This design comes from an exercise in tuning for small area and a short achievable clock period on the open sky130 flow, not from production work. Where RTL was checked, it was by simulation tests only, not by an equivalence proof against the original. The series may have gaps, and a smaller design here may also do less where the tests do not look. Only the layout flow was run in run 1; the RTL was not checked for function there.

==> flow/design.v, too long to show whole: its modules and the start of the top module <==
// module ntt4point: 1412 lines
// module ntt_fa: 4 lines
module ntt4point(
    input clk, rst,
    input [15:0] in0, in1, in2, in3,
    output [15:0] out0, out1, out2, out3
);
  // ...
==> flow/flow/run.sh <==
#!/bin/bash
set -euo pipefail
cd "$(dirname "$0")/.."
cat >> config.mk <<'EOC'
export SYNTH_ARGS = -noabc
export SYNTH_KEEP_MODULES = ntt_fa
export DONT_USE_CELLS += sky130_fd_sc_hd__ha_1
export BUFFER_PORTS_ARGS = -buffer_cell sky130_fd_sc_hd__buf_1
export CTS_BUF_LIST = sky130_fd_sc_hd__clkbuf_8
export SETUP_SLACK_MARGIN = 39.0
EOC
bash standard.sh > standard_flow.log 2>&1
==> flow/standard.sh <==
#!/bin/bash
# synth_recipe.tcl (not shown) runs the flow's synth.tcl, then flattens the netlist and writes it again
# the make line also repeats each setting of config.mk as NAME=value (left out here)
make -C /OpenROAD-flow-scripts/flow DESIGN_CONFIG=/design/flow/config.mk WORK_HOME=/design/flow/orfs CLKGATE_MAP_FILE= SYNTH_SCRIPT=/design/flow/synth_recipe.tcl "${@:-finish}"
==> flow/config.mk <==
export PLATFORM = sky130hd
export DESIGN_NAME = ntt4point
export DESIGN_NICKNAME = ntt4point
export VERILOG_FILES = /design/flow/design.v
export SDC_FILE = /design/flow/constraint.sdc
export NUM_CORES = 4
export LEC_CHECK = 0
export CAP_MARGIN = 20
export CORE_MARGIN = 2
export CORE_UTILIZATION = 60
export PLACE_DENSITY = 0.8
export SLEW_MARGIN = 20
export SYNTH_ARGS = -noabc
export SYNTH_KEEP_MODULES = ntt_fa
export DONT_USE_CELLS += sky130_fd_sc_hd__ha_1
export BUFFER_PORTS_ARGS = -buffer_cell sky130_fd_sc_hd__buf_1
export CTS_BUF_LIST = sky130_fd_sc_hd__clkbuf_8
export SETUP_SLACK_MARGIN = 39.0
==> flow/constraint.sdc <==
create_clock -name core_clock -period 60.0 [get_ports {clk}]
set_input_delay 12.0000 -clock core_clock [delete_from_list [all_inputs] [get_ports {clk}]]
set_output_delay 12.0000 -clock core_clock [all_outputs]
set_load 0.01 [all_outputs]
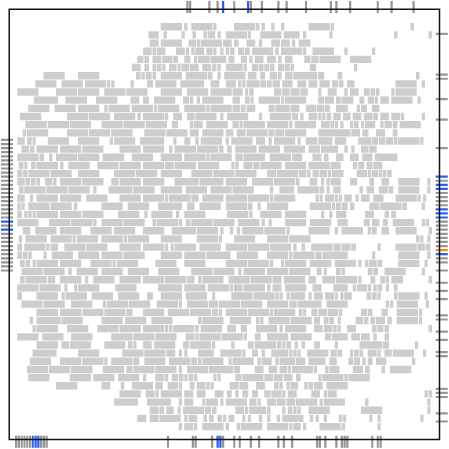
**Above:** run 1 (ports around the boundary).
(3 px per um) Pins as bars across the die edge, other pins in grey.
`in2` -> blue  # pins 16, direction input, edge 7 right, 5 bottom, 2 top, 2 left
`rst` -> orange  # pins 1, direction input, edge right
all pins by edge = 43 right, 36 bottom, 33 left, 18 top
Die Y: 143 um
Die Wd: 143 um
IO Port Bufs: 105

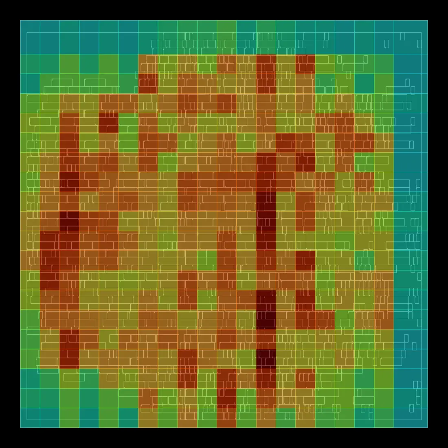
**Above:** run 1 (track usage over the die).
met1 GRT Util: 39.7%
gr usage total: 28.6%

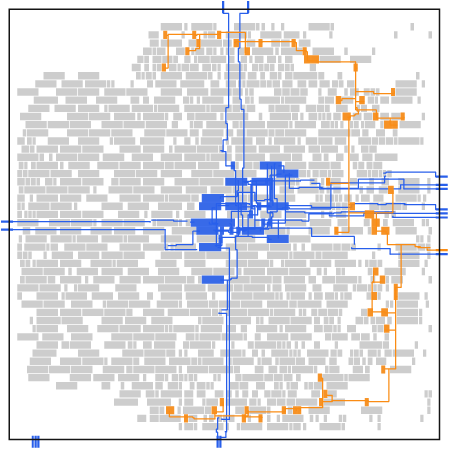
**Above:** run 1 (I/O nets highlighted).
(3 px per um)
`in2` -> blue  # bits 16, direction input, end cells 26, buffers 13, wire 1230 um
`rst` -> orange  # bits 1, direction input, end cells 53, buffers 2, wire 481 um
IO Pins: 130

==> results.txt, run 1 <==
outcome=finished clean; WP depth=34; Post-CTS Hold Buffers=0; Worst EP required=60.19 ns; Synth area leader=fa_1; H-tree levels=2; Initial Utilization=61.5%; Worst Setup Slack, final=39.35 ns; delay-heaviest family, CP=adder cells; routed via count=8003; Residual DRC=0; met3 routed WL=2370 um; Most common cell on crit path=fa_1; cell row count=50; Post-Syn Instances=1012; top_reg_cell synth=dfxtp_1; multi-input logic area=roughly 0.01 sq mm; synthesis warning total=1; DRT Pass-1 Iters=5; Post-CTS Setup Inserts=3; worst-path maximum fanout=5; Non-clk invs=131; Die Footprint=0.0204 sq mm; GR Util met2=between 40% and 50%; Compound-Gate Fraction of Synth Area=8.78%; Post-DP HPWL=roughly 24000 um; First DRT Iteration DRCs=441; Post-synth EDFFs=0; most instantiated cells after synthesis=fa_1 (344), inv_1 (131), nor2_1 (80); Core Area=0.0188 sq mm; fmax=48.4 MHz; filler cell count=1419; Tapcells=260; Synth async-reset ratio=0%; WL met2=roughly 14000 um; Total Wirelength=27400 um; main combinational cell family by area after synthesis=adder cells; number of global-route vias before repair=around 8400; Antenna Cells=2; Largest cell class=multi-input gates; clk tree area frac=less than 1%; TritonCTS clock tree=yes; commonest non-fill, non-tap cell in the layout=fa_1; setup slack after placement=37.69 ns; final non-filler cell total=1386; nets=1533; area of all sequential standard cells=roughly 0.0010 sq mm; Max Root-Sink Buffers=2; Post-CTS Resized=32; M1 wire length=10800 um; max-cap violation count=0; HP Class=in -> reg; synthesized area=0.0116 sq mm; startpoint types=input port; Tcrit/Tclk final=34.4%; Non-clock buffers=122; slowest cell on the critical path=fa_2; placed instance area=~0.012 sq mm; FF+latch count, synth=52; clk slew on worst S/H paths=0.10 ns; multi-input gate share of total cell area=79.7%; clock buffers=5; via density per instance=5.77; RSZ-0062 raised after global routing=false; Layout Area Growth over Synthesis=8.85%; largest net degree at the start of global routing=54; grt total ovfl=0; Hold Vio Cnt, Final=0; CP Buf/Inv Count=3; Synth top area share=59.5%; Sink Count=52; setup TNS=0 ns; most common cell in the netlist=fa_1; share of cells above drive strength 1=10.8%; sequential-to-total area share from yosys stat=8.99%; placed insts=1360; routed len/inst=approximately 20 um; Rel. slew slack=approximately 59%; Post-Synth XOR/XNOR Area=6.00%; number of multi-input logic gates=811; Slew Limit Fails=0; Layout non-clock buf frac=4.59%; Worst Path Arrival=20.85 ns; worst setup path class=in -> reg; Synth Area in Simple Gates=9.67%; first-pass GRT wire length=43700 um; Seq area share=under 10%; TritonCTS Buffers=5; Root Buffer=clkbuf_8; Seq cells=52; Avg Inst Size Synth=between 10 and 15 sq um; mux share of post-synthesis cell area=0.810%; hold depth=3; adder-cell share of the synthesized area=60.0%; top routing layer used=met4; final core occ=between 60 and 70%; Synth cell types=86; Crit. End Element=flop; Worst-Margin Slew=0.616 ns; Setup Viol. Count Final=0; design area=0.0126 sq mm; CP peak stage delay=0.58 ns; GRT Max-Usage Layer=met2; minimum clock period=20.66 ns
**Run 1: wiring heat map**

(2 px per um) The die is cut into 29 by 29 equal tiles; white is low, dark blue is high, scaled to the fullest tile. Values are wire area over tile area, all layers added.
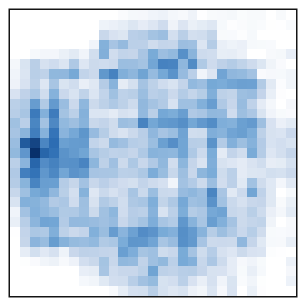

--- run 2: outline of the changes from run 1 ---
flow/design.v: 1416 -> 1378 lines; modules unchanged: 0
  ntt4point: edited, 1412 -> 1378 lines
  removed: ntt_fa
==> flow/run.sh (new file) <==
#!/bin/bash
# synth_recipe.tcl (not shown) runs the flow's synth.tcl, then flattens the netlist and writes it again
# the make line also repeats each setting of config.mk as NAME=value (left out here)
make -C /OpenROAD-flow-scripts/flow DESIGN_CONFIG=/design/flow/config.mk WORK_HOME=/design/flow/orfs CLKGATE_MAP_FILE= SYNTH_SCRIPT=/design/flow/synth_recipe.tcl finish
==> flow/config.mk (replaced) <==
export PLATFORM = sky130hd
export DESIGN_NAME = ntt4point
export DESIGN_NICKNAME = ntt4point
export VERILOG_FILES = /design/flow/design.v
export SDC_FILE = /design/flow/constraint.sdc
export NUM_CORES = 4
export LEC_CHECK = 0
export CAP_MARGIN = 20
export CORE_MARGIN = 2
export CORE_UTILIZATION = 40
export SLEW_MARGIN = 20
removed: flow/flow/run.sh
removed: flow/standard.sh
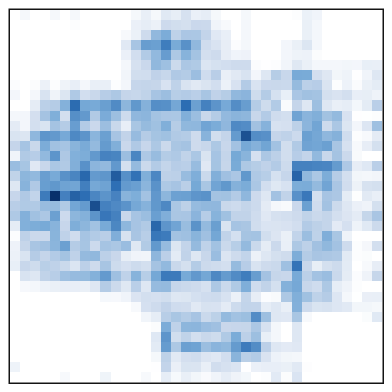
**Above:** run 2 (wiring heat map).
(2 px per um) The die is cut into 37 by 37 equal tiles; white is low, dark blue is high, scaled to the fullest tile. Values are wire area over tile area, all layers added.
fullest tile = 0.58
tiles over half the peak = 11%
emptiest ninth of the die = bottom left
Total Wirelength: 29300 um
gr usage total: 18.3%
routed via count: 8051
routed len/inst: 16.2 um

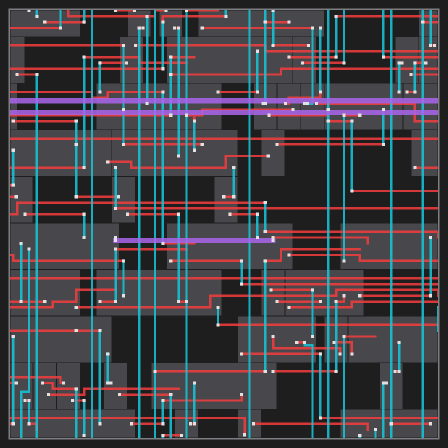
**Above:** run 2 (close-up of the layout).
Window x 81 to 106, y 118 to 143 um. Cells in grey, sequential cells in the stronger grey; small squares are vias.
metal 1 -> red
metal 2 -> cyan
metal 3 -> purple
most frequent = inv_1 (23), fa_1 (16), ha_1 (3)
cells with their middle in the window = 42
sequential cells in the window = 0

==> run 2 against run 1 <==
- critical path type unchanged
- area after synthesis rose by 15%
- global-route usage is 10 points lower
- die area up 70%
- critical path depth is 11 higher
==> results.txt, run 2 <==
outcome=finished clean; max-cap violation count=0 (unchanged); mux share of post-synthesis cell area=0.829% (+0.019 points); startpoint types=input port; met3 Use GR=2.78%; IO Pins=130 (unchanged); top routing layer used=met4; HP Class=in -> reg; Tapcells=442 (+70%); filler cell count=3098 (+120%); setup TNS=0 ns (unchanged); Compound-Gate Fraction of Synth Area=3.30% (-5.5 points); synth top area cells=fa_1 (55%), inv_1 (14%), ha_1 (13%), dfxtp_1 (7.8%), nand2_1 (1.0%); Post-synth EDFFs=0 (unchanged); placed insts=1801 (+32%); nets=1934 (+26%); placer congestion estimate=slightly above 0.9; Synth Area in Simple Gates=3.91% (-5.8 points); setup slack after placement=35.67 ns (-2.02 ns); grt total ovfl=0 (unchanged); number of multi-input logic gates=702 (-13%); Sink Count=52 (unchanged); Slew Limit Fails=0 (unchanged); Post-CTS Setup Inserts=0 (-3); RSZ-0062 raised after global routing=false; synthesized area=0.0133 sq mm (+15%); worst setup path class=in -> reg; Post-CTS Hold Buffers=0 (unchanged); FF+latch count, synth=52 (unchanged); Layout Area Growth over Synthesis=12.2%; Post-CTS Resized=0 (-100%); M1 wire length=13400 um (+24%); Setup Viol. Count Final=0 (unchanged); Synth area leader=fa_1; clk slew on worst S/H paths=0.07 ns (-0.03 ns); WP depth=45 (+32%); Die Footprint=0.0347 sq mm (+70%); Max Root-Sink Buffers=2 (unchanged); Non-clk invs=500 (+280%); Synth async-reset ratio=0% (unchanged); met1 GRT Util=25.6% (-14 points); slowest cell on the critical path=clkdlybuf4s50_1; Residual DRC=0 (unchanged); Worst Setup Slack, final=36.02 ns (-3.32 ns); multi-input logic area=0.0102 sq mm (+1.7%); worst hold slack=12.31 ns; clock buffers=5 (unchanged); most common cell in the netlist=inv_1; Core Area=0.0326 sq mm (+73%); GR Util met2=30.4% (-16 points); Worst Path Arrival=24.18 ns (+3.33 ns); minimum clock period=23.98 ns (+3.32 ns); hold depth=2 (-1); number of global-route vias before repair=8852 (+5.3%); H-tree levels=2 (unchanged); Initial Utilization=40.7% (-21 points); largest net degree at the start of global routing=49 (-9.3%); Most common cell on crit path=fa_1; Tcrit/Tclk final=40.0% (+5.5 points); cell row count=66 (+32%); via density per instance=4.45 (-23%); initial antenna violation count=0; synthesis warning total=1 (unchanged); WL met2=14100 um (+4.2%); Worst EP required=60.20 ns (about the same); main combinational cell family by area after synthesis=adder cells; Post-Synth XOR/XNOR Area=0.452% (-5.5 points); first-pass GRT wire length=47100 um (+7.8%); Rel. slew slack=38.9% (-20 points); CP peak stage delay=0.83 ns (+0.25 ns); fmax=41.7 MHz (-14%); Non-clock buffers=105 (-14%); Crit. End Element=flop; met3 routed WL=1500 um (-37%); Seq area share=6.98% (-1.3 points); clk tree area frac=1.15% (+0.24 points); CP Buf/Inv Count=14 (+11); most frequent cells in the layout=inv_1 (499), fa_1 (368), ha_1 (134); GRT Max-Usage Layer=met2; First DRT Iteration DRCs=371 (-16%); Layout non-clock buf frac=7.02% (+2.4 points); final non-filler cell total=1809 (+31%); TritonCTS Buffers=5 (unchanged); Post-DP HPWL=26900 um (+12%); worst-path maximum fanout=9 (+4); Worst-Margin Slew=0.916 ns (+0.300 ns); multi-input gate share of total cell area=68.5% (-11 points); Final ANT Viol Nets=0; Avg Inst Size Synth=10.4 sq um (-9.0%); delay-heaviest family, CP=adder cells; design area=0.0149 sq mm (+18%); share of cells above drive strength 1=1.32% (-9.4 points); most instantiated cells after synthesis=inv_1 (499), fa_1 (368), ha_1 (134); Hold Vio Cnt, Final=0 (unchanged); Seq cells=52 (unchanged); IO Port Bufs=105 (unchanged); top_reg_cell synth=dfxtp_1; placed instance area=0.0147 sq mm (+21%); TritonCTS clock tree=yes; Antenna Cells=0 (-2); DRT Pass-1 Iters=5 (unchanged); Largest cell class=multi-input gates; commonest non-fill, non-tap cell in the layout=inv_1; Post-Syn Instances=1275 (+26%); final core occ=45.7% (-21 points); Root Buffer=clkbuf_16; Synth top area share=55.5% (-4.0 points); Synth cell types=36 (-58%); area of all sequential standard cells=0.00104 sq mm (unchanged); adder-cell share of the synthesized area=68.1% (+8.1 points); sequential-to-total area share from yosys stat=7.84% (-1.1 points)
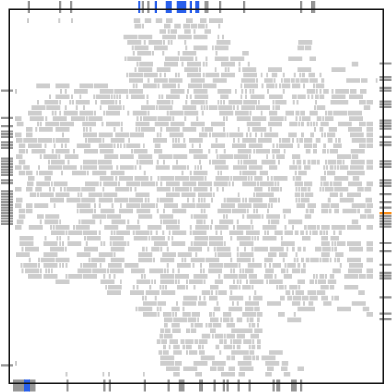
**Above:** run 2 (ports around the boundary).
(2 px per um) Pins as bars across the die edge, other pins in grey.
`rst` -> orange  # pins 1, direction input, edge right
`in2` -> blue  # pins 16, direction input, edge 13 top, 3 bottom
Die Y: 186 um
Die Wd: 186 um

**Run 2: I/O nets highlighted**

(2 px per um)
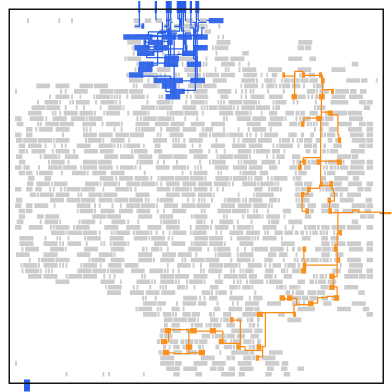

==> run 3: too many edits to list; what changed since run 2 <==
flow/design.v: 1378 -> 1628 lines; modules unchanged: 0
  ntt4point: edited, 1378 -> 1628 lines
==> flow/flow/run.sh (new file) <==
#!/bin/bash
set -euo pipefail
cd "$(dirname "$0")/.."
cat >> config.mk <<'EOC'
export SYNTH_ARGS = -noabc
export BUFFER_PORTS_ARGS = -buffer_cell sky130_fd_sc_hd__buf_1
export SETUP_SLACK_MARGIN = 41
EOC
bash standard.sh > standard_flow.log 2>&1
==> flow/standard.sh (new file) <==
#!/bin/bash
# synth_recipe.tcl (not shown) runs the flow's synth.tcl, then flattens the netlist and writes it again
# the make line also repeats each setting of config.mk as NAME=value (left out here)
make -C /OpenROAD-flow-scripts/flow DESIGN_CONFIG=/design/flow/config.mk WORK_HOME=/design/flow/orfs CLKGATE_MAP_FILE= SYNTH_SCRIPT=/design/flow/synth_recipe.tcl "${@:-finish}"
--- a/flow/config.mk
+++ b/flow/config.mk
@@ -10,2 +10,5 @@
 export CORE_UTILIZATION = 40
 export SLEW_MARGIN = 20
+export SYNTH_ARGS = -noabc
+export BUFFER_PORTS_ARGS = -buffer_cell sky130_fd_sc_hd__buf_1
+export SETUP_SLACK_MARGIN = 41
removed: flow/run.sh
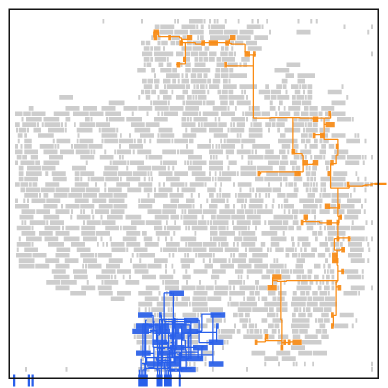
**Above:** run 3 (I/O nets highlighted).
(2 px per um)
`rst` -> orange  # bits 1, direction input, end cells 52, buffers 2, wire 538 um
`in2` -> blue  # bits 16, direction input, end cells 28, buffers 18, wire 857 um

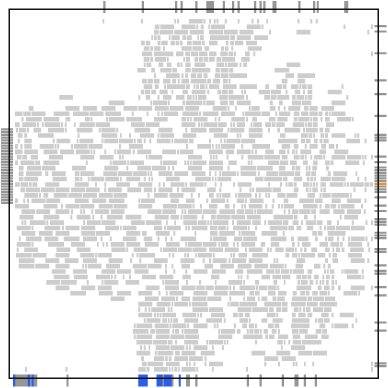
**Above:** run 3 (ports around the boundary).
(2 px per um) Pins as bars across the die edge, other pins in grey.
`rst` -> orange  # pins 1, direction input, edge right
`in2` -> blue  # pins 16, direction input, edge bottom
Die Wd: 184 um
Die Y: 184 um

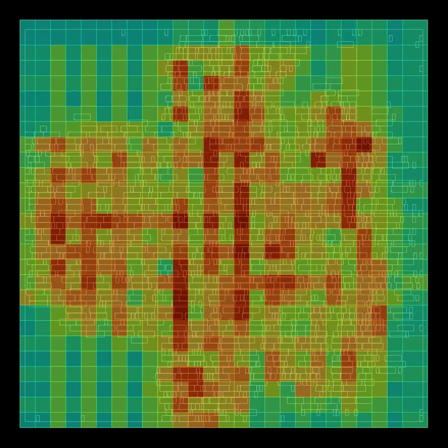
**Above:** run 3 (track usage over the die).
GR Util met2: 33.5%
routed len/inst: 17.5 um
gr usage total: 19.7%
met3 Use GR: 3.13%

==> run 3 against run 2 <==
- cell count decreased by 1.0%
- sequential cell count unchanged
- die area decreased by 2.6%
- critical path type unchanged
==> results.txt, run 3 <==
synthesis warning total=1 (unchanged); Max Root-Sink Buffers=2 (unchanged); Avg Inst Size Synth=10.8 sq um (+4.2%); Post-CTS Setup Inserts=68 (+68); Core Area=0.0317 sq mm (-2.8%); outcome=finished clean; first-pass GRT wire length=50800 um (+7.9%); startpoint types=input port; met1 GRT Util=26.3% (+0.70 points); Post-Synth XOR/XNOR Area=2.44% (+2.0 points); area of all sequential standard cells=0.00104 sq mm (unchanged); Initial Utilization=40.8% (+0.060 points); Synth async-reset ratio=0% (unchanged); number of global-route vias before repair=9782 (+11%); setup TNS=0 ns (unchanged); Slew Limit Fails=0 (unchanged); mux share of post-synthesis cell area=0.900% (+0.071 points); RSZ-0062 raised after global routing=true; WL met2=15200 um (+7.9%); Hold Vio Cnt, Final=0 (unchanged); Tapcells=402 (-9.0%); Worst Path Arrival=19.70 ns (-4.48 ns); worst setup path class=in -> reg; Compound-Gate Fraction of Synth Area=7.55% (+4.2 points); most common cell in the netlist=fa_1; top routing layer used=met4; First DRT Iteration DRCs=289 (-22%); worst hold slack=12.27 ns (-0.0480 ns); delay-heaviest family, CP=adder cells; filler cell count=2886 (-6.8%); fmax=51.2 MHz (+23%); setup slack after placement=39.07 ns (+3.40 ns); largest net degree at the start of global routing=53 (+8.2%); Non-clock buffers=203 (+93%); Post-Syn Instances=1192 (-6.5%); FF+latch count, synth=52 (unchanged); Largest cell class=multi-input gates; grt total ovfl=0 (unchanged); design area=0.0159 sq mm (+6.5%); Crit. End Element=flop; IO Pins=130 (unchanged); hold depth=3 (+1); DRT Pass-1 Iters=4 (-1); Post-synth EDFFs=0 (unchanged); Die Footprint=0.0338 sq mm (-2.6%); HP Class=in -> reg; Synth cell types=80 (+120%); routed via count=8737 (+8.5%); H-tree levels=2 (unchanged); Synth Area in Simple Gates=6.91% (+3.0 points); placed instance area=0.0140 sq mm (-4.9%); commonest non-fill, non-tap cell in the layout=inv_1; clk tree area frac=0.954% (-0.20 points); worst-path maximum fanout=6 (-3); Synth area leader=fa_1; Root Buffer=clkbuf_16; TritonCTS Buffers=5 (unchanged); Final ANT Viol Nets=0 (unchanged); Synth top area share=55.7% (+0.25 points); Most common cell on crit path=fa_2; synthesized area=0.0129 sq mm (-2.6%); Worst EP required=60.17 ns (-0.03 ns); Layout non-clock buf frac=9.57% (+2.5 points); most instantiated cells after synthesis=fa_1 (360), inv_1 (334), ha_1 (76); Post-CTS Hold Buffers=0 (unchanged); Worst-Margin Slew=0.791 ns (-0.125 ns); Post-CTS Resized=203 (+203); share of cells above drive strength 1=25.1% (+24 points); top_reg_cell synth=dfxtp_1; placer congestion estimate=0.943 (+2.1%); slowest cell on the critical path=fa_2; synth top area cells=fa_1 (56%), inv_1 (9.7%), dfxtp_1 (8.1%), ha_1 (7.4%), nor2_1 (1.6%); Non-clk invs=335 (-33%); Tcrit/Tclk final=32.6% (-7.4 points); IO Port Bufs=105 (unchanged); Layout Area Growth over Synthesis=22.8%; final non-filler cell total=1791 (-1.0%); Worst Setup Slack, final=40.47 ns (+4.45 ns); multi-input gate share of total cell area=71.8% (+3.2 points); Seq area share=6.56% (-0.43 points); Seq cells=52 (unchanged); CP Buf/Inv Count=6 (-8); via density per instance=4.88 (+9.6%); Rel. slew slack=46.8% (+7.9 points); CP peak stage delay=0.59 ns (-0.24 ns); Antenna Cells=0 (unchanged); GRT Max-Usage Layer=met2; minimum clock period=19.53 ns (-4.45 ns); met3 routed WL=1520 um (+0.86%); initial antenna violation count=0 (unchanged); nets=1890 (-2.3%); clk slew on worst S/H paths=0.07 ns (about the same); max-cap violation count=0 (unchanged); WP depth=29 (-36%); placed insts=1688 (-6.3%); Sink Count=52 (unchanged); Post-DP HPWL=26200 um (-2.5%); multi-input logic area=0.0114 sq mm (+12%); cell row count=65 (-1.5%); adder-cell share of the synthesized area=63.2% (-4.9 points); Setup Viol. Count Final=0 (unchanged); sequential-to-total area share from yosys stat=8.05% (+0.21 points); TritonCTS clock tree=yes; final core occ=50.1% (+4.4 points); Residual DRC=0 (unchanged); number of multi-input logic gates=791 (+13%); clock buffers=5 (unchanged); Total Wirelength=31300 um (+6.8%); M1 wire length=13700 um (+2.6%); main combinational cell family by area after synthesis=adder cells; most frequent cells in the layout=inv_1 (312), fa_1 (289), buf_4 (75)
**Run 3: close-up of the layout**

Window x 79 to 104, y 116 to 141 um. Cells in grey, sequential cells in the stronger grey; small squares are vias.
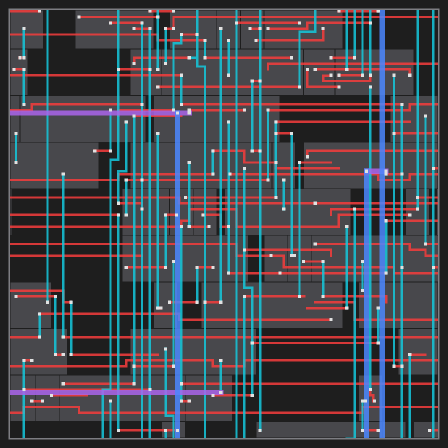

## Run 4: what changed since run 3
==> flow/flow/run.sh (replaced) <==
#!/bin/bash
set -euo pipefail
cd "$(dirname "$0")/.."
cat >> config.mk <<'EOC'
export SYNTH_ARGS = -noabc
export BUFFER_PORTS_ARGS = -buffer_cell sky130_fd_sc_hd__buf_1
EOC
bash standard.sh > standard_flow.log 2>&1
--- a/flow/config.mk
+++ b/flow/config.mk
@@ -11,4 +11,3 @@
 export SLEW_MARGIN = 20
 export SYNTH_ARGS = -noabc
 export BUFFER_PORTS_ARGS = -buffer_cell sky130_fd_sc_hd__buf_1
-export SETUP_SLACK_MARGIN = 41
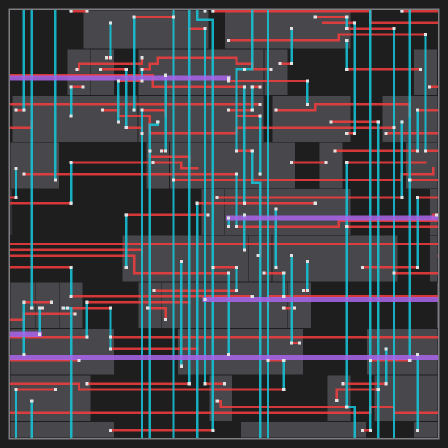
**Above:** run 4 (close-up of the layout).
Window x 79 to 104, y 116 to 141 um. Cells in grey, sequential cells in the stronger grey; small squares are vias.
metal 2 -> cyan
metal 3 -> purple
metal 1 -> red
cells with their middle in the window = 30
most frequent = fa_1 (15), inv_1 (14), ha_1 (1)
sequential cells in the window = 0

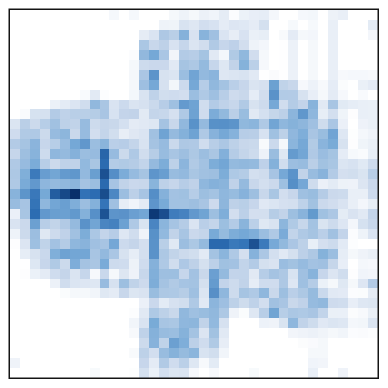
**Above:** run 4 (wiring heat map).
(2 px per um) The die is cut into 37 by 37 equal tiles; white is low, dark blue is high, scaled to the fullest tile. Values are wire area over tile area, all layers added.
nearly empty tiles = 26%
fullest tile = 0.61
densest ninth of the die = left middle
mean over tiles = 0.13
tiles over half the peak = 7.8%
Total Wirelength: 28600 um
routed len/inst: 16.9 um
routed via count: 8098

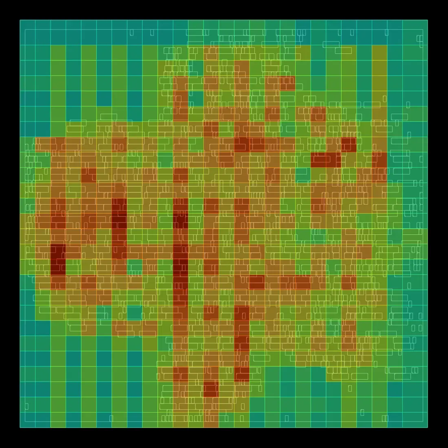
**Above:** run 4 (track usage over the die).
met1 GRT Util: 26.4%
final core occ: 43.8%

==> run 4 against run 3 <==
- worst hold slack got worse by 0.0033 ns
- critical path type unchanged
- sequential share of layout area increased by 0.93 points
- critical endpoint unchanged
- global-route usage decreased by 1.6 points
- routed wire length decreased by 8.5%
- still clean on timing, DRC and antenna
==> results.txt, run 4 <==
setup slack after placement=38.69 ns (-0.380 ns); GRT Max-Usage Layer=met2; sequential-to-total area share from yosys stat=8.05% (unchanged); fmax=47.5 MHz (-7.2%); Root Buffer=clkbuf_16; Tapcells=402 (unchanged); Crit. End Element=flop; clk tree area frac=1.10% (+0.14 points); most frequent cells in the layout=fa_1 (360), inv_1 (334), buf_1 (104); minimum clock period=21.05 ns (+1.52 ns); first-pass GRT wire length=46900 um (-7.8%); area of all sequential standard cells=0.00104 sq mm (unchanged); FF+latch count, synth=52 (unchanged); top_reg_cell synth=dfxtp_1; design area=0.0139 sq mm (-12%); placer congestion estimate=0.888 (-5.9%); IO Pins=130 (unchanged); initial antenna violation count=0 (unchanged); Seq area share=7.49% (+0.93 points); number of multi-input logic gates=790 (-0.13%); CP peak stage delay=0.64 ns (+0.05 ns); number of global-route vias before repair=8915 (-8.9%); GR Util met2=29.8% (-3.7 points); grt total ovfl=0 (unchanged); M1 wire length=13500 um (-1.3%); Worst Setup Slack, final=38.95 ns (-1.52 ns); Worst-Margin Slew=0.890 ns (+0.0994 ns); placed insts=1689 (+0.059%); commonest non-fill, non-tap cell in the layout=fa_1; WL met2=13300 um (-12%); Rel. slew slack=40.6% (-6.1 points); Synth top area share=55.7% (unchanged); final non-filler cell total=1697 (-5.2%); gr usage total=18.2% (-1.6 points); Die Footprint=0.0338 sq mm (unchanged); hold depth=3 (unchanged); Layout non-clock buf frac=3.11% (-6.5 points); top routing layer used=met4; worst setup path class=in -> reg; startpoint types=input port; multi-input logic area=0.0105 sq mm (-7.7%); Post-CTS Hold Buffers=0 (unchanged); outcome=finished clean; Die Wd=184 um (unchanged); Residual DRC=0 (unchanged); Slew Limit Fails=0 (unchanged); Synth cell types=80 (unchanged); worst hold slack=12.26 ns (-0.00330 ns); CP Buf/Inv Count=4 (-2); Non-clock buffers=110 (-46%); Seq cells=52 (unchanged); Synth Area in Simple Gates=6.91% (unchanged); H-tree levels=2 (unchanged); Setup Viol. Count Final=0 (unchanged); Compound-Gate Fraction of Synth Area=7.55% (unchanged); Core Area=0.0317 sq mm (unchanged); adder-cell share of the synthesized area=63.2% (unchanged); HP Class=in -> reg; Die Y=184 um (unchanged); synth top area cells=fa_1 (56%), inv_1 (9.7%), dfxtp_1 (8.1%), ha_1 (7.4%), nor2_1 (1.6%); DRT Pass-1 Iters=4 (unchanged); share of cells above drive strength 1=3.40% (-22 points); setup TNS=0 ns (unchanged); via density per instance=4.77 (-2.2%); Final ANT Viol Nets=0 (unchanged); Post-Syn Instances=1192 (unchanged); Synth area leader=fa_1; Post-synth EDFFs=0 (unchanged); Initial Utilization=40.8% (unchanged); Most common cell on crit path=fa_1; Layout Area Growth over Synthesis=7.50%; synthesis warning total=1 (unchanged); Tcrit/Tclk final=35.1% (+2.5 points); synthesized area=0.0129 sq mm (unchanged); RSZ-0062 raised after global routing=false; nets=1796 (-5.0%); IO Port Bufs=105 (unchanged); filler cell count=3073 (+6.5%); max-cap violation count=0 (unchanged); WP depth=28 (-3.4%); TritonCTS clock tree=yes; Antenna Cells=0 (unchanged); main combinational cell family by area after synthesis=adder cells; largest net degree at the start of global routing=53 (unchanged); Post-CTS Setup Inserts=0 (-100%); slowest cell on the critical path=buf_1; Post-Synth XOR/XNOR Area=2.44% (unchanged); most instantiated cells after synthesis=fa_1 (360), inv_1 (334), ha_1 (76); Post-CTS Resized=0 (-100%); Largest cell class=multi-input gates; Post-DP HPWL=25800 um (-1.5%); clk slew on worst S/H paths=0.07 ns (about the same); worst-path maximum fanout=14 (+8); Sink Count=52 (unchanged); delay-heaviest family, CP=adder cells; met3 routed WL=1400 um (-7.5%); Worst EP required=60.19 ns (+0.02 ns); Hold Vio Cnt, Final=0 (unchanged); Avg Inst Size Synth=10.8 sq um (unchanged); multi-input gate share of total cell area=75.6% (+3.9 points)
**Run 4: I/O nets highlighted**

(2 px per um)
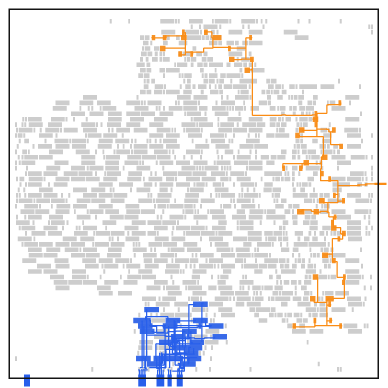

## Run 5: what changed since run 4
==> flow/flow/run.sh (replaced) <==
#!/bin/bash
set -euo pipefail
cd "$(dirname "$0")/.."
cat >> config.mk <<'EOC'
export SYNTH_ARGS = -noabc
export BUFFER_PORTS_ARGS = -buffer_cell sky130_fd_sc_hd__buf_1
export SETUP_SLACK_MARGIN = 45
EOC
bash standard.sh > standard_flow.log 2>&1
--- a/flow/config.mk
+++ b/flow/config.mk
@@ -11,3 +11,4 @@
 export SLEW_MARGIN = 20
 export SYNTH_ARGS = -noabc
 export BUFFER_PORTS_ARGS = -buffer_cell sky130_fd_sc_hd__buf_1
+export SETUP_SLACK_MARGIN = 45
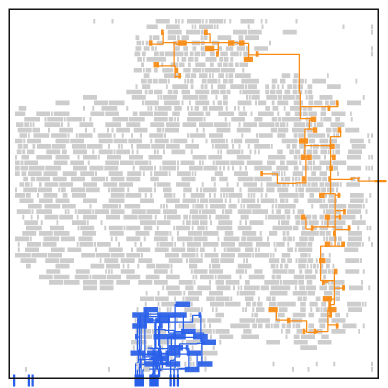
**Above:** run 5 (I/O nets highlighted).
(2 px per um)
`in2` -> blue  # bits 16, direction input, end cells 28, buffers 13, wire 675 um
`rst` -> orange  # bits 1, direction input, end cells 52, buffers 2, wire 569 um

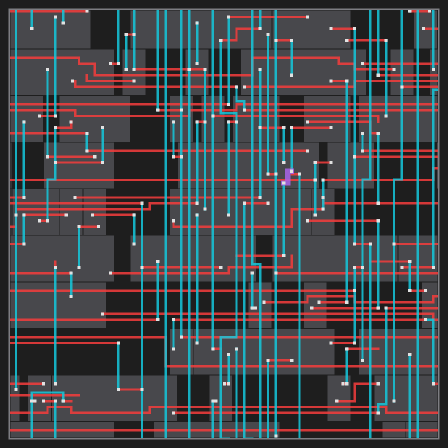
**Above:** run 5 (close-up of the layout).
Window x 79 to 104, y 116 to 141 um. Cells in grey, sequential cells in the stronger grey; small squares are vias.
metal 3 -> purple
metal 1 -> red
metal 2 -> cyan
most frequent = fa_1 (10), inv_1 (8), inv_2 (7)
cells with their middle in the window = 37
sequential cells in the window = 0

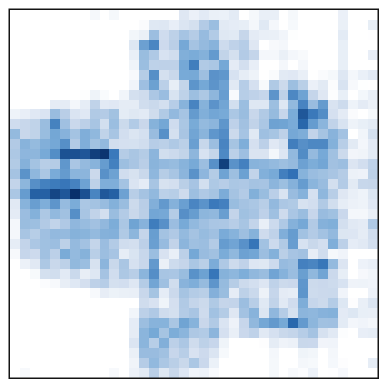
**Above:** run 5 (wiring heat map).
(2 px per um) The die is cut into 37 by 37 equal tiles; white is low, dark blue is high, scaled to the fullest tile. Values are wire area over tile area, all layers added.
fullest tile = 0.59
tiles over half the peak = 11%
nearly empty tiles = 24%
Total Wirelength: 31000 um
gr usage total: 19.4%
routed via count: 8663
routed len/inst: 17.3 um

==> run 5 against run 4 <==
- final area up 13%
- synthesized cell count unchanged
- routed wire length up 8.1%
- non-clock buffer count up 93
- utilization up 5.7 points
- cell count up 5.6%
- global-route usage up 1.2 points
- still clean on timing, DRC and antenna
- sequential share of layout area down 0.86 points
- sequential cell count unchanged
==> results.txt, run 5 <==
outcome=finished clean; CP peak stage delay=0.58 ns (-0.06 ns); CP Buf/Inv Count=10 (+6); GR Util met2=33.9% (+4.1 points); delay-heaviest family, CP=adder cells; clk slew on worst S/H paths=0.07 ns (about the same); synthesized area=0.0129 sq mm (unchanged); final non-filler cell total=1792 (+5.6%); main combinational cell family by area after synthesis=adder cells; IO Pins=130 (unchanged); M1 wire length=14000 um (+3.2%); Initial Utilization=40.8% (unchanged); Residual DRC=0 (unchanged); final core occ=49.5% (+5.7 points); hold depth=3 (unchanged); Die Y=184 um (unchanged); RSZ-0062 raised after global routing=true; startpoint types=input port; share of cells above drive strength 1=24.9% (+21 points); placer congestion estimate=0.901 (+1.5%); IO Port Bufs=105 (unchanged); worst setup path class=in -> reg; Hold Vio Cnt, Final=0 (unchanged); Post-DP HPWL=26300 um (+1.7%); Root Buffer=clkbuf_16; Tcrit/Tclk final=32.6% (-2.5 points); largest net degree at the start of global routing=53 (unchanged); Setup Viol. Count Final=0 (unchanged); GRT Max-Usage Layer=met2; HP Class=in -> reg; Worst-Margin Slew=0.675 ns (-0.215 ns); Synth Area in Simple Gates=6.91% (unchanged); via density per instance=4.83 (+1.3%); Avg Inst Size Synth=10.8 sq um (unchanged); Antenna Cells=0 (unchanged); Die Wd=184 um (unchanged); top_reg_cell synth=dfxtp_1; setup slack after placement=39.08 ns (+0.388 ns); H-tree levels=2 (unchanged); Non-clock buffers=203 (+85%); Rel. slew slack=54.4% (+14 points); Crit. End Element=flop; clk tree area frac=1.13% (+0.034 points); multi-input gate share of total cell area=72.3% (-3.3 points); most instantiated cells after synthesis=fa_1 (360), inv_1 (334), ha_1 (76); placed insts=1686 (-0.18%); max-cap violation count=0 (unchanged); Largest cell class=multi-input gates; worst-path maximum fanout=5 (-9); Layout Area Growth over Synthesis=21.4%; synth top area cells=fa_1 (56%), inv_1 (9.7%), dfxtp_1 (8.1%), ha_1 (7.4%), nor2_1 (1.6%); multi-input logic area=0.0113 sq mm (+7.9%); number of multi-input logic gates=792 (+0.25%); minimum clock period=19.54 ns (-1.52 ns); Slew Limit Fails=0 (unchanged); filler cell count=2910 (-5.3%); worst hold slack=12.29 ns (+0.0288 ns); met3 routed WL=1230 um (-12%); most frequent cells in the layout=inv_1 (308), fa_1 (290), buf_4 (95); Post-CTS Hold Buffers=0 (unchanged); Sink Count=52 (unchanged); WL met2=15500 um (+16%); initial antenna violation count=0 (unchanged); commonest non-fill, non-tap cell in the layout=inv_1; synthesis warning total=1 (unchanged); WP depth=31 (+11%); adder-cell share of the synthesized area=63.2% (unchanged); TritonCTS clock tree=yes; fmax=51.2 MHz (+7.8%); sequential-to-total area share from yosys stat=8.05% (unchanged); FF+latch count, synth=52 (unchanged); Synth cell types=80 (unchanged); setup TNS=0 ns (unchanged); Synth top area share=55.7% (unchanged); Seq cells=52 (unchanged); Post-Synth XOR/XNOR Area=2.44% (unchanged); Worst EP required=60.20 ns (about the same); met1 GRT Util=26.6% (+0.21 points); grt total ovfl=0 (unchanged); Most common cell on crit path=fa_2
**Run 5: ports around the boundary**

(2 px per um) Pins as bars across the die edge, other pins in grey.
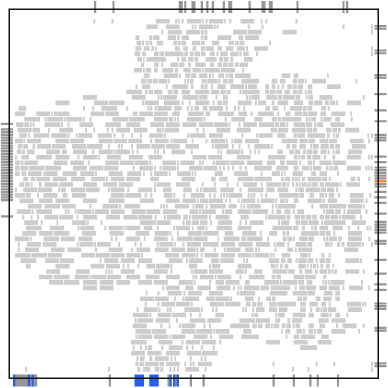

## Run 6: large edit since run 5, in outline
flow/design.v: 1628 -> 1592 lines; modules unchanged: 0
  ntt4point: edited, 1628 -> 1592 lines
==> flow/flow/run.sh (replaced) <==
#!/bin/bash
set -euo pipefail
cd "$(dirname "$0")/.."
cat >> config.mk <<'EOC'
export SYNTH_ARGS = -noabc
export BUFFER_PORTS_ARGS = -buffer_cell sky130_fd_sc_hd__buf_1
EOC
bash standard.sh > standard_flow.log 2>&1
--- a/flow/config.mk
+++ b/flow/config.mk
@@ -12,3 +12,2 @@
 export SYNTH_ARGS = -noabc
 export BUFFER_PORTS_ARGS = -buffer_cell sky130_fd_sc_hd__buf_1
-export SETUP_SLACK_MARGIN = 45
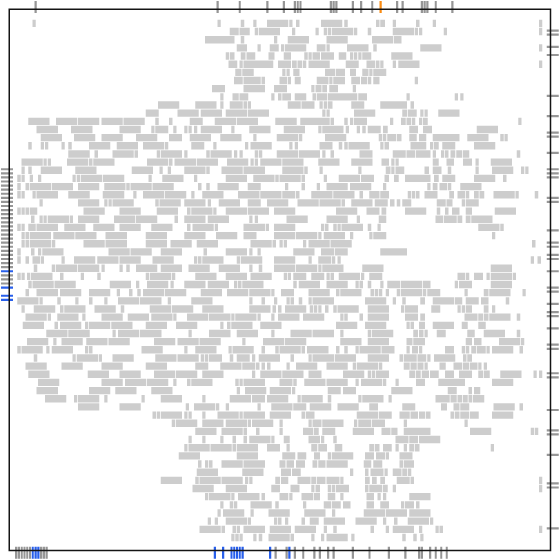
**Above:** run 6 (ports around the boundary).
(3 px per um) Pins as bars across the die edge, other pins in grey.
`in2` -> blue  # pins 16, direction input, edge 12 bottom, 4 left
`rst` -> orange  # pins 1, direction input, edge top
all pins by edge = 39 bottom, 37 right, 32 left, 22 top
Die Wd: 180 um
Die Y: 180 um

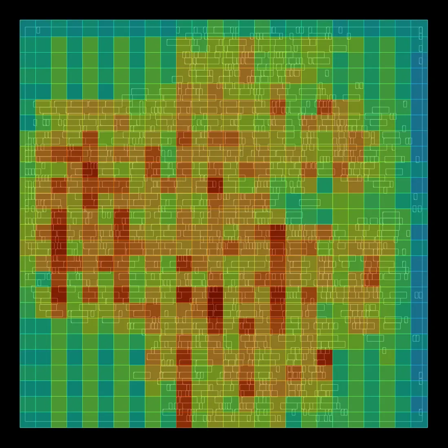
**Above:** run 6 (track usage over the die).
GRT Max-Usage Layer: met2
final core occ: 43.8%

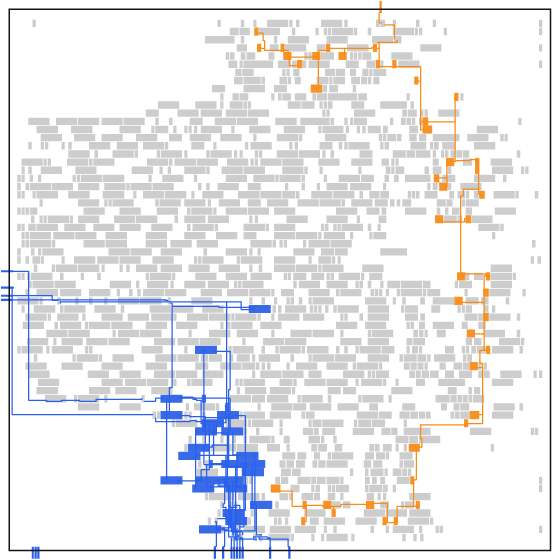
**Above:** run 6 (I/O nets highlighted).
(3 px per um)
`in2` -> blue  # bits 16, direction input, end cells 28, buffers 13, wire 1170 um
`rst` -> orange  # bits 1, direction input, end cells 47, buffers 2, wire 471 um

==> run 6 against run 5 <==
- critical path depth down 1
- via count down 10%
- synthesized cell count down 5.2%
- sequential cell count unchanged
- critical path type unchanged
- highest routed layer unchanged
==> results.txt, run 6 <==
top routing layer used=met4; Layout non-clock buf frac=3.24%; Tapcells=396; Non-clk invs=323; Core Area=0.0305 sq mm; Max Root-Sink Buffers=2; first-pass GRT wire length=around 46000 um; multi-input logic area=0.0100 sq mm (-12%); main combinational cell family by area after synthesis=adder cells; placer congestion estimate=0.903 (+0.12%); routed len/inst=17.3 um (-0.15%); top_reg_cell synth=dfxtp_1; Total Wirelength=28200 um (-9.1%); M1 wire length=12700 um (-9.4%); Residual DRC=0 (unchanged); Tcrit/Tclk final=35.1% (+2.5 points); number of global-route vias before repair=8692; WP depth=30 (-3.2%); Initial Utilization=40.6% (-0.20 points); Setup Viol. Count Final=0 (unchanged); met3 routed WL=1420 um (+16%); mux share of post-synthesis cell area=0.505%; Largest cell class=multi-input gates; Synth area leader=fa_1; placed insts=1623 (-3.7%); worst-path maximum fanout=14 (+9); CP Buf/Inv Count=6 (-4); TritonCTS clock tree=yes; multi-input gate share of total cell area=75.0% (+2.7 points); Compound-Gate Fraction of Synth Area=under 10%; Seq area share=between 7 and 8%; Synth top area share=56.8% (+1.0 points); IO Port Bufs=105 (unchanged); setup slack after placement=38.71 ns (-0.365 ns); design area=0.0134 sq mm; routed via count=7778 (-10%); via density per instance=4.77 (-1.4%); clk slew on worst S/H paths=0.06 ns (about the same); synthesis warning total=1 (unchanged); number of multi-input logic gates=742 (-6.3%); gr usage total=18.4% (-0.97 points); initial antenna violation count=2 (+2); filler cell count=2892 (-0.62%); RSZ-0062 raised after global routing=false; most instantiated cells after synthesis=fa_1 (351), inv_1 (323), ha_1 (75); largest net degree at the start of global routing=48 (-9.4%); Post-CTS Setup Inserts=0; synthesized area=0.0124 sq mm (-4.3%); cell row count=64; Most common cell on crit path=fa_1; Worst Path Arrival=21.20 ns; H-tree levels=2 (unchanged); FF+latch count, synth=52 (unchanged); worst setup path class=in -> reg; Slew Limit Fails=0 (unchanged); Die Footprint=0.0324 sq mm; Worst-Margin Slew=0.991 ns (+0.316 ns); CP peak stage delay=0.80 ns (+0.22 ns); clock buffers=7; Post-CTS Hold Buffers=0 (unchanged); Post-Synth XOR/XNOR Area=3.04% (+0.60 points); Worst Setup Slack, final=a little under 40 ns; Layout Area Growth over Synthesis=7.86%; startpoint types=input port; Rel. slew slack=33.9% (-20 points); met1 GRT Util=25.4% (-1.3 points); Post-Syn Instances=1130; Crit. End Element=flop; Post-DP HPWL=25600 um (-2.6%); Worst EP required=60.17 ns (-0.03 ns); IO Pins=130 (unchanged); share of cells above drive strength 1=2.84% (-22 points); Non-clock buffers=110 (-46%); outcome=finished clean; area of all sequential standard cells=0.00104 sq mm; Seq cells=52 (unchanged); most common cell in the netlist=fa_1; Post-synth EDFFs=0; most frequent cells in the layout=fa_1 (351), inv_1 (323), buf_1 (104); minimum clock period=21.03 ns (+1.50 ns); First DRT Iteration DRCs=333; fmax=47.5 MHz (-7.1%); TritonCTS Buffers=5; delay-heaviest family, CP=adder cells; Post-CTS Resized=0; GR Util met2=30.7% (-3.3 points); setup TNS=0 ns (unchanged); commonest non-fill, non-tap cell in the layout=fa_1; final non-filler cell total=1632 (-8.9%); Synth cell types=68 (-15%); Final ANT Viol Nets=0; HP Class=in -> reg; Synth async-reset ratio=0%; Avg Inst Size Synth=11.0 sq um (+0.97%); slowest cell on the critical path=a211oi_2; sequential-to-total area share from yosys stat=8.41% (+0.36 points); Root Buffer=clkbuf_16; WL met2=13600 um (-12%); hold depth=3 (unchanged); Synth Area in Simple Gates=6.03% (-0.88 points); worst hold slack=12.23 ns (-0.0571 ns); Antenna Cells=2 (+2); grt total ovfl=0 (unchanged); DRT Pass-1 Iters=4; Hold Vio Cnt, Final=0 (unchanged); clk tree area frac=1.14% (+0.011 points); nets=1726; adder-cell share of the synthesized area=64.4% (+1.2 points); synth top area cells=fa_1 (57%), inv_1 (9.8%), dfxtp_1 (8.4%), ha_1 (7.6%), xnor2_1 (1.7%); max-cap violation count=0 (unchanged); Sink Count=52 (unchanged); placed instance area=0.0132 sq mm; met3 Use GR=2.74%
**Run 6: wiring heat map**

(2 px per um) The die is cut into 36 by 36 equal tiles; white is low, dark blue is high, scaled to the fullest tile. Values are wire area over tile area, all layers added.
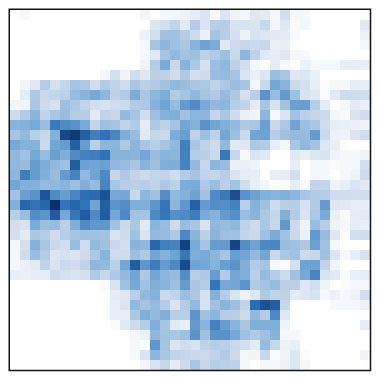

## Run 7: large edit since run 6, in outline
flow/design.v: 1592 -> 1570 lines; modules unchanged: 0
  ntt4point: edited, 1592 -> 1566 lines
  ntt_fa: new, 4 lines
==> module ntt_fa as of run 7 <==
module ntt_fa(input a, b, c, output s, co);
  assign s = a ^ b ^ c;
  assign co = (a & b) | (a & c) | (b & c);
endmodule
==> flow/flow/run.sh (replaced) <==
#!/bin/bash
set -euo pipefail
cd "$(dirname "$0")/.."
cat >> config.mk <<'EOC'
export SYNTH_ARGS = -noabc
export SYNTH_KEEP_MODULES = ntt_fa
export BUFFER_PORTS_ARGS = -buffer_cell sky130_fd_sc_hd__buf_1
export SETUP_SLACK_MARGIN = 39
EOC
bash standard.sh > standard_flow.log 2>&1
--- a/flow/config.mk
+++ b/flow/config.mk
@@ -11,3 +11,5 @@
 export SLEW_MARGIN = 20
 export SYNTH_ARGS = -noabc
+export SYNTH_KEEP_MODULES = ntt_fa
 export BUFFER_PORTS_ARGS = -buffer_cell sky130_fd_sc_hd__buf_1
+export SETUP_SLACK_MARGIN = 39
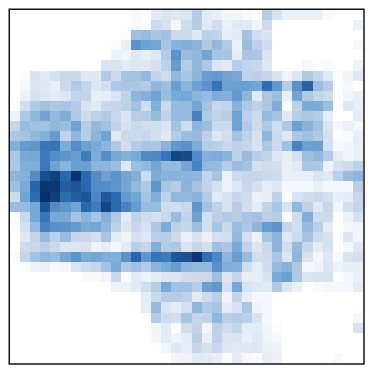
**Above:** run 7 (wiring heat map).
(2 px per um) The die is cut into 35 by 35 equal tiles; white is low, dark blue is high, scaled to the fullest tile. Values are wire area over tile area, all layers added.
tiles over half the peak = 12%
fullest tile = 0.58
mean over tiles = 0.13
routed via count: 7447
Total Wirelength: 26400 um
routed len/inst: 17.4 um
gr usage total: 18.2%

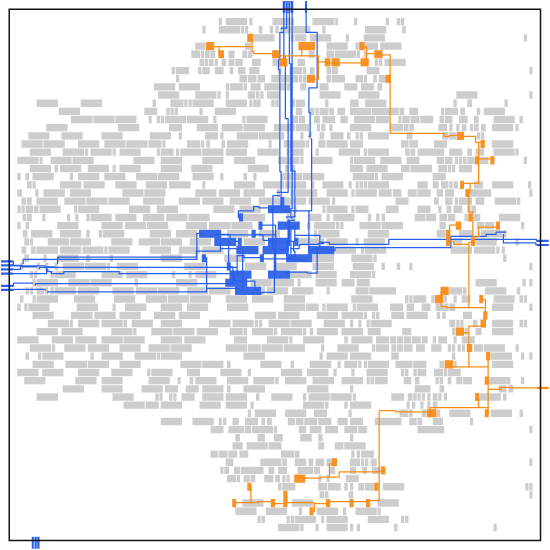
**Above:** run 7 (I/O nets highlighted).
(3 px per um)
`in2` -> blue  # bits 16, direction input, end cells 26, buffers 13, wire 1310 um
`rst` -> orange  # bits 1, direction input, end cells 54, buffers 2, wire 533 um

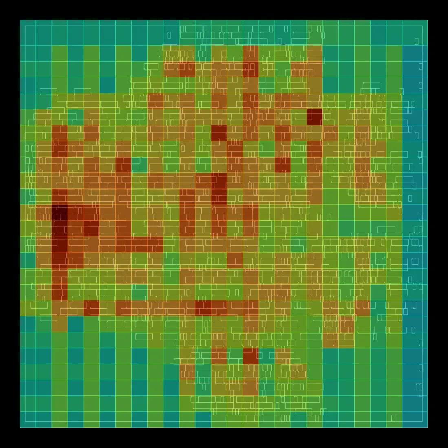
**Above:** run 7 (track usage over the die).
met3 Use GR: 4.16%
final core occ: 43.8%
GR Util met2: 28.6%

==> run 7 against run 6 <==
- sequential share of layout area rose by 0.27 points
- still clean on timing, DRC and antenna
- critical path depth shrank 6
- critical path type unchanged
- non-clock buffer count did not move
==> results.txt, run 7 <==
Compound-Gate Fraction of Synth Area=6.85% (+0.26 points); top routing layer used=met4; met1 GRT Util=25.9% (+0.54 points); number of global-route vias before repair=8059 (-7.3%); Initial Utilization=40.4% (-0.15 points); WP depth=24 (-20%); outcome=finished clean; Layout Area Growth over Synthesis=8.32%; hold depth=3 (unchanged); most frequent cells in the layout=fa_1 (346), inv_1 (198), buf_1 (93); worst setup path class=in -> reg; CP peak stage delay=0.65 ns (-0.15 ns); mux share of post-synthesis cell area=0.735% (+0.23 points); Largest cell class=multi-input gates; TritonCTS clock tree=yes; met3 routed WL=1790 um (+26%); clk slew on worst S/H paths=0.06 ns (about the same); Post-CTS Setup Inserts=0 (unchanged); commonest non-fill, non-tap cell in the layout=fa_1; initial antenna violation count=0 (-2); fmax=48.5 MHz (+2.0%); final non-filler cell total=1520 (-6.9%); CP Buf/Inv Count=2 (-4); minimum clock period=20.62 ns (-0.410 ns); Post-CTS Hold Buffers=0 (unchanged); via density per instance=4.90 (+2.8%); Non-clock buffers=110 (unchanged); Rel. slew slack=43.4% (+9.5 points); Setup Viol. Count Final=0 (unchanged); multi-input logic area=0.0100 sq mm (+0.34%); DRT Pass-1 Iters=6 (+2); clock buffers=5 (-2); Synth area leader=fa_1; most instantiated cells after synthesis=fa_1 (346), inv_1 (198), nor2_1 (78); RSZ-0062 raised after global routing=false; Post-CTS Resized=2 (+2); GRT Max-Usage Layer=met2; M1 wire length=12300 um (-3.2%); share of cells above drive strength 1=3.98% (+1.1 points); Slew Limit Fails=0 (unchanged); filler cell count=2821 (-2.5%); worst hold slack=12.27 ns (+0.0313 ns); Post-synth EDFFs=0 (unchanged); Synth top area share=58.1% (+1.4 points); Worst EP required=60.18 ns (about the same); startpoint types=input port; Layout non-clock buf frac=3.56% (+0.32 points); Die Footprint=0.0312 sq mm (-3.7%); worst-path maximum fanout=17 (+3); Crit. End Element=flop; area of all sequential standard cells=0.00104 sq mm (unchanged); IO Port Bufs=105 (unchanged); Antenna Cells=0 (-2); multi-input gate share of total cell area=77.8% (+2.8 points); delay-heaviest family, CP=adder cells; Worst-Margin Slew=0.849 ns (-0.142 ns); cell row count=63 (-1.6%); WL met2=12000 um (-12%); HP Class=in -> reg; TritonCTS Buffers=5 (unchanged); Seq area share=8.07% (+0.27 points); Residual DRC=0 (unchanged); Seq cells=52 (unchanged); Die Wd=177 um (-1.8%); grt total ovfl=0 (unchanged); Synth Area in Simple Gates=7.28% (+1.3 points); Core Area=0.0295 sq mm (-3.4%); Non-clk invs=199 (-38%); First DRT Iteration DRCs=410 (+23%); setup slack after placement=38.35 ns (-0.368 ns); Hold Vio Cnt, Final=0 (unchanged); H-tree levels=2 (unchanged); Most common cell on crit path=fa_1; placer congestion estimate=0.914 (+1.3%); max-cap violation count=0 (unchanged); largest net degree at the start of global routing=55 (+15%); setup TNS=0 ns (unchanged); Avg Inst Size Synth=11.6 sq um (+5.9%); Tapcells=390 (-1.5%); main combinational cell family by area after synthesis=adder cells; Synth async-reset ratio=0% (unchanged); IO Pins=130 (unchanged); Final ANT Viol Nets=0 (unchanged); placed insts=1514 (-6.7%); Post-Synth XOR/XNOR Area=2.79% (-0.25 points); most common cell in the netlist=fa_1; synth top area cells=fa_1 (58%), dfxtp_1 (8.7%), ha_1 (7.9%), inv_1 (6.2%), nor2_1 (2.5%); synthesis warning total=1 (unchanged); first-pass GRT wire length=42900 um (-7.2%); Post-Syn Instances=1027 (-9.1%); FF+latch count, synth=52 (unchanged); slowest cell on the critical path=or4b_1; placed instance area=0.0127 sq mm (-3.5%); Synth cell types=69 (+1.5%); adder-cell share of the synthesized area=66.2% (+1.8 points); nets=1619 (-6.2%); cell chain of the critical path=buf_1 -> fa_1 -> fa_1 -> fa_1 -> fa_1 -> fa_1 -> fa_1 -> ha_1 -> fa_1 -> fa_1 -> fa_1 -> fa_1 -> fa_1 -> inv_1 -> fa_1 -> nor2_1 -> fa_1 -> or4b_1 -> a211oi_2 -> a211oi_4 -> a31oi_4 -> o21ai_0 -> mux2_2 -> mux2_4; sequential-to-total area share from yosys stat=8.74% (+0.33 points); number of multi-input logic gates=764 (+3.0%); Worst Setup Slack, final=39.38 ns (+0.410 ns); Tcrit/Tclk final=34.4% (-0.68 points); Max Root-Sink Buffers=2 (unchanged); Die Y=177 um (-1.8%); Sink Count=52 (unchanged); synthesized area=0.0119 sq mm (-3.7%); Root Buffer=clkbuf_16; top_reg_cell synth=dfxtp_1; Post-DP HPWL=23900 um (-6.5%); design area=0.0129 sq mm (-3.3%); clk tree area frac=0.969% (-0.17 points); Worst Path Arrival=20.80 ns (-0.40 ns)
**Run 7: ports around the boundary**

(3 px per um) Pins as bars across the die edge, other pins in grey.
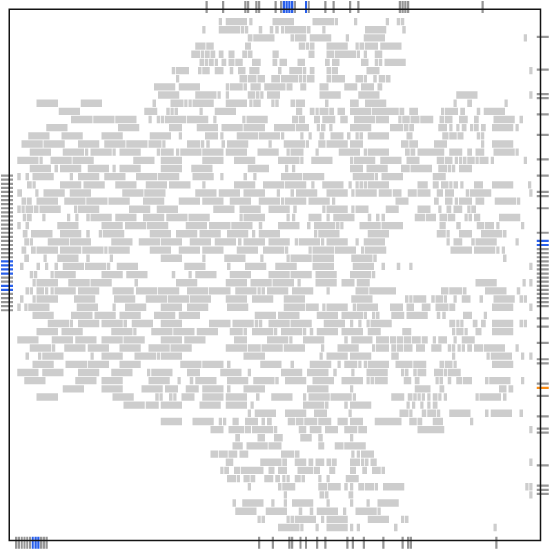

## Run 8: what changed since run 7
==> flow/flow/run.sh (replaced) <==
#!/bin/bash
set -euo pipefail
cd "$(dirname "$0")/.."
cat >> config.mk <<'EOC'
export SYNTH_ARGS = -noabc
export SYNTH_KEEP_MODULES = ntt_fa
export BUFFER_PORTS_ARGS = -buffer_cell sky130_fd_sc_hd__buf_1
EOC
bash standard.sh > standard_flow.log 2>&1
--- a/flow/config.mk
+++ b/flow/config.mk
@@ -12,4 +12,3 @@
 export SYNTH_ARGS = -noabc
 export SYNTH_KEEP_MODULES = ntt_fa
 export BUFFER_PORTS_ARGS = -buffer_cell sky130_fd_sc_hd__buf_1
-export SETUP_SLACK_MARGIN = 39
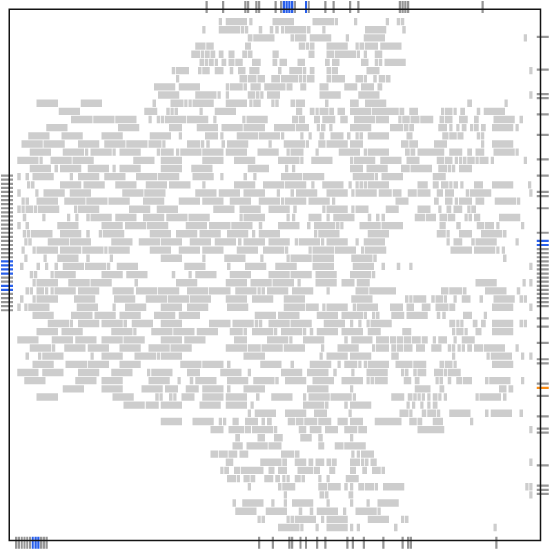
**Above:** run 8 (ports around the boundary).
(3 px per um) Pins as bars across the die edge, other pins in grey.
`rst` -> orange  # pins 1, direction input, edge right
`in2` -> blue  # pins 16, direction input, edge 6 left, 5 top, 3 bottom, 2 right
Die Wd: 177 um
Die Y: 177 um

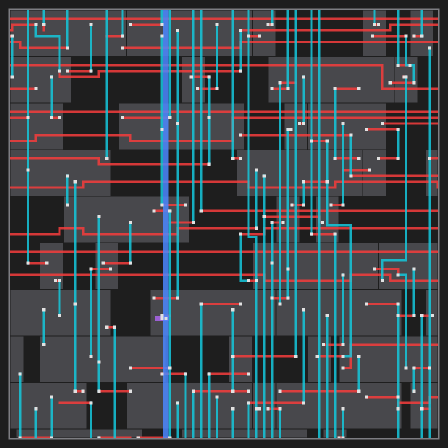
**Above:** run 8 (close-up of the layout).
Window x 76 to 101, y 111 to 136 um. Cells in grey, sequential cells in the stronger grey; small squares are vias.
metal 4 -> blue
metal 3 -> purple
metal 1 -> red
metal 2 -> cyan
most frequent = fa_1 (16), inv_1 (13), buf_1 (2)
cells with their middle in the window = 32
sequential cells in the window = 0

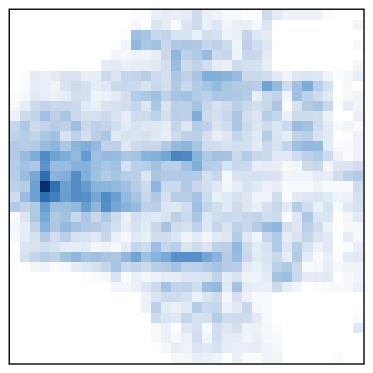
**Above:** run 8 (wiring heat map).
(2 px per um) The die is cut into 35 by 35 equal tiles; white is low, dark blue is high, scaled to the fullest tile. Values are wire area over tile area, all layers added.
mean over tiles = 0.13
fullest tile = 0.81
densest ninth of the die = left middle
tiles over half the peak = 3.0%
emptiest ninth of the die = bottom left
nearly empty tiles = 26%
routed len/inst: 17.3 um
Total Wirelength: 26400 um
gr usage total: 18.2%
routed via count: 7417

==> run 8 against run 7 <==
- still clean
- final area fell by 0.30%
==> results.txt, run 8 <==
outcome=finished clean; TritonCTS Buffers=5 (unchanged); adder-cell share of the synthesized area=66.2% (unchanged); Post-Syn Instances=1027 (unchanged); RSZ-0062 raised after global routing=false; max-cap violation count=0 (unchanged); Setup Viol. Count Final=0 (unchanged); number of multi-input logic gates=764 (unchanged); placed insts=1514 (unchanged); Tcrit/Tclk final=35.6% (+1.2 points); WP depth=29 (+21%); Post-DP HPWL=23900 um (unchanged); Final ANT Viol Nets=0 (unchanged); synth top area cells=fa_1 (58%), dfxtp_1 (8.7%), ha_1 (7.9%), inv_1 (6.2%), nor2_1 (2.5%); Rel. slew slack=23.6% (-20 points); multi-input logic area=0.0100 sq mm (about the same); TritonCTS clock tree=yes; Crit. End Element=flop; IO Port Bufs=105 (unchanged); hold depth=3 (unchanged); clk slew on worst S/H paths=0.06 ns (about the same); placer congestion estimate=0.914 (unchanged); mux share of post-synthesis cell area=0.735% (unchanged); DRT Pass-1 Iters=5 (-1); final core occ=43.6% (-0.13 points); CP peak stage delay=0.91 ns (+0.26 ns); GRT Max-Usage Layer=met2; most frequent cells in the layout=fa_1 (346), inv_1 (198), buf_1 (104); Synth async-reset ratio=0% (unchanged); Post-CTS Hold Buffers=0 (unchanged); Root Buffer=clkbuf_16; met1 GRT Util=25.9% (unchanged); cell row count=63 (unchanged); synthesized area=0.0119 sq mm (unchanged); H-tree levels=2 (unchanged); WL met2=11900 um (-0.35%); Non-clk invs=199 (unchanged); Seq cells=52 (unchanged); worst-path maximum fanout=13 (-4); Post-Synth XOR/XNOR Area=2.79% (unchanged); fmax=46.9 MHz (-3.3%); met3 Use GR=4.16% (unchanged); via density per instance=4.88 (-0.34%); GR Util met2=28.6% (-0.033 points); Post-CTS Resized=0 (-2); area of all sequential standard cells=0.00104 sq mm (unchanged); Die Footprint=0.0312 sq mm (unchanged); Synth area leader=fa_1; Post-CTS Setup Inserts=0 (unchanged); Seq area share=8.09% (+0.024 points); Worst EP required=60.15 ns (-0.03 ns); filler cell count=2824 (+0.11%); synthesis warning total=1 (unchanged); most common cell in the netlist=fa_1; design area=0.0129 sq mm (-0.30%); Max Root-Sink Buffers=2 (unchanged); initial antenna violation count=0 (unchanged); setup slack after placement=38.35 ns (unchanged); number of global-route vias before repair=8051 (-0.099%); largest net degree at the start of global routing=55 (unchanged); Worst Path Arrival=21.48 ns (+0.68 ns); clk tree area frac=0.972% (+0.0029 points); Initial Utilization=40.4% (unchanged); Worst Setup Slack, final=38.67 ns (-0.708 ns); Largest cell class=multi-input gates; grt total ovfl=0 (unchanged); HP Class=in -> reg; top routing layer used=met4; M1 wire length=12300 um (+0.30%); Layout Area Growth over Synthesis=7.99%; startpoint types=input port; Non-clock buffers=109 (-0.91%); first-pass GRT wire length=42900 um (about the same); met3 routed WL=1770 um (-1.3%); worst setup path class=in -> reg; Layout non-clock buf frac=3.31% (-0.25 points); share of cells above drive strength 1=2.83% (-1.1 points); Slew Limit Fails=0 (unchanged); CP Buf/Inv Count=5 (+3); Synth Area in Simple Gates=7.28% (unchanged); Tapcells=390 (unchanged); final non-filler cell total=1519 (-0.066%); sequential-to-total area share from yosys stat=8.74% (unchanged); setup TNS=0 ns (unchanged); First DRT Iteration DRCs=400 (-2.4%); Post-synth EDFFs=0 (unchanged); main combinational cell family by area after synthesis=adder cells; Hold Vio Cnt, Final=0 (unchanged); worst hold slack=12.27 ns (+0.000700 ns); minimum clock period=21.33 ns (+0.708 ns); commonest non-fill, non-tap cell in the layout=fa_1; Worst-Margin Slew=1.15 ns (+0.297 ns); Synth cell types=69 (unchanged); Synth top area share=58.1% (unchanged); nets=1618 (-0.062%); Compound-Gate Fraction of Synth Area=6.85% (unchanged); delay-heaviest family, CP=adder cells; slowest cell on the critical path=a22oi_1; IO Pins=130 (unchanged); Sink Count=52 (unchanged); top_reg_cell synth=dfxtp_1; Core Area=0.0295 sq mm (unchanged); Residual DRC=0 (unchanged); multi-input gate share of total cell area=78.0% (+0.20 points); Most common cell on crit path=fa_1; most instantiated cells after synthesis=fa_1 (346), inv_1 (198), nor2_1 (78); FF+latch count, synth=52 (unchanged); Antenna Cells=0 (unchanged); clock buffers=5 (unchanged); Avg Inst Size Synth=11.6 sq um (unchanged); placed instance area=0.0127 sq mm (unchanged)
**Run 8: track usage over the die**

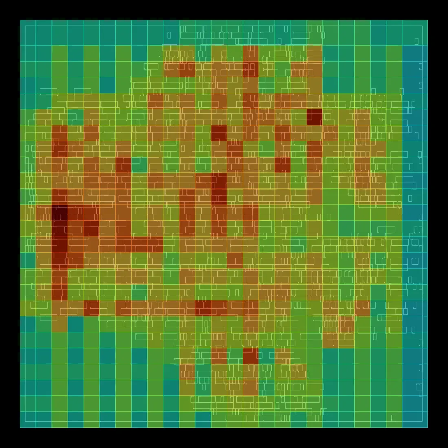

## Run 9: what changed since run 8
--- a/flow/flow/run.sh
+++ b/flow/flow/run.sh
@@ -5,5 +5,6 @@
 export SYNTH_ARGS = -noabc
 export SYNTH_KEEP_MODULES = ntt_fa
 export BUFFER_PORTS_ARGS = -buffer_cell sky130_fd_sc_hd__buf_1
+export SETUP_SLACK_MARGIN = 40.3
 EOC
 bash standard.sh > standard_flow.log 2>&1
--- a/flow/config.mk
+++ b/flow/config.mk
@@ -12,3 +12,4 @@
 export SYNTH_ARGS = -noabc
 export SYNTH_KEEP_MODULES = ntt_fa
 export BUFFER_PORTS_ARGS = -buffer_cell sky130_fd_sc_hd__buf_1
+export SETUP_SLACK_MARGIN = 40.3
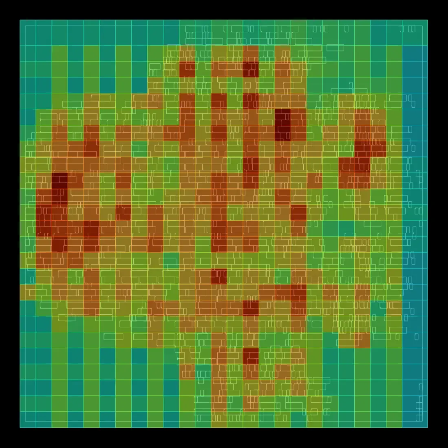
**Above:** run 9 (track usage over the die).
GR Util met2: 29.7%
routed len/inst: 17.9 um
final core occ: 46.2%

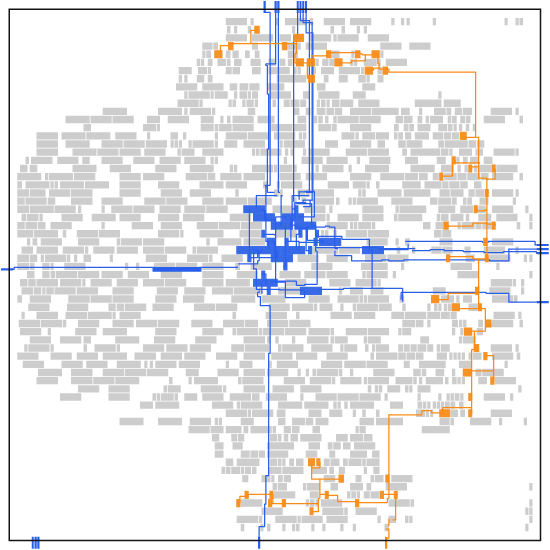
**Above:** run 9 (I/O nets highlighted).
(3 px per um)
`in2` -> blue  # bits 16, direction input, end cells 26, buffers 13, wire 1340 um
`rst` -> orange  # bits 1, direction input, end cells 54, buffers 2, wire 555 um

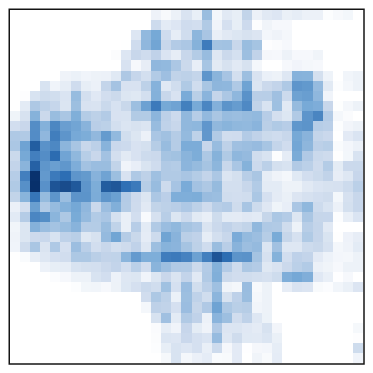
**Above:** run 9 (wiring heat map).
(2 px per um) The die is cut into 35 by 35 equal tiles; white is low, dark blue is high, scaled to the fullest tile. Values are wire area over tile area, all layers added.
emptiest ninth of the die = bottom left
tiles over half the peak = 7.7%
mean over tiles = 0.14
densest ninth of the die = left middle
fullest tile = 0.68
nearly empty tiles = 26%
Total Wirelength: 27800 um
routed via count: 7699
gr usage total: 18.6%

==> run 9 against run 8 <==
- still clean
- die area did not move
- final area is 5.9% higher
- non-clock buffer count is 32 higher
- critical path type unchanged
- critical endpoint is now r0[8]$_SDFF_PP0_
==> results.txt, run 9 <==
met1 GRT Util=26.2% (+0.24 points); Tcrit/Tclk final=32.4% (-3.1 points); Non-clock buffers=141 (+29%); setup TNS=0 ns (unchanged); Core Area=0.0295 sq mm (unchanged); CP peak stage delay=0.54 ns (-0.37 ns); setup slack after placement=38.35 ns (+0.00600 ns); Worst Setup Slack, final=40.53 ns (+1.87 ns); design area=0.0136 sq mm (+5.9%); placed insts=1512 (-0.13%); multi-input gate share of total cell area=76.1% (-1.9 points); delay-heaviest family, CP=adder cells; TritonCTS Buffers=5 (unchanged); FF+latch count, synth=52 (unchanged); Worst Path Arrival=19.65 ns (-1.83 ns); Final ANT Viol Nets=0 (unchanged); Largest cell class=multi-input gates; IO Pins=130 (unchanged); GRT Max-Usage Layer=met2; Crit. End Element=flop; synthesis warning total=1 (unchanged); Post-CTS Resized=101 (+101); First DRT Iteration DRCs=435 (+8.8%); Tapcells=390 (unchanged); worst hold slack=12.26 ns (-0.00860 ns); synth top area cells=fa_1 (58%), dfxtp_1 (8.7%), ha_1 (7.9%), inv_1 (6.2%), nor2_1 (2.5%); synthesized area=0.0119 sq mm (unchanged); top_reg_cell synth=dfxtp_1; Slew Limit Fails=0 (unchanged); WP depth=27 (-6.9%); Layout Area Growth over Synthesis=14.4%; top routing layer used=met5; Compound-Gate Fraction of Synth Area=6.85% (unchanged); minimum clock period=19.47 ns (-1.87 ns); Die Footprint=0.0312 sq mm (unchanged); initial antenna violation count=4 (+4); via density per instance=4.94 (+1.2%); slowest cell on the critical path=fa_1; Antenna Cells=3 (+3); placer congestion estimate=0.899 (-1.7%); Die Wd=177 um (unchanged); Synth area leader=fa_1; Residual DRC=0 (unchanged); placed instance area=0.0127 sq mm (about the same); Layout non-clock buf frac=5.94% (+2.6 points); commonest non-fill, non-tap cell in the layout=fa_1; adder-cell share of the synthesized area=66.2% (unchanged); Synth cell types=69 (unchanged); Sink Count=52 (unchanged); Synth Area in Simple Gates=7.28% (unchanged); most instantiated cells after synthesis=fa_1 (346), inv_1 (198), nor2_1 (78); most frequent cells in the layout=fa_1 (299), inv_1 (188), nor2_1 (77); multi-input logic area=0.0104 sq mm (+3.4%); H-tree levels=2 (unchanged); Post-synth EDFFs=0 (unchanged); grt total ovfl=0 (unchanged); main combinational cell family by area after synthesis=adder cells; startpoint types=input port; worst-path maximum fanout=10 (-3); Max Root-Sink Buffers=2 (unchanged); WL met2=13000 um (+9.2%); Post-Syn Instances=1027 (unchanged); Synth async-reset ratio=0% (unchanged); Worst EP required=60.19 ns (+0.04 ns); Rel. slew slack=61.1% (+37 points); CP Buf/Inv Count=4 (-1); largest net degree at the start of global routing=55 (unchanged); clk tree area frac=1.07% (+0.10 points); outcome=finished clean; Most common cell on crit path=fa_2; Worst-Margin Slew=0.584 ns (-0.562 ns); area of all sequential standard cells=0.00104 sq mm (unchanged); Initial Utilization=40.4% (unchanged); filler cell count=2756 (-2.4%); Avg Inst Size Synth=11.6 sq um (unchanged); cell row count=63 (unchanged); Root Buffer=clkbuf_16; HP Class=in -> reg; Post-CTS Setup Inserts=19 (+19); share of cells above drive strength 1=15.5% (+13 points); number of global-route vias before repair=8276 (+2.8%); hold depth=3 (unchanged); Seq cells=52 (unchanged); DRT Pass-1 Iters=4 (-1); final non-filler cell total=1558 (+2.6%); M1 wire length=12700 um (+3.5%); clock buffers=8 (+3); first-pass GRT wire length=43600 um (+1.7%); Synth top area share=58.1% (unchanged); worst setup path class=in -> reg; sequential-to-total area share from yosys stat=8.74% (unchanged); IO Port Bufs=105 (unchanged); TritonCTS clock tree=yes; most common cell in the netlist=fa_1; met3 routed WL=1480 um (-16%); mux share of post-synthesis cell area=0.735% (unchanged); Post-CTS Hold Buffers=0 (unchanged); number of multi-input logic gates=765 (+0.13%)
**Run 9: ports around the boundary**

(3 px per um) Pins as bars across the die edge, other pins in grey.
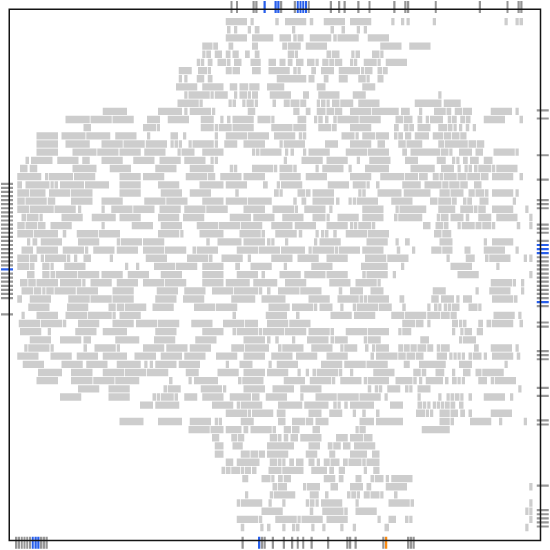

## Run 10: what changed since run 9
==> flow/flow/run.sh (replaced) <==
#!/bin/bash
set -euo pipefail
cd "$(dirname "$0")/.."
cat >> config.mk <<'EOC'
export SYNTH_ARGS = -noabc
export SYNTH_KEEP_MODULES = ntt_fa
export BUFFER_PORTS_ARGS = -buffer_cell sky130_fd_sc_hd__buf_1
export SETUP_SLACK_MARGIN = 40.7
EOC
bash standard.sh > standard_flow.log 2>&1
--- a/flow/config.mk
+++ b/flow/config.mk
@@ -12,4 +12,4 @@
 export SYNTH_ARGS = -noabc
 export SYNTH_KEEP_MODULES = ntt_fa
 export BUFFER_PORTS_ARGS = -buffer_cell sky130_fd_sc_hd__buf_1
-export SETUP_SLACK_MARGIN = 40.3
+export SETUP_SLACK_MARGIN = 40.7
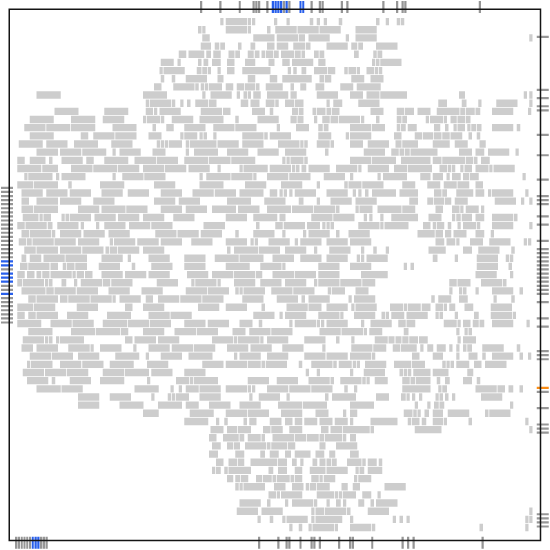
**Above:** run 10 (ports around the boundary).
(3 px per um) Pins as bars across the die edge, other pins in grey.
`rst` -> orange  # pins 1, direction input, edge right
`in2` -> blue  # pins 16, direction input, edge 7 top, 6 left, 3 bottom

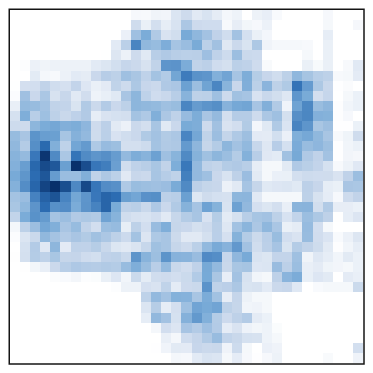
**Above:** run 10 (wiring heat map).
(2 px per um) The die is cut into 35 by 35 equal tiles; white is low, dark blue is high, scaled to the fullest tile. Values are wire area over tile area, all layers added.
densest ninth of the die = left middle
fullest tile = 0.63
nearly empty tiles = 24%
emptiest ninth of the die = bottom left
mean over tiles = 0.14
tiles over half the peak = 9.5%
routed len/inst: 17.8 um
routed via count: 7763
gr usage total: 18.6%
Total Wirelength: 28100 um

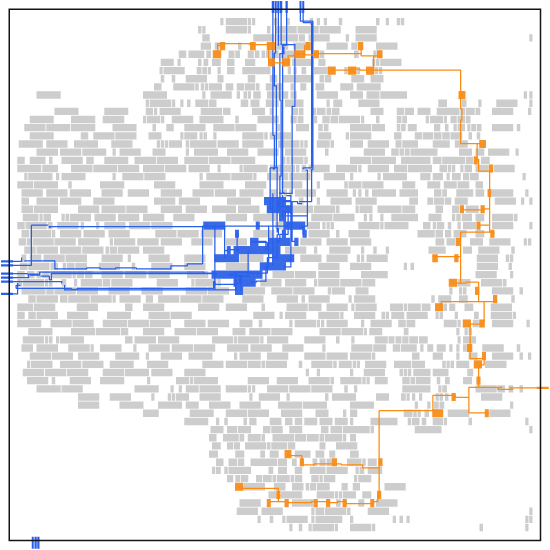
**Above:** run 10 (I/O nets highlighted).
(3 px per um)
`rst` -> orange  # bits 1, direction input, end cells 54, buffers 2, wire 530 um
`in2` -> blue  # bits 16, direction input, end cells 26, buffers 14, wire 1260 um

==> run 10 against run 9 <==
- still clean
- first-iteration DRC count is 9.9% higher
- global-route usage is 0.055 points higher
- worst setup slack improved by 0.10 ns
- utilization rose by 1.8 points
- die area is the same
- critical path depth shrank 3
- non-clock buffer count increased by 21
==> results.txt, run 10 <==
outcome=finished clean; worst hold slack=12.26 ns (+0.00350 ns); cell row count=63 (unchanged); Root Buffer=clkbuf_16; WL met2=13300 um (+2.1%); top routing layer used=met4; Layout non-clock buf frac=8.20% (+2.3 points); final non-filler cell total=1577 (+1.2%); M1 wire length=12700 um (-0.12%); Rel. slew slack=61.6% (+0.52 points); main combinational cell family by area after synthesis=adder cells; FF+latch count, synth=52 (unchanged); Max Root-Sink Buffers=2 (unchanged); Synth area leader=fa_1; Sink Count=52 (unchanged); Synth cell types=69 (unchanged); Initial Utilization=40.4% (unchanged); worst setup path class=in -> reg; TritonCTS Buffers=5 (unchanged); Crit. End Element=flop; Die Footprint=0.0312 sq mm (unchanged); startpoint types=input port; synth top area cells=fa_1 (58%), dfxtp_1 (8.7%), ha_1 (7.9%), inv_1 (6.2%), nor2_1 (2.5%); Die Wd=177 um (unchanged); synthesis warning total=1 (unchanged); clk tree area frac=1.03% (-0.041 points); setup slack after placement=39.04 ns (+0.687 ns); sequential-to-total area share from yosys stat=8.74% (unchanged); Post-CTS Hold Buffers=0 (unchanged); first-pass GRT wire length=43900 um (+0.79%); Worst Path Arrival=19.55 ns (-0.10 ns); most frequent cells in the layout=fa_1 (277), inv_1 (179), nor2_1 (73); met1 GRT Util=26.6% (+0.46 points); GRT Max-Usage Layer=met2; grt total ovfl=0 (unchanged); IO Pins=130 (unchanged); TritonCTS clock tree=yes; WP depth=24 (-11%); adder-cell share of the synthesized area=66.2% (unchanged); CP peak stage delay=0.55 ns (about the same); most instantiated cells after synthesis=fa_1 (346), inv_1 (198), nor2_1 (78); placer congestion estimate=0.940 (+4.5%); Slew Limit Fails=0 (unchanged); via density per instance=4.92 (-0.38%); synthesized area=0.0119 sq mm (unchanged); multi-input logic area=0.0106 sq mm (+1.8%); initial antenna violation count=1 (-3); hold depth=3 (unchanged); GR Util met2=29.9% (+0.21 points); met3 routed WL=1600 um (+8.1%); largest net degree at the start of global routing=55 (unchanged); Seq cells=52 (unchanged); minimum clock period=19.36 ns (-0.102 ns); design area=0.0142 sq mm (+4.0%); worst-path maximum fanout=8 (-2); Residual DRC=0 (unchanged); number of multi-input logic gates=765 (unchanged); Layout Area Growth over Synthesis=19.0%; delay-heaviest family, CP=adder cells; Worst EP required=60.19 ns (about the same); Non-clock buffers=162 (+15%); multi-input gate share of total cell area=74.6% (-1.6 points); H-tree levels=2 (unchanged); setup TNS=0 ns (unchanged); Final ANT Viol Nets=0 (unchanged); clock buffers=8 (unchanged); slowest cell on the critical path=or4b_4; Synth async-reset ratio=0% (unchanged); Worst-Margin Slew=0.571 ns (-0.0127 ns)
**Run 10: close-up of the layout**

Window x 76 to 101, y 111 to 136 um. Cells in grey, sequential cells in the stronger grey; small squares are vias.
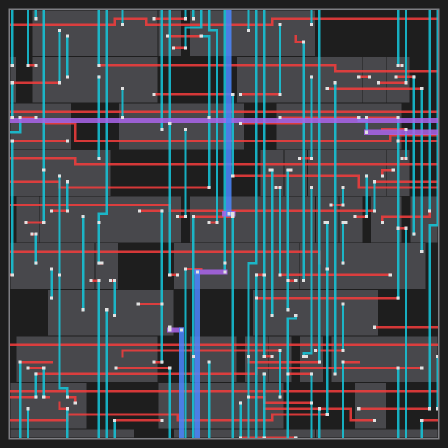

## Run 11: what changed since run 10
==> flow/flow/run.sh (replaced) <==
#!/bin/bash
set -euo pipefail
cd "$(dirname "$0")/.."
cat >> config.mk <<'EOC'
export SYNTH_ARGS = -noabc
export SYNTH_KEEP_MODULES = ntt_fa
export BUFFER_PORTS_ARGS = -buffer_cell sky130_fd_sc_hd__buf_1
export SETUP_SLACK_MARGIN = 39.8
EOC
bash standard.sh > standard_flow.log 2>&1
--- a/flow/config.mk
+++ b/flow/config.mk
@@ -7,9 +7,9 @@
 export LEC_CHECK = 0
 export CAP_MARGIN = 20
 export CORE_MARGIN = 2
-export CORE_UTILIZATION = 40
+export CORE_UTILIZATION = 55
 export SLEW_MARGIN = 20
 export SYNTH_ARGS = -noabc
 export SYNTH_KEEP_MODULES = ntt_fa
 export BUFFER_PORTS_ARGS = -buffer_cell sky130_fd_sc_hd__buf_1
-export SETUP_SLACK_MARGIN = 40.7
+export SETUP_SLACK_MARGIN = 39.8
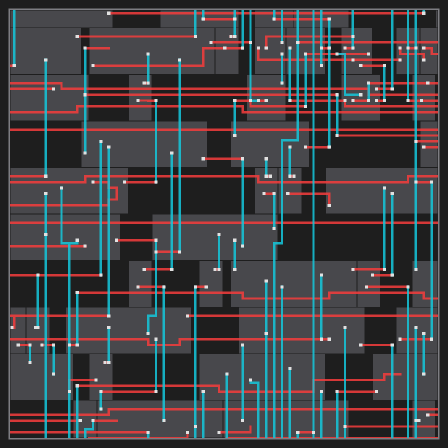
**Above:** run 11 (close-up of the layout).
Window x 63 to 88, y 93 to 118 um. Cells in grey, sequential cells in the stronger grey; small squares are vias.
metal 2 -> cyan
metal 1 -> red
most frequent = fa_1 (15), inv_1 (13)
cells with their middle in the window = 37
sequential cells in the window = 0

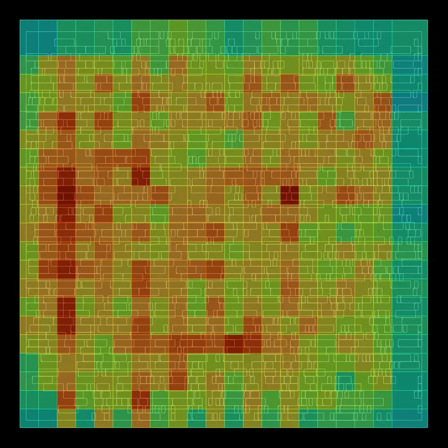
**Above:** run 11 (track usage over the die).
routed len/inst: 19.3 um
GR Util met2: 41.9%

==> run 11 against run 10 <==
- cell count down 9.8%
- final area down 7.4%
- non-clock buffer count down 38
- routed wire length down 2.5%
- largest cell class unchanged
- worst setup slack worse by 0.54 ns
- global-route usage up 7.8 points
- critical path type unchanged
- utilization up 14 points
- still clean
- sequential cell count unchanged
- critical endpoint is now r0[9]$_SDFF_PP0_
- area after synthesis unchanged
- first-iteration DRC count down 32%
- critical path depth up 5
==> results.txt, run 11 <==
Worst EP required=60.16 ns (-0.03 ns); via density per instance=5.28 (+7.2%); Worst-Margin Slew=0.567 ns (-0.00371 ns); setup TNS=0 ns (unchanged); final non-filler cell total=1423 (-9.8%); Root Buffer=clkbuf_16; Rel. slew slack=62.1% (+0.46 points); Layout Area Growth over Synthesis=10.2%; cell row count=53 (-16%); FF+latch count, synth=52 (unchanged); most frequent cells in the layout=fa_1 (333), inv_1 (195), nor2_1 (78); Die Wd=151 um (-14%); largest net degree at the start of global routing=55 (unchanged); multi-input gate share of total cell area=77.4% (+2.9 points); design area=0.0131 sq mm (-7.4%); worst setup path class=in -> reg; Residual DRC=0 (unchanged); WL met2=13000 um (-2.6%); CP peak stage delay=0.58 ns (+0.03 ns); Seq cells=52 (unchanged); synth top area cells=fa_1 (58%), dfxtp_1 (8.7%), ha_1 (7.9%), inv_1 (6.2%), nor2_1 (2.5%); Sink Count=52 (unchanged); multi-input logic area=0.0102 sq mm (-3.8%); setup slack after placement=38.38 ns (-0.659 ns); Max Root-Sink Buffers=2 (unchanged); number of multi-input logic gates=764 (-0.13%); hold depth=3 (unchanged); Synth cell types=69 (unchanged); Final ANT Viol Nets=0 (unchanged); minimum clock period=19.90 ns (+0.538 ns); WP depth=29 (+21%); Post-CTS Hold Buffers=0 (unchanged); met1 GRT Util=39.1% (+13 points); slowest cell on the critical path=fa_1; Post-CTS Setup Inserts=10; max-cap violation count=0; Synth area leader=fa_1; first-pass GRT wire length=44000 um (+0.13%); adder-cell share of the synthesized area=66.2% (unchanged); top_reg_cell synth=dfxtp_1; delay-heaviest family, CP=adder cells; most instantiated cells after synthesis=fa_1 (346), inv_1 (198), nor2_1 (78); Crit. End Element=flop; synthesized area=0.0119 sq mm (unchanged); initial antenna violation count=2 (+1); clock buffers=5 (-3); grt total ovfl=0 (unchanged); Synth async-reset ratio=0% (unchanged); Die Footprint=0.0229 sq mm (-27%); H-tree levels=2 (unchanged); IO Pins=130 (unchanged); M1 wire length=12600 um (-0.94%); outcome=finished clean; worst-path maximum fanout=12 (+4); TritonCTS clock tree=yes
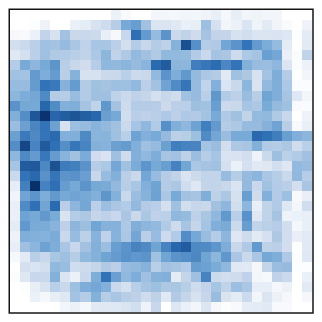
**Above:** run 11 (wiring heat map).
(2 px per um) The die is cut into 30 by 30 equal tiles; white is low, dark blue is high, scaled to the fullest tile. Values are wire area over tile area, all layers added.
mean over tiles = 0.19
nearly empty tiles = 5.3%
fullest tile = 0.55
tiles over half the peak = 20%
Total Wirelength: 27400 um
routed via count: 7508
gr usage total: 26.4%

**Run 11: ports around the boundary**

(3 px per um) Pins as bars across the die edge, other pins in grey.
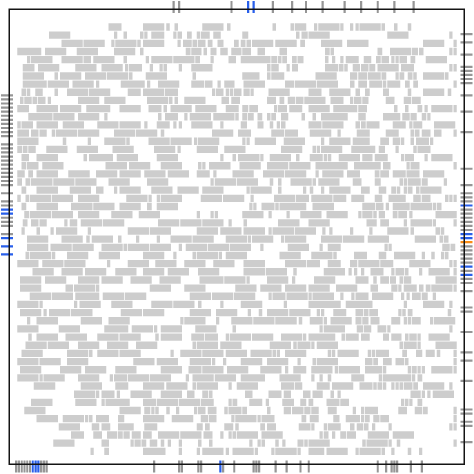

## Run 12: what changed since run 11
--- a/flow/config.mk
+++ b/flow/config.mk
@@ -7,7 +7,7 @@
 export LEC_CHECK = 0
 export CAP_MARGIN = 20
 export CORE_MARGIN = 2
-export CORE_UTILIZATION = 55
+export CORE_UTILIZATION = 70
 export SLEW_MARGIN = 20
 export SYNTH_ARGS = -noabc
 export SYNTH_KEEP_MODULES = ntt_fa
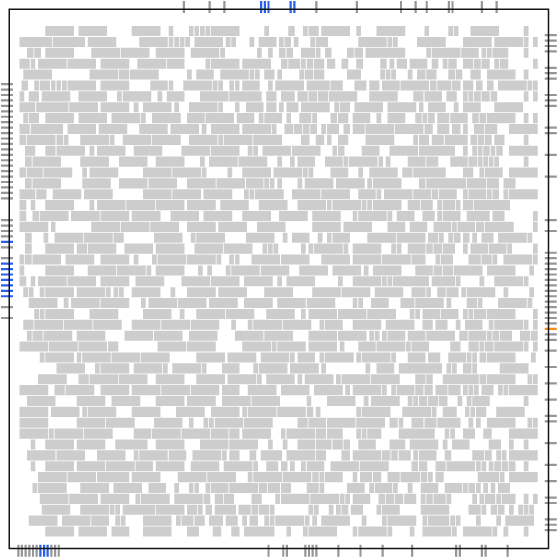
**Above:** run 12 (ports around the boundary).
(4 px per um) Pins as bars across the die edge, other pins in grey.
`rst` -> orange  # pins 1, direction input, edge right
`in2` -> blue  # pins 16, direction input, edge 8 left, 5 top, 3 bottom
Die Y: 134 um
Die Wd: 134 um

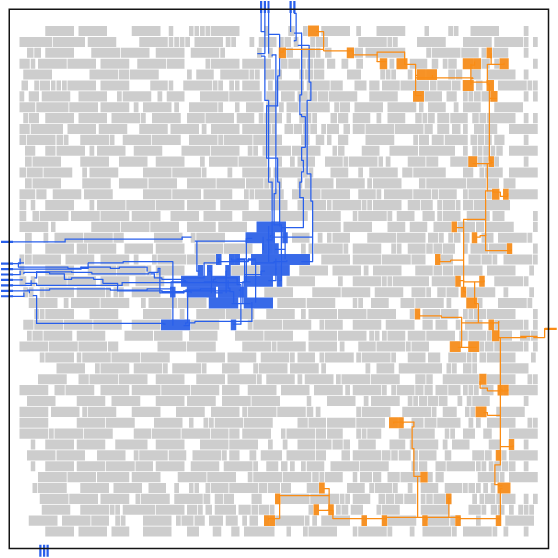
**Above:** run 12 (I/O nets highlighted).
(4 px per um)
`in2` -> blue  # bits 16, direction input, end cells 26, buffers 13, wire 992 um
`rst` -> orange  # bits 1, direction input, end cells 54, buffers 2, wire 455 um

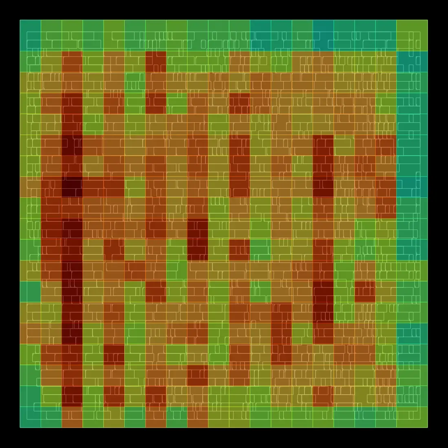
**Above:** run 12 (track usage over the die).
GR Util met2: 54.6%
met3 Use GR: 5.18%
routed len/inst: 19.6 um

==> run 12 against run 11 <==
- still clean
- sequential cell count is the same
- sequential share of layout area grew 0.066 points
- critical endpoint is now r0[7]$_SDFF_PP0_
- largest cell class unchanged
==> results.txt, run 12 <==
WL met2=13400 um (+3.6%); Worst-Margin Slew=0.653 ns (+0.0853 ns); nets=1632; largest net degree at the start of global routing=55 (unchanged); WP depth=29 (unchanged); synthesis warning total=1; CP peak stage delay=0.59 ns (about the same); slowest cell on the critical path=fa_2; adder-cell share of the synthesized area=66.2% (unchanged); Rel. slew slack=56.5% (-5.6 points); Synth area leader=fa_1; setup TNS=0 ns (unchanged); H-tree levels=2 (unchanged); Synth cell types=69 (unchanged); worst setup path class=in -> reg; top_reg_cell synth=dfxtp_1; Residual DRC=0 (unchanged); Sink Count=52 (unchanged); delay-heaviest family, CP=adder cells; Seq cells=52 (unchanged); Worst EP required=60.16 ns (about the same); grt total ovfl=0 (unchanged); gr usage total=32.3% (+5.9 points); main combinational cell family by area after synthesis=adder cells; clock buffers=6 (+1); Total Wirelength=26700 um (-2.5%); Compound-Gate Fraction of Synth Area=under 10%; Final ANT Viol Nets=0 (unchanged); top routing layer used=met4; met1 GRT Util=45.0% (+5.9 points); TritonCTS clock tree=yes; final non-filler cell total=1366 (-4.0%); first-pass GRT wire length=43400 um (-1.2%); synthesized area=0.0119 sq mm (unchanged); setup slack after placement=38.32 ns (-0.0644 ns); hold depth=3 (unchanged); cell row count=47 (-11%); max-cap violation count=0 (unchanged); most frequent cells in the layout=fa_1 (337), inv_1 (195), buf_1 (79); IO Pins=130 (unchanged); synth top area cells=fa_1 (58%), dfxtp_1 (8.7%), ha_1 (7.9%), inv_1 (6.2%), nor2_1 (2.5%); Avg Inst Size Synth=11.6 sq um; Post-CTS Hold Buffers=0 (unchanged); multi-input logic area=0.0102 sq mm (about the same); Post-CTS Setup Inserts=8 (-2); Post-DP HPWL=23500 um; RSZ-0062 raised after global routing=true; Synth async-reset ratio=0% (unchanged); M1 wire length=10900 um (-13%); worst-path maximum fanout=8 (-4); Max Root-Sink Buffers=2 (unchanged); most instantiated cells after synthesis=fa_1 (346), inv_1 (198), nor2_1 (78); initial antenna violation count=0 (-2); number of multi-input logic gates=764 (unchanged); minimum clock period=19.94 ns (+0.0427 ns); FF+latch count, synth=52 (unchanged); multi-input gate share of total cell area=78.1% (+0.72 points); via density per instance=5.67 (+7.5%); Die Footprint=0.0181 sq mm (-21%); clk tree area frac=1.36%; Root Buffer=clkbuf_16; Layout Area Growth over Synthesis=9.26%; final core occ=~79%; outcome=finished clean
**Run 12: wiring heat map**

(3 px per um) The die is cut into 27 by 27 equal tiles; white is low, dark blue is high, scaled to the fullest tile. Values are wire area over tile area, all layers added.
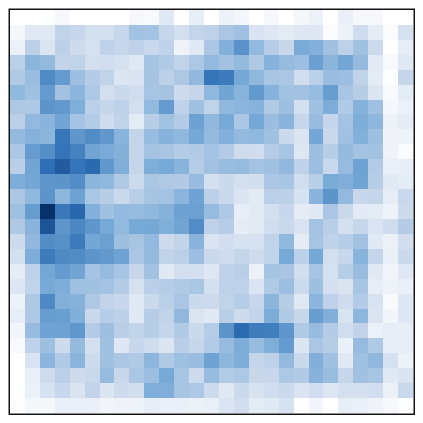

## Run 13: what changed since run 12
--- a/flow/config.mk
+++ b/flow/config.mk
@@ -7,7 +7,7 @@
 export LEC_CHECK = 0
 export CAP_MARGIN = 20
 export CORE_MARGIN = 2
-export CORE_UTILIZATION = 70
+export CORE_UTILIZATION = 40
 export SLEW_MARGIN = 20
 export SYNTH_ARGS = -noabc
 export SYNTH_KEEP_MODULES = ntt_fa
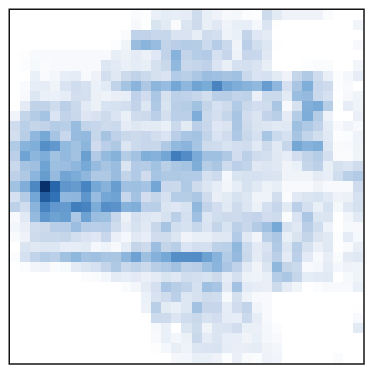
**Above:** run 13 (wiring heat map).
(2 px per um) The die is cut into 35 by 35 equal tiles; white is low, dark blue is high, scaled to the fullest tile. Values are wire area over tile area, all layers added.
mean over tiles = 0.14
tiles over half the peak = 4.2%
fullest tile = 0.80
densest ninth of the die = left middle
routed via count: 7548
gr usage total: 18.3%
Total Wirelength: 26700 um

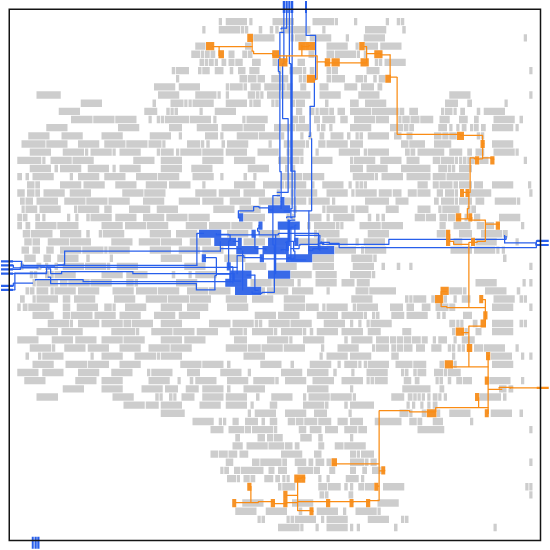
**Above:** run 13 (I/O nets highlighted).
(3 px per um)
`rst` -> orange  # bits 1, direction input, end cells 54, buffers 2, wire 528 um
`in2` -> blue  # bits 16, direction input, end cells 26, buffers 13, wire 1320 um

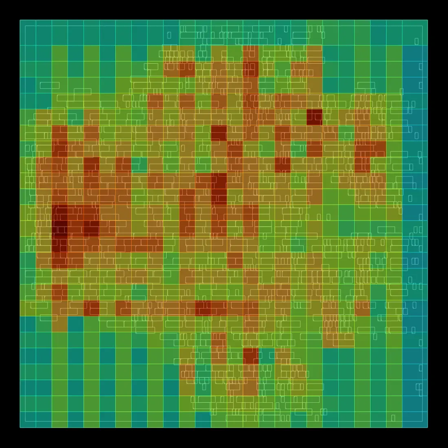
**Above:** run 13 (track usage over the die).
met3 Use GR: 3.94%
final core occ: 44.9%

==> run 13 against run 12 <==
- critical path depth down 5
- fmax rose by 0.15%
- cell count rose by 13%
- sequential share of layout area is 0.14 points lower
- sequential cell count did not move
- synthesized cell count unchanged
- worst setup slack improved by 0.029 ns
- die area up 72%
- clock-buffer cell count fell by 1
- non-clock buffer count grew 3
- highest routed layer unchanged
==> results.txt, run 13 <==
area of all sequential standard cells=0.00104 sq mm; WL met2=12400 um (-8.0%); Post-CTS Hold Buffers=0 (unchanged); Residual DRC=0 (unchanged); TritonCTS Buffers=5; H-tree levels=2 (unchanged); met3 routed WL=2040 um; nets=1636 (+0.25%); Die Footprint=0.0312 sq mm (+72%); worst-path maximum fanout=8 (unchanged); Most common cell on crit path=fa_1; Synth Area in Simple Gates=7.28%; most instantiated cells after synthesis=fa_1 (346), inv_1 (198), nor2_1 (78); Post-synth EDFFs=0; Non-clk invs=199; placed instance area=0.0127 sq mm; grt total ovfl=0 (unchanged); number of global-route vias before repair=8104; number of multi-input logic gates=765 (+0.13%); Layout Area Growth over Synthesis=11.2%; synthesized area=0.0119 sq mm (unchanged); Largest cell class=multi-input gates; clk slew on worst S/H paths=0.06 ns; top_reg_cell synth=dfxtp_1; routed len/inst=17.4 um (-11%); Tcrit/Tclk final=33.2%; Max Root-Sink Buffers=2 (unchanged); Compound-Gate Fraction of Synth Area=6.85% (unchanged); M1 wire length=12000 um (+9.9%); clock buffers=5 (-1); Initial Utilization=40.4%; fmax=50.2 MHz; TritonCTS clock tree=yes; Avg Inst Size Synth=11.6 sq um (unchanged); Die Y=177 um (+31%); CP peak stage delay=0.55 ns (-0.04 ns); design area=0.0133 sq mm; clk tree area frac=0.944% (-0.42 points); cell chain of the critical path=clkbuf_4 -> fa_1 -> fa_1 -> fa_1 -> fa_1 -> fa_1 -> fa_1 -> ha_1 -> fa_1 -> fa_2 -> fa_1 -> fa_1 -> fa_1 -> inv_1 -> fa_2 -> nor2_2 -> fa_1 -> or4b_4 -> a211oi_4 -> a211oi_4 -> a31oi_4 -> o21ai_0 -> mux2_2 -> mux2_4; Synth cell types=69 (unchanged); outcome=finished clean; placed insts=roughly 1500; Post-DP HPWL=23900 um (+1.9%); top routing layer used=met4; WP depth=24 (-17%); setup slack after placement=38.35 ns (+0.0300 ns); Rel. slew slack=59.9% (+3.4 points); RSZ-0062 raised after global routing=true; Layout non-clock buf frac=4.78%; filler cell count=approximately 2800; Setup Viol. Count Final=0; Tapcells=slightly below 400; Synth top area share=between 50% and 60%; Core Area=0.0295 sq mm; Root Buffer=clkbuf_16; adder-cell share of the synthesized area=66.2% (unchanged); Post-Synth XOR/XNOR Area=2.79%; mux share of post-synthesis cell area=less than 1%; met1 GRT Util=26.0% (-19 points); synth top area cells=fa_1 (58%), dfxtp_1 (8.7%), ha_1 (7.9%), inv_1 (6.2%), nor2_1 (2.5%); Post-CTS Setup Inserts=6 (-2); Seq cells=52 (unchanged); Slew Limit Fails=0; commonest non-fill, non-tap cell in the layout=fa_1; largest net degree at the start of global routing=55 (unchanged); IO Port Bufs=between 100 and 150; Die Wd=177 um (+31%); DRT Pass-1 Iters=4; first-pass GRT wire length=43100 um (-0.76%); via density per instance=4.91 (-13%); multi-input gate share of total cell area=77.0% (-1.1 points); final non-filler cell total=1537 (+13%); hold depth=3 (unchanged); CP Buf/Inv Count=2; Non-clock buffers=between 100 and 150; Seq area share=7.86%; initial antenna violation count=0 (unchanged); HP Class=in -> reg; Crit. End Element=flop; minimum clock period=19.92 ns (-0.0291 ns); First DRT Iteration DRCs=383; worst setup path class=in -> reg; delay-heaviest family, CP=adder cells; GRT Max-Usage Layer=met2; Synth area leader=fa_1; multi-input logic area=0.0102 sq mm (+0.33%); worst hold slack=around 12 ns; Synth async-reset ratio=0% (unchanged); Antenna Cells=0; Sink Count=52 (unchanged); setup TNS=0 ns (unchanged); FF+latch count, synth=52 (unchanged); sequential-to-total area share from yosys stat=between 8 and 9%; Worst EP required=60.18 ns (+0.02 ns); Hold Vio Cnt, Final=0; placer congestion estimate=0.914; share of cells above drive strength 1=8.72%; cell row count=63 (+34%); main combinational cell family by area after synthesis=adder cells; Post-CTS Resized=32; slowest cell on the critical path=or4b_4; most common cell in the netlist=fa_1; Worst-Margin Slew=0.600 ns (-0.0525 ns); Worst Setup Slack, final=40.08 ns; most frequent cells in the layout=fa_1 (337), inv_1 (196), buf_1 (79); Final ANT Viol Nets=0 (unchanged); Post-Syn Instances=1027; max-cap violation count=0 (unchanged); synthesis warning total=1 (unchanged); Worst Path Arrival=20.10 ns; startpoint types=input port; GR Util met2=29.0% (-26 points); IO Pins=130 (unchanged)
**Run 13: ports around the boundary**

(3 px per um) Pins as bars across the die edge, other pins in grey.
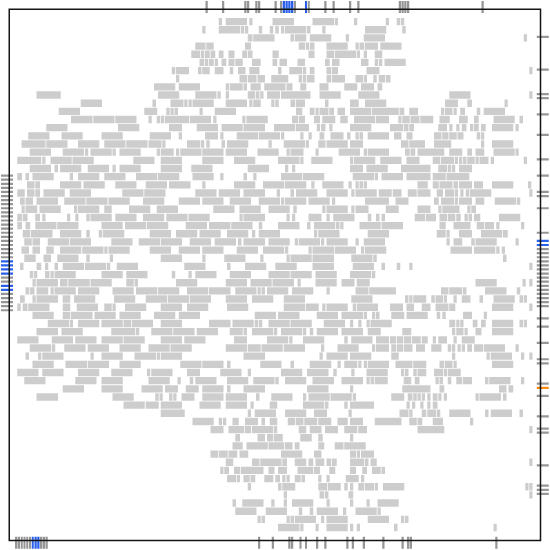

## Run 14: what changed since run 13
--- a/flow/flow/run.sh
+++ b/flow/flow/run.sh
@@ -5,6 +5,7 @@
 export SYNTH_ARGS = -noabc
 export SYNTH_KEEP_MODULES = ntt_fa
 export BUFFER_PORTS_ARGS = -buffer_cell sky130_fd_sc_hd__buf_1
+export CTS_BUF_LIST = sky130_fd_sc_hd__clkbuf_8
 export SETUP_SLACK_MARGIN = 39.8
 EOC
 bash standard.sh > standard_flow.log 2>&1
--- a/flow/config.mk
+++ b/flow/config.mk
@@ -12,4 +12,5 @@
 export SYNTH_ARGS = -noabc
 export SYNTH_KEEP_MODULES = ntt_fa
 export BUFFER_PORTS_ARGS = -buffer_cell sky130_fd_sc_hd__buf_1
+export CTS_BUF_LIST = sky130_fd_sc_hd__clkbuf_8
 export SETUP_SLACK_MARGIN = 39.8
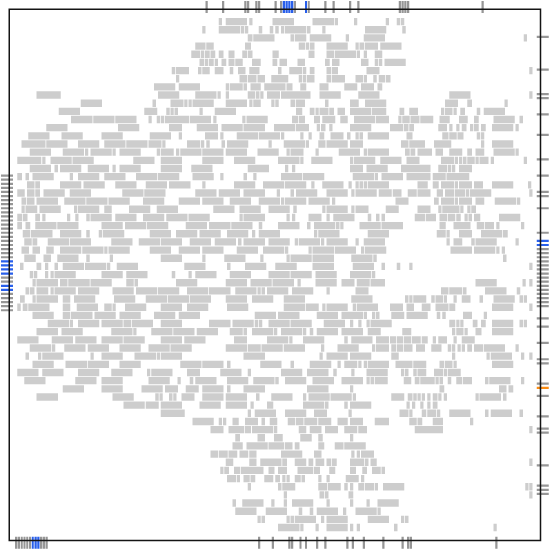
**Above:** run 14 (ports around the boundary).
(3 px per um) Pins as bars across the die edge, other pins in grey.
`rst` -> orange  # pins 1, direction input, edge right
`in2` -> blue  # pins 16, direction input, edge 6 left, 5 top, 3 bottom, 2 right
all pins by edge = 44 right, 34 left, 28 bottom, 24 top
Die Wd: 177 um
Die Y: 177 um

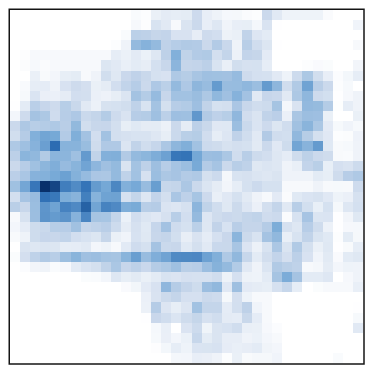
**Above:** run 14 (wiring heat map).
(2 px per um) The die is cut into 35 by 35 equal tiles; white is low, dark blue is high, scaled to the fullest tile. Values are wire area over tile area, all layers added.
fullest tile = 0.77
tiles over half the peak = 4.2%
emptiest ninth of the die = bottom left
gr usage total: 18.3%
routed via count: 7558
Total Wirelength: 26800 um
routed len/inst: 17.5 um

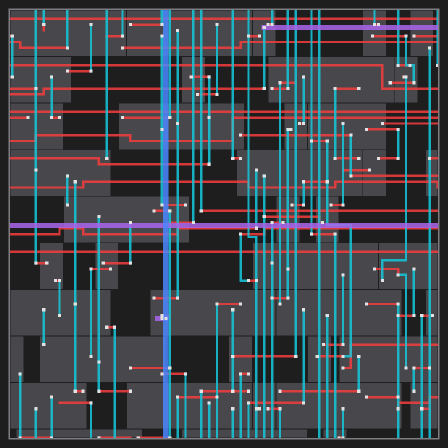
**Above:** run 14 (close-up of the layout).
Window x 76 to 101, y 111 to 136 um. Cells in grey, sequential cells in the stronger grey; small squares are vias.
metal 1 -> red
metal 4 -> blue
metal 2 -> cyan
metal 3 -> purple
most frequent = fa_1 (16), inv_1 (13), buf_1 (2)
sequential cells in the window = 0
cells with their middle in the window = 32

==> run 14 against run 13 <==
- largest cell class unchanged
- via count rose by 0.13%
- highest routed layer unchanged
- routed wire length is 0.26% higher
- area after synthesis is the same
- clock-buffer cell count unchanged
- fmax barely moved
- critical endpoint unchanged
- critical path type unchanged
==> results.txt, run 14 <==
main combinational cell family by area after synthesis=adder cells; mux share of post-synthesis cell area=0.735% (unchanged); Largest cell class=multi-input gates; startpoint types=input port; setup TNS=0 ns (unchanged); worst setup path class=in -> reg; Seq cells=52 (unchanged); Layout non-clock buf frac=4.66% (-0.11 points); worst hold slack=12.24 ns (-0.0222 ns); Layout Area Growth over Synthesis=10.5%; Avg Inst Size Synth=11.6 sq um (unchanged); most common cell in the netlist=fa_1; cell row count=63 (unchanged); slowest cell on the critical path=or4b_4; number of multi-input logic gates=765 (unchanged); clock buffers=5 (unchanged); Post-Synth XOR/XNOR Area=2.79% (unchanged); Core Area=0.0295 sq mm (unchanged); Synth async-reset ratio=0% (unchanged); placed insts=1514 (unchanged); Tcrit/Tclk final=33.2% (about the same); Non-clk invs=199 (unchanged); synth top area cells=fa_1 (58%), dfxtp_1 (8.7%), ha_1 (7.9%), inv_1 (6.2%), nor2_1 (2.5%); number of global-route vias before repair=8102 (-0.025%); clk tree area frac=0.522% (-0.42 points); Hold Vio Cnt, Final=0 (unchanged); synthesis warning total=1 (unchanged); commonest non-fill, non-tap cell in the layout=fa_1; met3 Use GR=4.01% (+0.065 points); Worst-Margin Slew=0.590 ns (-0.0105 ns); Tapcells=390 (unchanged); RSZ-0062 raised after global routing=true; placed instance area=0.0127 sq mm (unchanged); adder-cell share of the synthesized area=66.2% (unchanged); top routing layer used=met4; IO Port Bufs=105 (unchanged); Synth top area share=58.1% (unchanged); Max Root-Sink Buffers=2 (unchanged); first-pass GRT wire length=43100 um (about the same); HP Class=in -> reg; Antenna Cells=0 (unchanged); Compound-Gate Fraction of Synth Area=6.85% (unchanged); most instantiated cells after synthesis=fa_1 (346), inv_1 (198), nor2_1 (78); filler cell count=2800 (+0.43%); Sink Count=52 (unchanged); First DRT Iteration DRCs=353 (-7.8%); H-tree levels=2 (unchanged); placer congestion estimate=0.914 (unchanged); worst-path maximum fanout=8 (unchanged); synthesized area=0.0119 sq mm (unchanged); WL met2=12400 um (+0.18%); Worst EP required=60.21 ns (+0.03 ns); initial antenna violation count=0 (unchanged); largest net degree at the start of global routing=55 (unchanged); Initial Utilization=40.4% (unchanged); Post-Syn Instances=1027 (unchanged); Rel. slew slack=60.6% (+0.70 points); WP depth=24 (unchanged); fmax=50.3 MHz (about the same); Setup Viol. Count Final=0 (unchanged); sequential-to-total area share from yosys stat=8.74% (unchanged); via density per instance=4.92 (+0.26%); Slew Limit Fails=0 (unchanged); GR Util met2=29.0% (about the same); Post-CTS Resized=31 (-3.1%); Synth cell types=69 (unchanged); multi-input gate share of total cell area=77.5% (+0.43 points); Final ANT Viol Nets=0 (unchanged); Root Buffer=clkbuf_8; minimum clock period=19.90 ns (-0.0198 ns); CP Buf/Inv Count=2 (unchanged); Post-CTS Setup Inserts=5 (-1); max-cap violation count=0 (unchanged); FF+latch count, synth=52 (unchanged); Synth area leader=fa_1; area of all sequential standard cells=0.00104 sq mm (unchanged); Worst Setup Slack, final=40.10 ns (+0.0198 ns); Post-CTS Hold Buffers=0 (unchanged); outcome=finished clean; final core occ=44.7% (-0.27 points); design area=0.0132 sq mm (-0.60%); delay-heaviest family, CP=adder cells; IO Pins=130 (unchanged); Post-DP HPWL=23900 um (unchanged); TritonCTS Buffers=5 (unchanged); most frequent cells in the layout=fa_1 (340), inv_1 (196), buf_1 (80); M1 wire length=12100 um (+0.73%); Non-clock buffers=124 (-1.6%); DRT Pass-1 Iters=4 (unchanged); Most common cell on crit path=fa_1; GRT Max-Usage Layer=met2; share of cells above drive strength 1=8.21% (-0.51 points); grt total ovfl=0 (unchanged); setup slack after placement=38.35 ns (unchanged); clk slew on worst S/H paths=0.08 ns (+0.02 ns); Synth Area in Simple Gates=7.28% (unchanged); CP peak stage delay=0.61 ns (+0.06 ns); cell chain of the critical path=buf_2 -> fa_1 -> fa_1 -> fa_1 -> fa_1 -> fa_1 -> fa_1 -> ha_1 -> fa_1 -> fa_2 -> fa_1 -> fa_1 -> fa_1 -> inv_1 -> fa_1 -> nor2_1 -> fa_1 -> or4b_4 -> a211oi_4 -> a211oi_4 -> a31oi_4 -> o21ai_0 -> mux2_2 -> mux2_4; final non-filler cell total=1535 (-0.13%); Seq area share=7.90% (+0.048 points); Residual DRC=0 (unchanged); Die Footprint=0.0312 sq mm (unchanged); multi-input logic area=0.0102 sq mm (about the same); met1 GRT Util=26.1% (+0.028 points); top_reg_cell synth=dfxtp_1; hold depth=3 (unchanged); Crit. End Element=flop; Worst Path Arrival=20.10 ns (about the same); TritonCTS clock tree=yes; nets=1634 (-0.12%); Post-synth EDFFs=0 (unchanged); met3 routed WL=1990 um (-2.2%)
**Run 14: I/O nets highlighted**

(3 px per um)
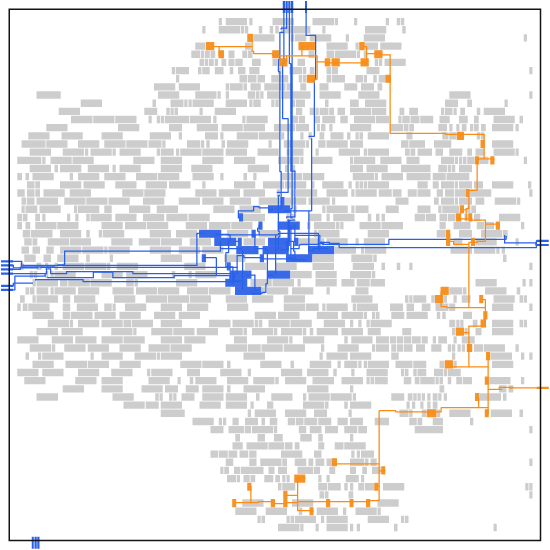

## Run 15: what changed since run 14
--- a/flow/flow/run.sh
+++ b/flow/flow/run.sh
@@ -4,6 +4,7 @@
 cat >> config.mk <<'EOC'
 export SYNTH_ARGS = -noabc
 export SYNTH_KEEP_MODULES = ntt_fa
+export DONT_USE_CELLS += sky130_fd_sc_hd__ha_1
 export BUFFER_PORTS_ARGS = -buffer_cell sky130_fd_sc_hd__buf_1
 export CTS_BUF_LIST = sky130_fd_sc_hd__clkbuf_8
 export SETUP_SLACK_MARGIN = 39.8
--- a/flow/config.mk
+++ b/flow/config.mk
@@ -11,6 +11,7 @@
 export SLEW_MARGIN = 20
 export SYNTH_ARGS = -noabc
 export SYNTH_KEEP_MODULES = ntt_fa
+export DONT_USE_CELLS += sky130_fd_sc_hd__ha_1
 export BUFFER_PORTS_ARGS = -buffer_cell sky130_fd_sc_hd__buf_1
 export CTS_BUF_LIST = sky130_fd_sc_hd__clkbuf_8
 export SETUP_SLACK_MARGIN = 39.8
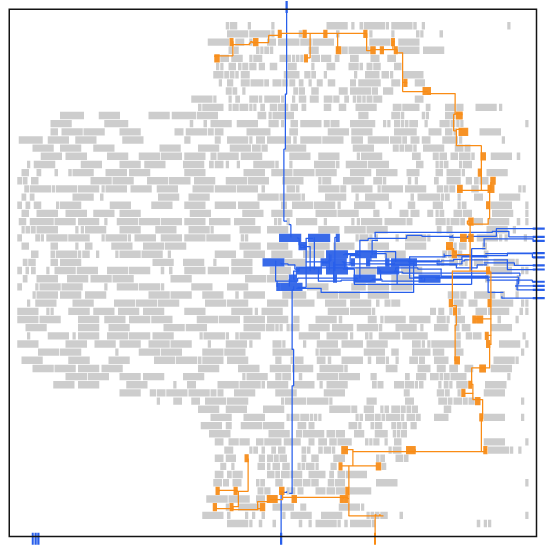
**Above:** run 15 (I/O nets highlighted).
(3 px per um)
`in2` -> blue  # bits 16, direction input, end cells 26, buffers 13, wire 1140 um
`rst` -> orange  # bits 1, direction input, end cells 59, buffers 2, wire 548 um

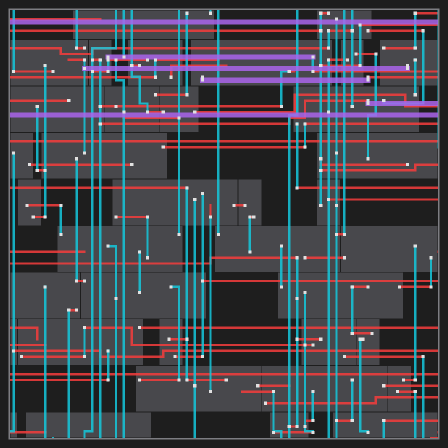
**Above:** run 15 (close-up of the layout).
Window x 75 to 100, y 110 to 135 um. Cells in grey, sequential cells in the stronger grey; small squares are vias.
metal 2 -> cyan
metal 1 -> red
metal 3 -> purple
cells with their middle in the window = 33
sequential cells in the window = 0
most frequent = fa_1 (17), inv_1 (6), xnor2_1 (3)

==> run 15 against run 14 <==
- non-clock buffer count up 6
- worst setup slack worse by 0.049 ns
- sequential share of layout area is 0.093 points higher
- critical endpoint is now r3[9]$_SDFF_PP0_
- area after synthesis decreased by 1.6%
==> results.txt, run 15 <==
hold depth=3 (unchanged); number of global-route vias before repair=8452 (+4.3%); Worst Path Arrival=20.17 ns (+0.07 ns); Compound-Gate Fraction of Synth Area=9.18% (+2.3 points); routed len/inst=18.4 um (+5.6%); cell row count=62 (-1.6%); minimum clock period=19.94 ns (+0.0486 ns); WL met2=12600 um (+2.0%); clk slew on worst S/H paths=0.09 ns (about the same); sequential-to-total area share from yosys stat=8.87% (+0.14 points); Seq cells=52 (unchanged); Crit. End Element=flop; synthesis warning total=1 (unchanged); via density per instance=5.16 (+4.9%); first-pass GRT wire length=45800 um (+6.2%); largest net degree at the start of global routing=60 (+9.1%); met3 routed WL=1740 um (-12%); worst hold slack=12.23 ns (-0.0128 ns); Seq area share=8.00% (+0.093 points); Tcrit/Tclk final=33.2% (+0.081 points); Post-CTS Setup Inserts=11 (+6); Most common cell on crit path=fa_1; RSZ-0062 raised after global routing=true; IO Pins=130 (unchanged); Layout Area Growth over Synthesis=11.0%; most frequent cells in the layout=fa_1 (335), inv_1 (120), nor2_1 (78); GRT Max-Usage Layer=met1; Synth cell types=82 (+19%); startpoint types=input port; clk tree area frac=0.740% (+0.22 points); number of multi-input logic gates=832 (+8.8%); Synth async-reset ratio=0% (unchanged); Post-Synth XOR/XNOR Area=5.63% (+2.8 points); Post-Syn Instances=1028 (+0.097%); area of all sequential standard cells=0.00104 sq mm (unchanged); Antenna Cells=0 (unchanged); Worst Setup Slack, final=40.06 ns (-0.0486 ns); H-tree levels=2 (unchanged); CP Buf/Inv Count=3 (+1); Setup Viol. Count Final=0 (unchanged); initial antenna violation count=0 (unchanged); most instantiated cells after synthesis=fa_1 (346), inv_1 (124), nor2_1 (79); Final ANT Viol Nets=0 (unchanged); Sink Count=52 (unchanged); First DRT Iteration DRCs=591 (+67%); Initial Utilization=40.8% (+0.34 points); outcome=finished clean; setup TNS=0 ns (unchanged); Post-DP HPWL=24800 um (+3.8%); Post-CTS Resized=43 (+39%); multi-input gate share of total cell area=79.0% (+1.5 points); routed via count=7895 (+4.5%); DRT Pass-1 Iters=5 (+1); Core Area=0.0288 sq mm (-2.4%); TritonCTS Buffers=5 (unchanged); placed insts=1498 (-1.1%)
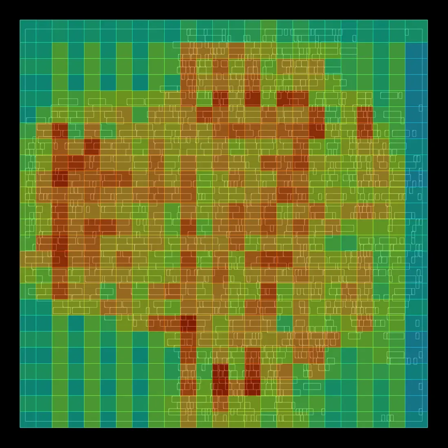
**Above:** run 15 (track usage over the die).
met1 GRT Util: 29.5%
met3 Use GR: 3.85%
final core occ: 45.2%
GR Util met2: 29.3%

**Run 15: wiring heat map**

(2 px per um) The die is cut into 35 by 35 equal tiles; white is low, dark blue is high, scaled to the fullest tile. Values are wire area over tile area, all layers added.
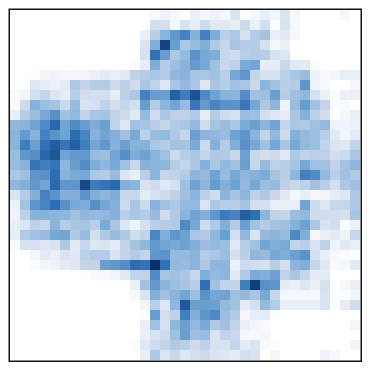

## Run 16: what changed since run 15
==> flow/flow/run.sh (replaced) <==
#!/bin/bash
set -euo pipefail
cd "$(dirname "$0")/.."
cat >> config.mk <<'EOC'
export SYNTH_ARGS = -noabc
export SYNTH_KEEP_MODULES = ntt_fa
export BUFFER_PORTS_ARGS = -buffer_cell sky130_fd_sc_hd__buf_1
export DONT_USE_CELLS += sky130_fd_sc_hd__ha_1
export SETUP_SLACK_MARGIN = 39.8
EOC
bash standard.sh > standard_flow.log 2>&1
--- a/flow/config.mk
+++ b/flow/config.mk
@@ -11,7 +11,6 @@
 export SLEW_MARGIN = 20
 export SYNTH_ARGS = -noabc
 export SYNTH_KEEP_MODULES = ntt_fa
+export BUFFER_PORTS_ARGS = -buffer_cell sky130_fd_sc_hd__buf_1
 export DONT_USE_CELLS += sky130_fd_sc_hd__ha_1
-export BUFFER_PORTS_ARGS = -buffer_cell sky130_fd_sc_hd__buf_1
-export CTS_BUF_LIST = sky130_fd_sc_hd__clkbuf_8
 export SETUP_SLACK_MARGIN = 39.8
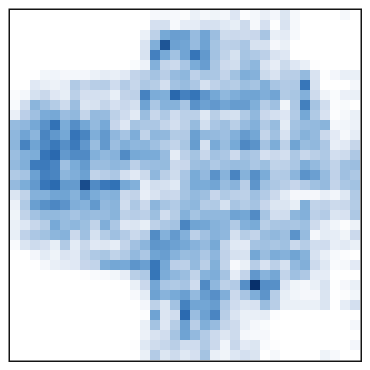
**Above:** run 16 (wiring heat map).
(2 px per um) The die is cut into 35 by 35 equal tiles; white is low, dark blue is high, scaled to the fullest tile. Values are wire area over tile area, all layers added.
fullest tile = 0.59
mean over tiles = 0.15
densest ninth of the die = left middle
tiles over half the peak = 12%
nearly empty tiles = 24%
Total Wirelength: 28200 um
gr usage total: 19.5%
routed via count: 7889

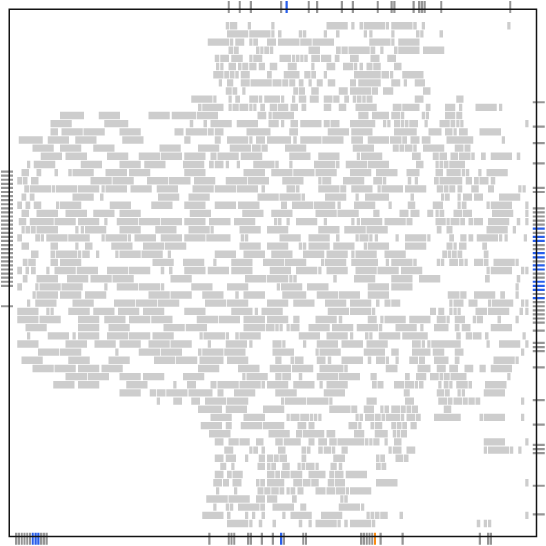
**Above:** run 16 (ports around the boundary).
(3 px per um) Pins as bars across the die edge, other pins in grey.
`in2` -> blue  # pins 16, direction input, edge 11 right, 4 bottom, 1 top
`rst` -> orange  # pins 1, direction input, edge bottom
all pins by edge = 47 right, 35 bottom, 30 left, 18 top
Die Wd: 175 um
Die Y: 175 um

==> run 16 against run 15 <==
- via count hardly changed
- fmax is 0.11% higher
- highest routed layer unchanged
- still clean
- routed wire length is 0.15% higher
- global-route usage stayed put
- cell count is 0.13% lower
==> results.txt, run 16 <==
outcome=finished clean; Synth async-reset ratio=0% (unchanged); synth top area cells=fa_1 (59%), dfxtp_1 (8.9%), inv_1 (4.0%), xnor2_1 (3.4%), nor2_1 (2.5%); filler cell count=2706; most instantiated cells after synthesis=fa_1 (346), inv_1 (124), nor2_1 (79); cell row count=62 (unchanged); Worst Setup Slack, final=40.08 ns (+0.0212 ns); Most common cell on crit path=fa_1; multi-input gate share of total cell area=78.7% (-0.21 points); Non-clock buffers=128; most frequent cells in the layout=fa_1 (332), inv_1 (120), nor2_1 (78); clock buffers=7; top routing layer used=met4; CP Buf/Inv Count=4 (+1); clk tree area frac=1.17% (+0.43 points); Synth Area in Simple Gates=9.63%; via density per instance=5.17 (about the same); CP peak stage delay=0.59 ns; synthesis warning total=1 (unchanged); M1 wire length=13500 um; final core occ=45.5% (+0.23 points); Tapcells=around 380; routed len/inst=18.5 um (+0.28%); Final ANT Viol Nets=0 (unchanged); area of all sequential standard cells=0.00104 sq mm (unchanged); Post-DP HPWL=24800 um (unchanged); Worst-Margin Slew=0.663 ns; Avg Inst Size Synth=11.4 sq um; Compound-Gate Fraction of Synth Area=9.18% (unchanged); TritonCTS Buffers=5 (unchanged); multi-input logic area=slightly above 0.01 sq mm; met1 GRT Util=29.6% (+0.043 points); largest net degree at the start of global routing=60 (unchanged); Rel. slew slack=55.7%; Seq cells=52 (unchanged); minimum clock period=19.92 ns (-0.0212 ns); WL met2=12700 um (+0.33%); initial antenna violation count=0 (unchanged); setup TNS=0 ns (unchanged); H-tree levels=2 (unchanged); slowest cell on the critical path=fa_2; setup slack after placement=38.39 ns; GRT Max-Usage Layer=met1; clk slew on worst S/H paths=0.06 ns (-0.03 ns); first-pass GRT wire length=45700 um (-0.15%); Synth top area share=59.1%; TritonCTS clock tree=yes; DRT Pass-1 Iters=5 (unchanged); Synth area leader=fa_1; Post-CTS Hold Buffers=0; Synth cell types=82 (unchanged); Layout non-clock buf frac=4.84%; Core Area=0.0288 sq mm (unchanged); adder-cell share of the synthesized area=59.8%; Crit. End Element=flop; max-cap violation count=0; Post-CTS Setup Inserts=8 (-3); hold depth=3 (unchanged); Post-Syn Instances=1028 (unchanged); Setup Viol. Count Final=0 (unchanged); First DRT Iteration DRCs=521 (-12%); fmax=about 50 MHz; worst hold slack=12.26 ns (+0.0283 ns); Sink Count=52 (unchanged); delay-heaviest family, CP=adder cells; placed insts=1498 (unchanged); Layout Area Growth over Synthesis=11.5%; number of global-route vias before repair=8414 (-0.45%); Antenna Cells=0 (unchanged); IO Pins=130 (unchanged); number of multi-input logic gates=832 (unchanged); met3 Use GR=3.92% (+0.065 points); Initial Utilization=40.8% (unchanged); GR Util met2=29.3% (unchanged); startpoint types=input port; FF+latch count, synth=52; Post-Synth XOR/XNOR Area=5.63% (unchanged); HP Class=in -> reg; Tcrit/Tclk final=33.2% (-0.035 points); Die Footprint=0.0307 sq mm; IO Port Bufs=105; Post-CTS Resized=47 (+9.3%); sequential-to-total area share from yosys stat=8.87% (unchanged); Hold Vio Cnt, Final=0; Seq area share=7.96% (-0.040 points); top_reg_cell synth=dfxtp_1; Worst Path Arrival=20.12 ns (-0.05 ns); RSZ-0062 raised after global routing=true; met3 routed WL=1770 um (+1.7%); nets=1555
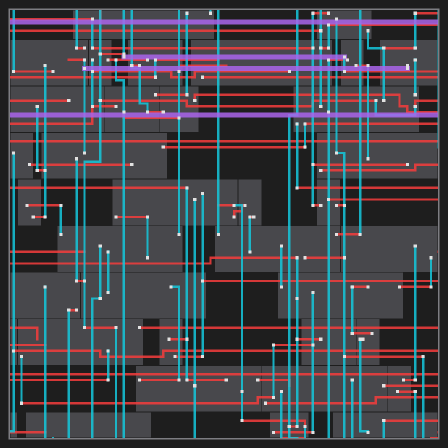
**Above:** run 16 (close-up of the layout).
Window x 75 to 100, y 110 to 135 um. Cells in grey, sequential cells in the stronger grey; small squares are vias.
metal 3 -> purple
metal 2 -> cyan
metal 1 -> red
cells with their middle in the window = 33
sequential cells in the window = 0
most frequent = fa_1 (17), inv_1 (6), xnor2_1 (3)

==> re-timing with driven ports <==
No port has a modelled driver above. Below, the same layouts with a new extraction and two added sets of constraints. Step 1, drivers: a clkbuf_16 drives clk and a buf_2 each remaining input, both assumed. Step 2 times the ports against the registers' clock, not the clock port: input delays grow and output delays shrink by t, the midpoint of the rising clock arrivals with the driver on. a / b / c = no drivers / after step 1 / after step 2; a / b = the first two.
| run | t, ns | slack for setup (ns) | latest minus earliest clock arrival (ns) | worst slew at a driven data input, ns |
|---|---|---|---|---|
| run 1 | 0.355 | 39.345 / 39.362 / 39.006 | 0.008 / 0.007 | 0.09 |
| run 2 | 0.351 | 36.021 / 36.045 / 35.694 | 0.004 / 0.004 | 0.07 |
| run 3 | 0.349 | 40.468 / 40.455 / 40.106 | 0.008 / 0.007 | 0.08 |
| run 4 | 0.337 | 38.947 / 38.960 / 38.623 | 0.007 / 0.006 | 0.04 |
| run 5 | 0.339 | 40.462 / 40.463 / 40.124 | 0.008 / 0.008 | 0.08 |
| run 6 | 0.336 | 38.967 / 38.989 / 38.653 | 0.006 / 0.006 | 0.09 |
| run 7 | 0.330 | 39.377 / 39.397 / 39.067 | 0.006 / 0.006 | 0.08 |
| run 8 | 0.330 | 38.669 / 38.688 / 38.358 | 0.006 / 0.006 | 0.08 |
| run 9 | 0.336 | 40.535 / 40.512 / 40.176 | 0.009 / 0.009 | 0.09 |
| run 10 | 0.337 | 40.636 / 40.615 / 40.279 | 0.008 / 0.007 | 0.09 |
| run 11 | 0.339 | 40.099 / 40.119 / 39.780 | 0.011 / 0.011 | 0.07 |
| run 12 | 0.330 | 40.056 / 40.069 / 39.739 | 0.010 / 0.010 | 0.06 |
| run 13 | 0.330 | 40.085 / 40.094 / 39.764 | 0.006 / 0.006 | 0.08 |
| run 14 | 0.346 | 40.105 / 40.108 / 39.761 | 0.005 / 0.005 | 0.08 |
| run 15 | 0.363 | 40.056 / 40.069 / 39.705 | 0.007 / 0.007 | 0.07 |
| run 16 | 0.347 | 40.077 / 40.095 / 39.748 | 0.006 / 0.006 | 0.07 |
After both steps setup and hold are still met in every run listed. The setup slack of run 3, which loses most, moves by -0.013 ns with the drivers and by -0.362 ns with both steps.
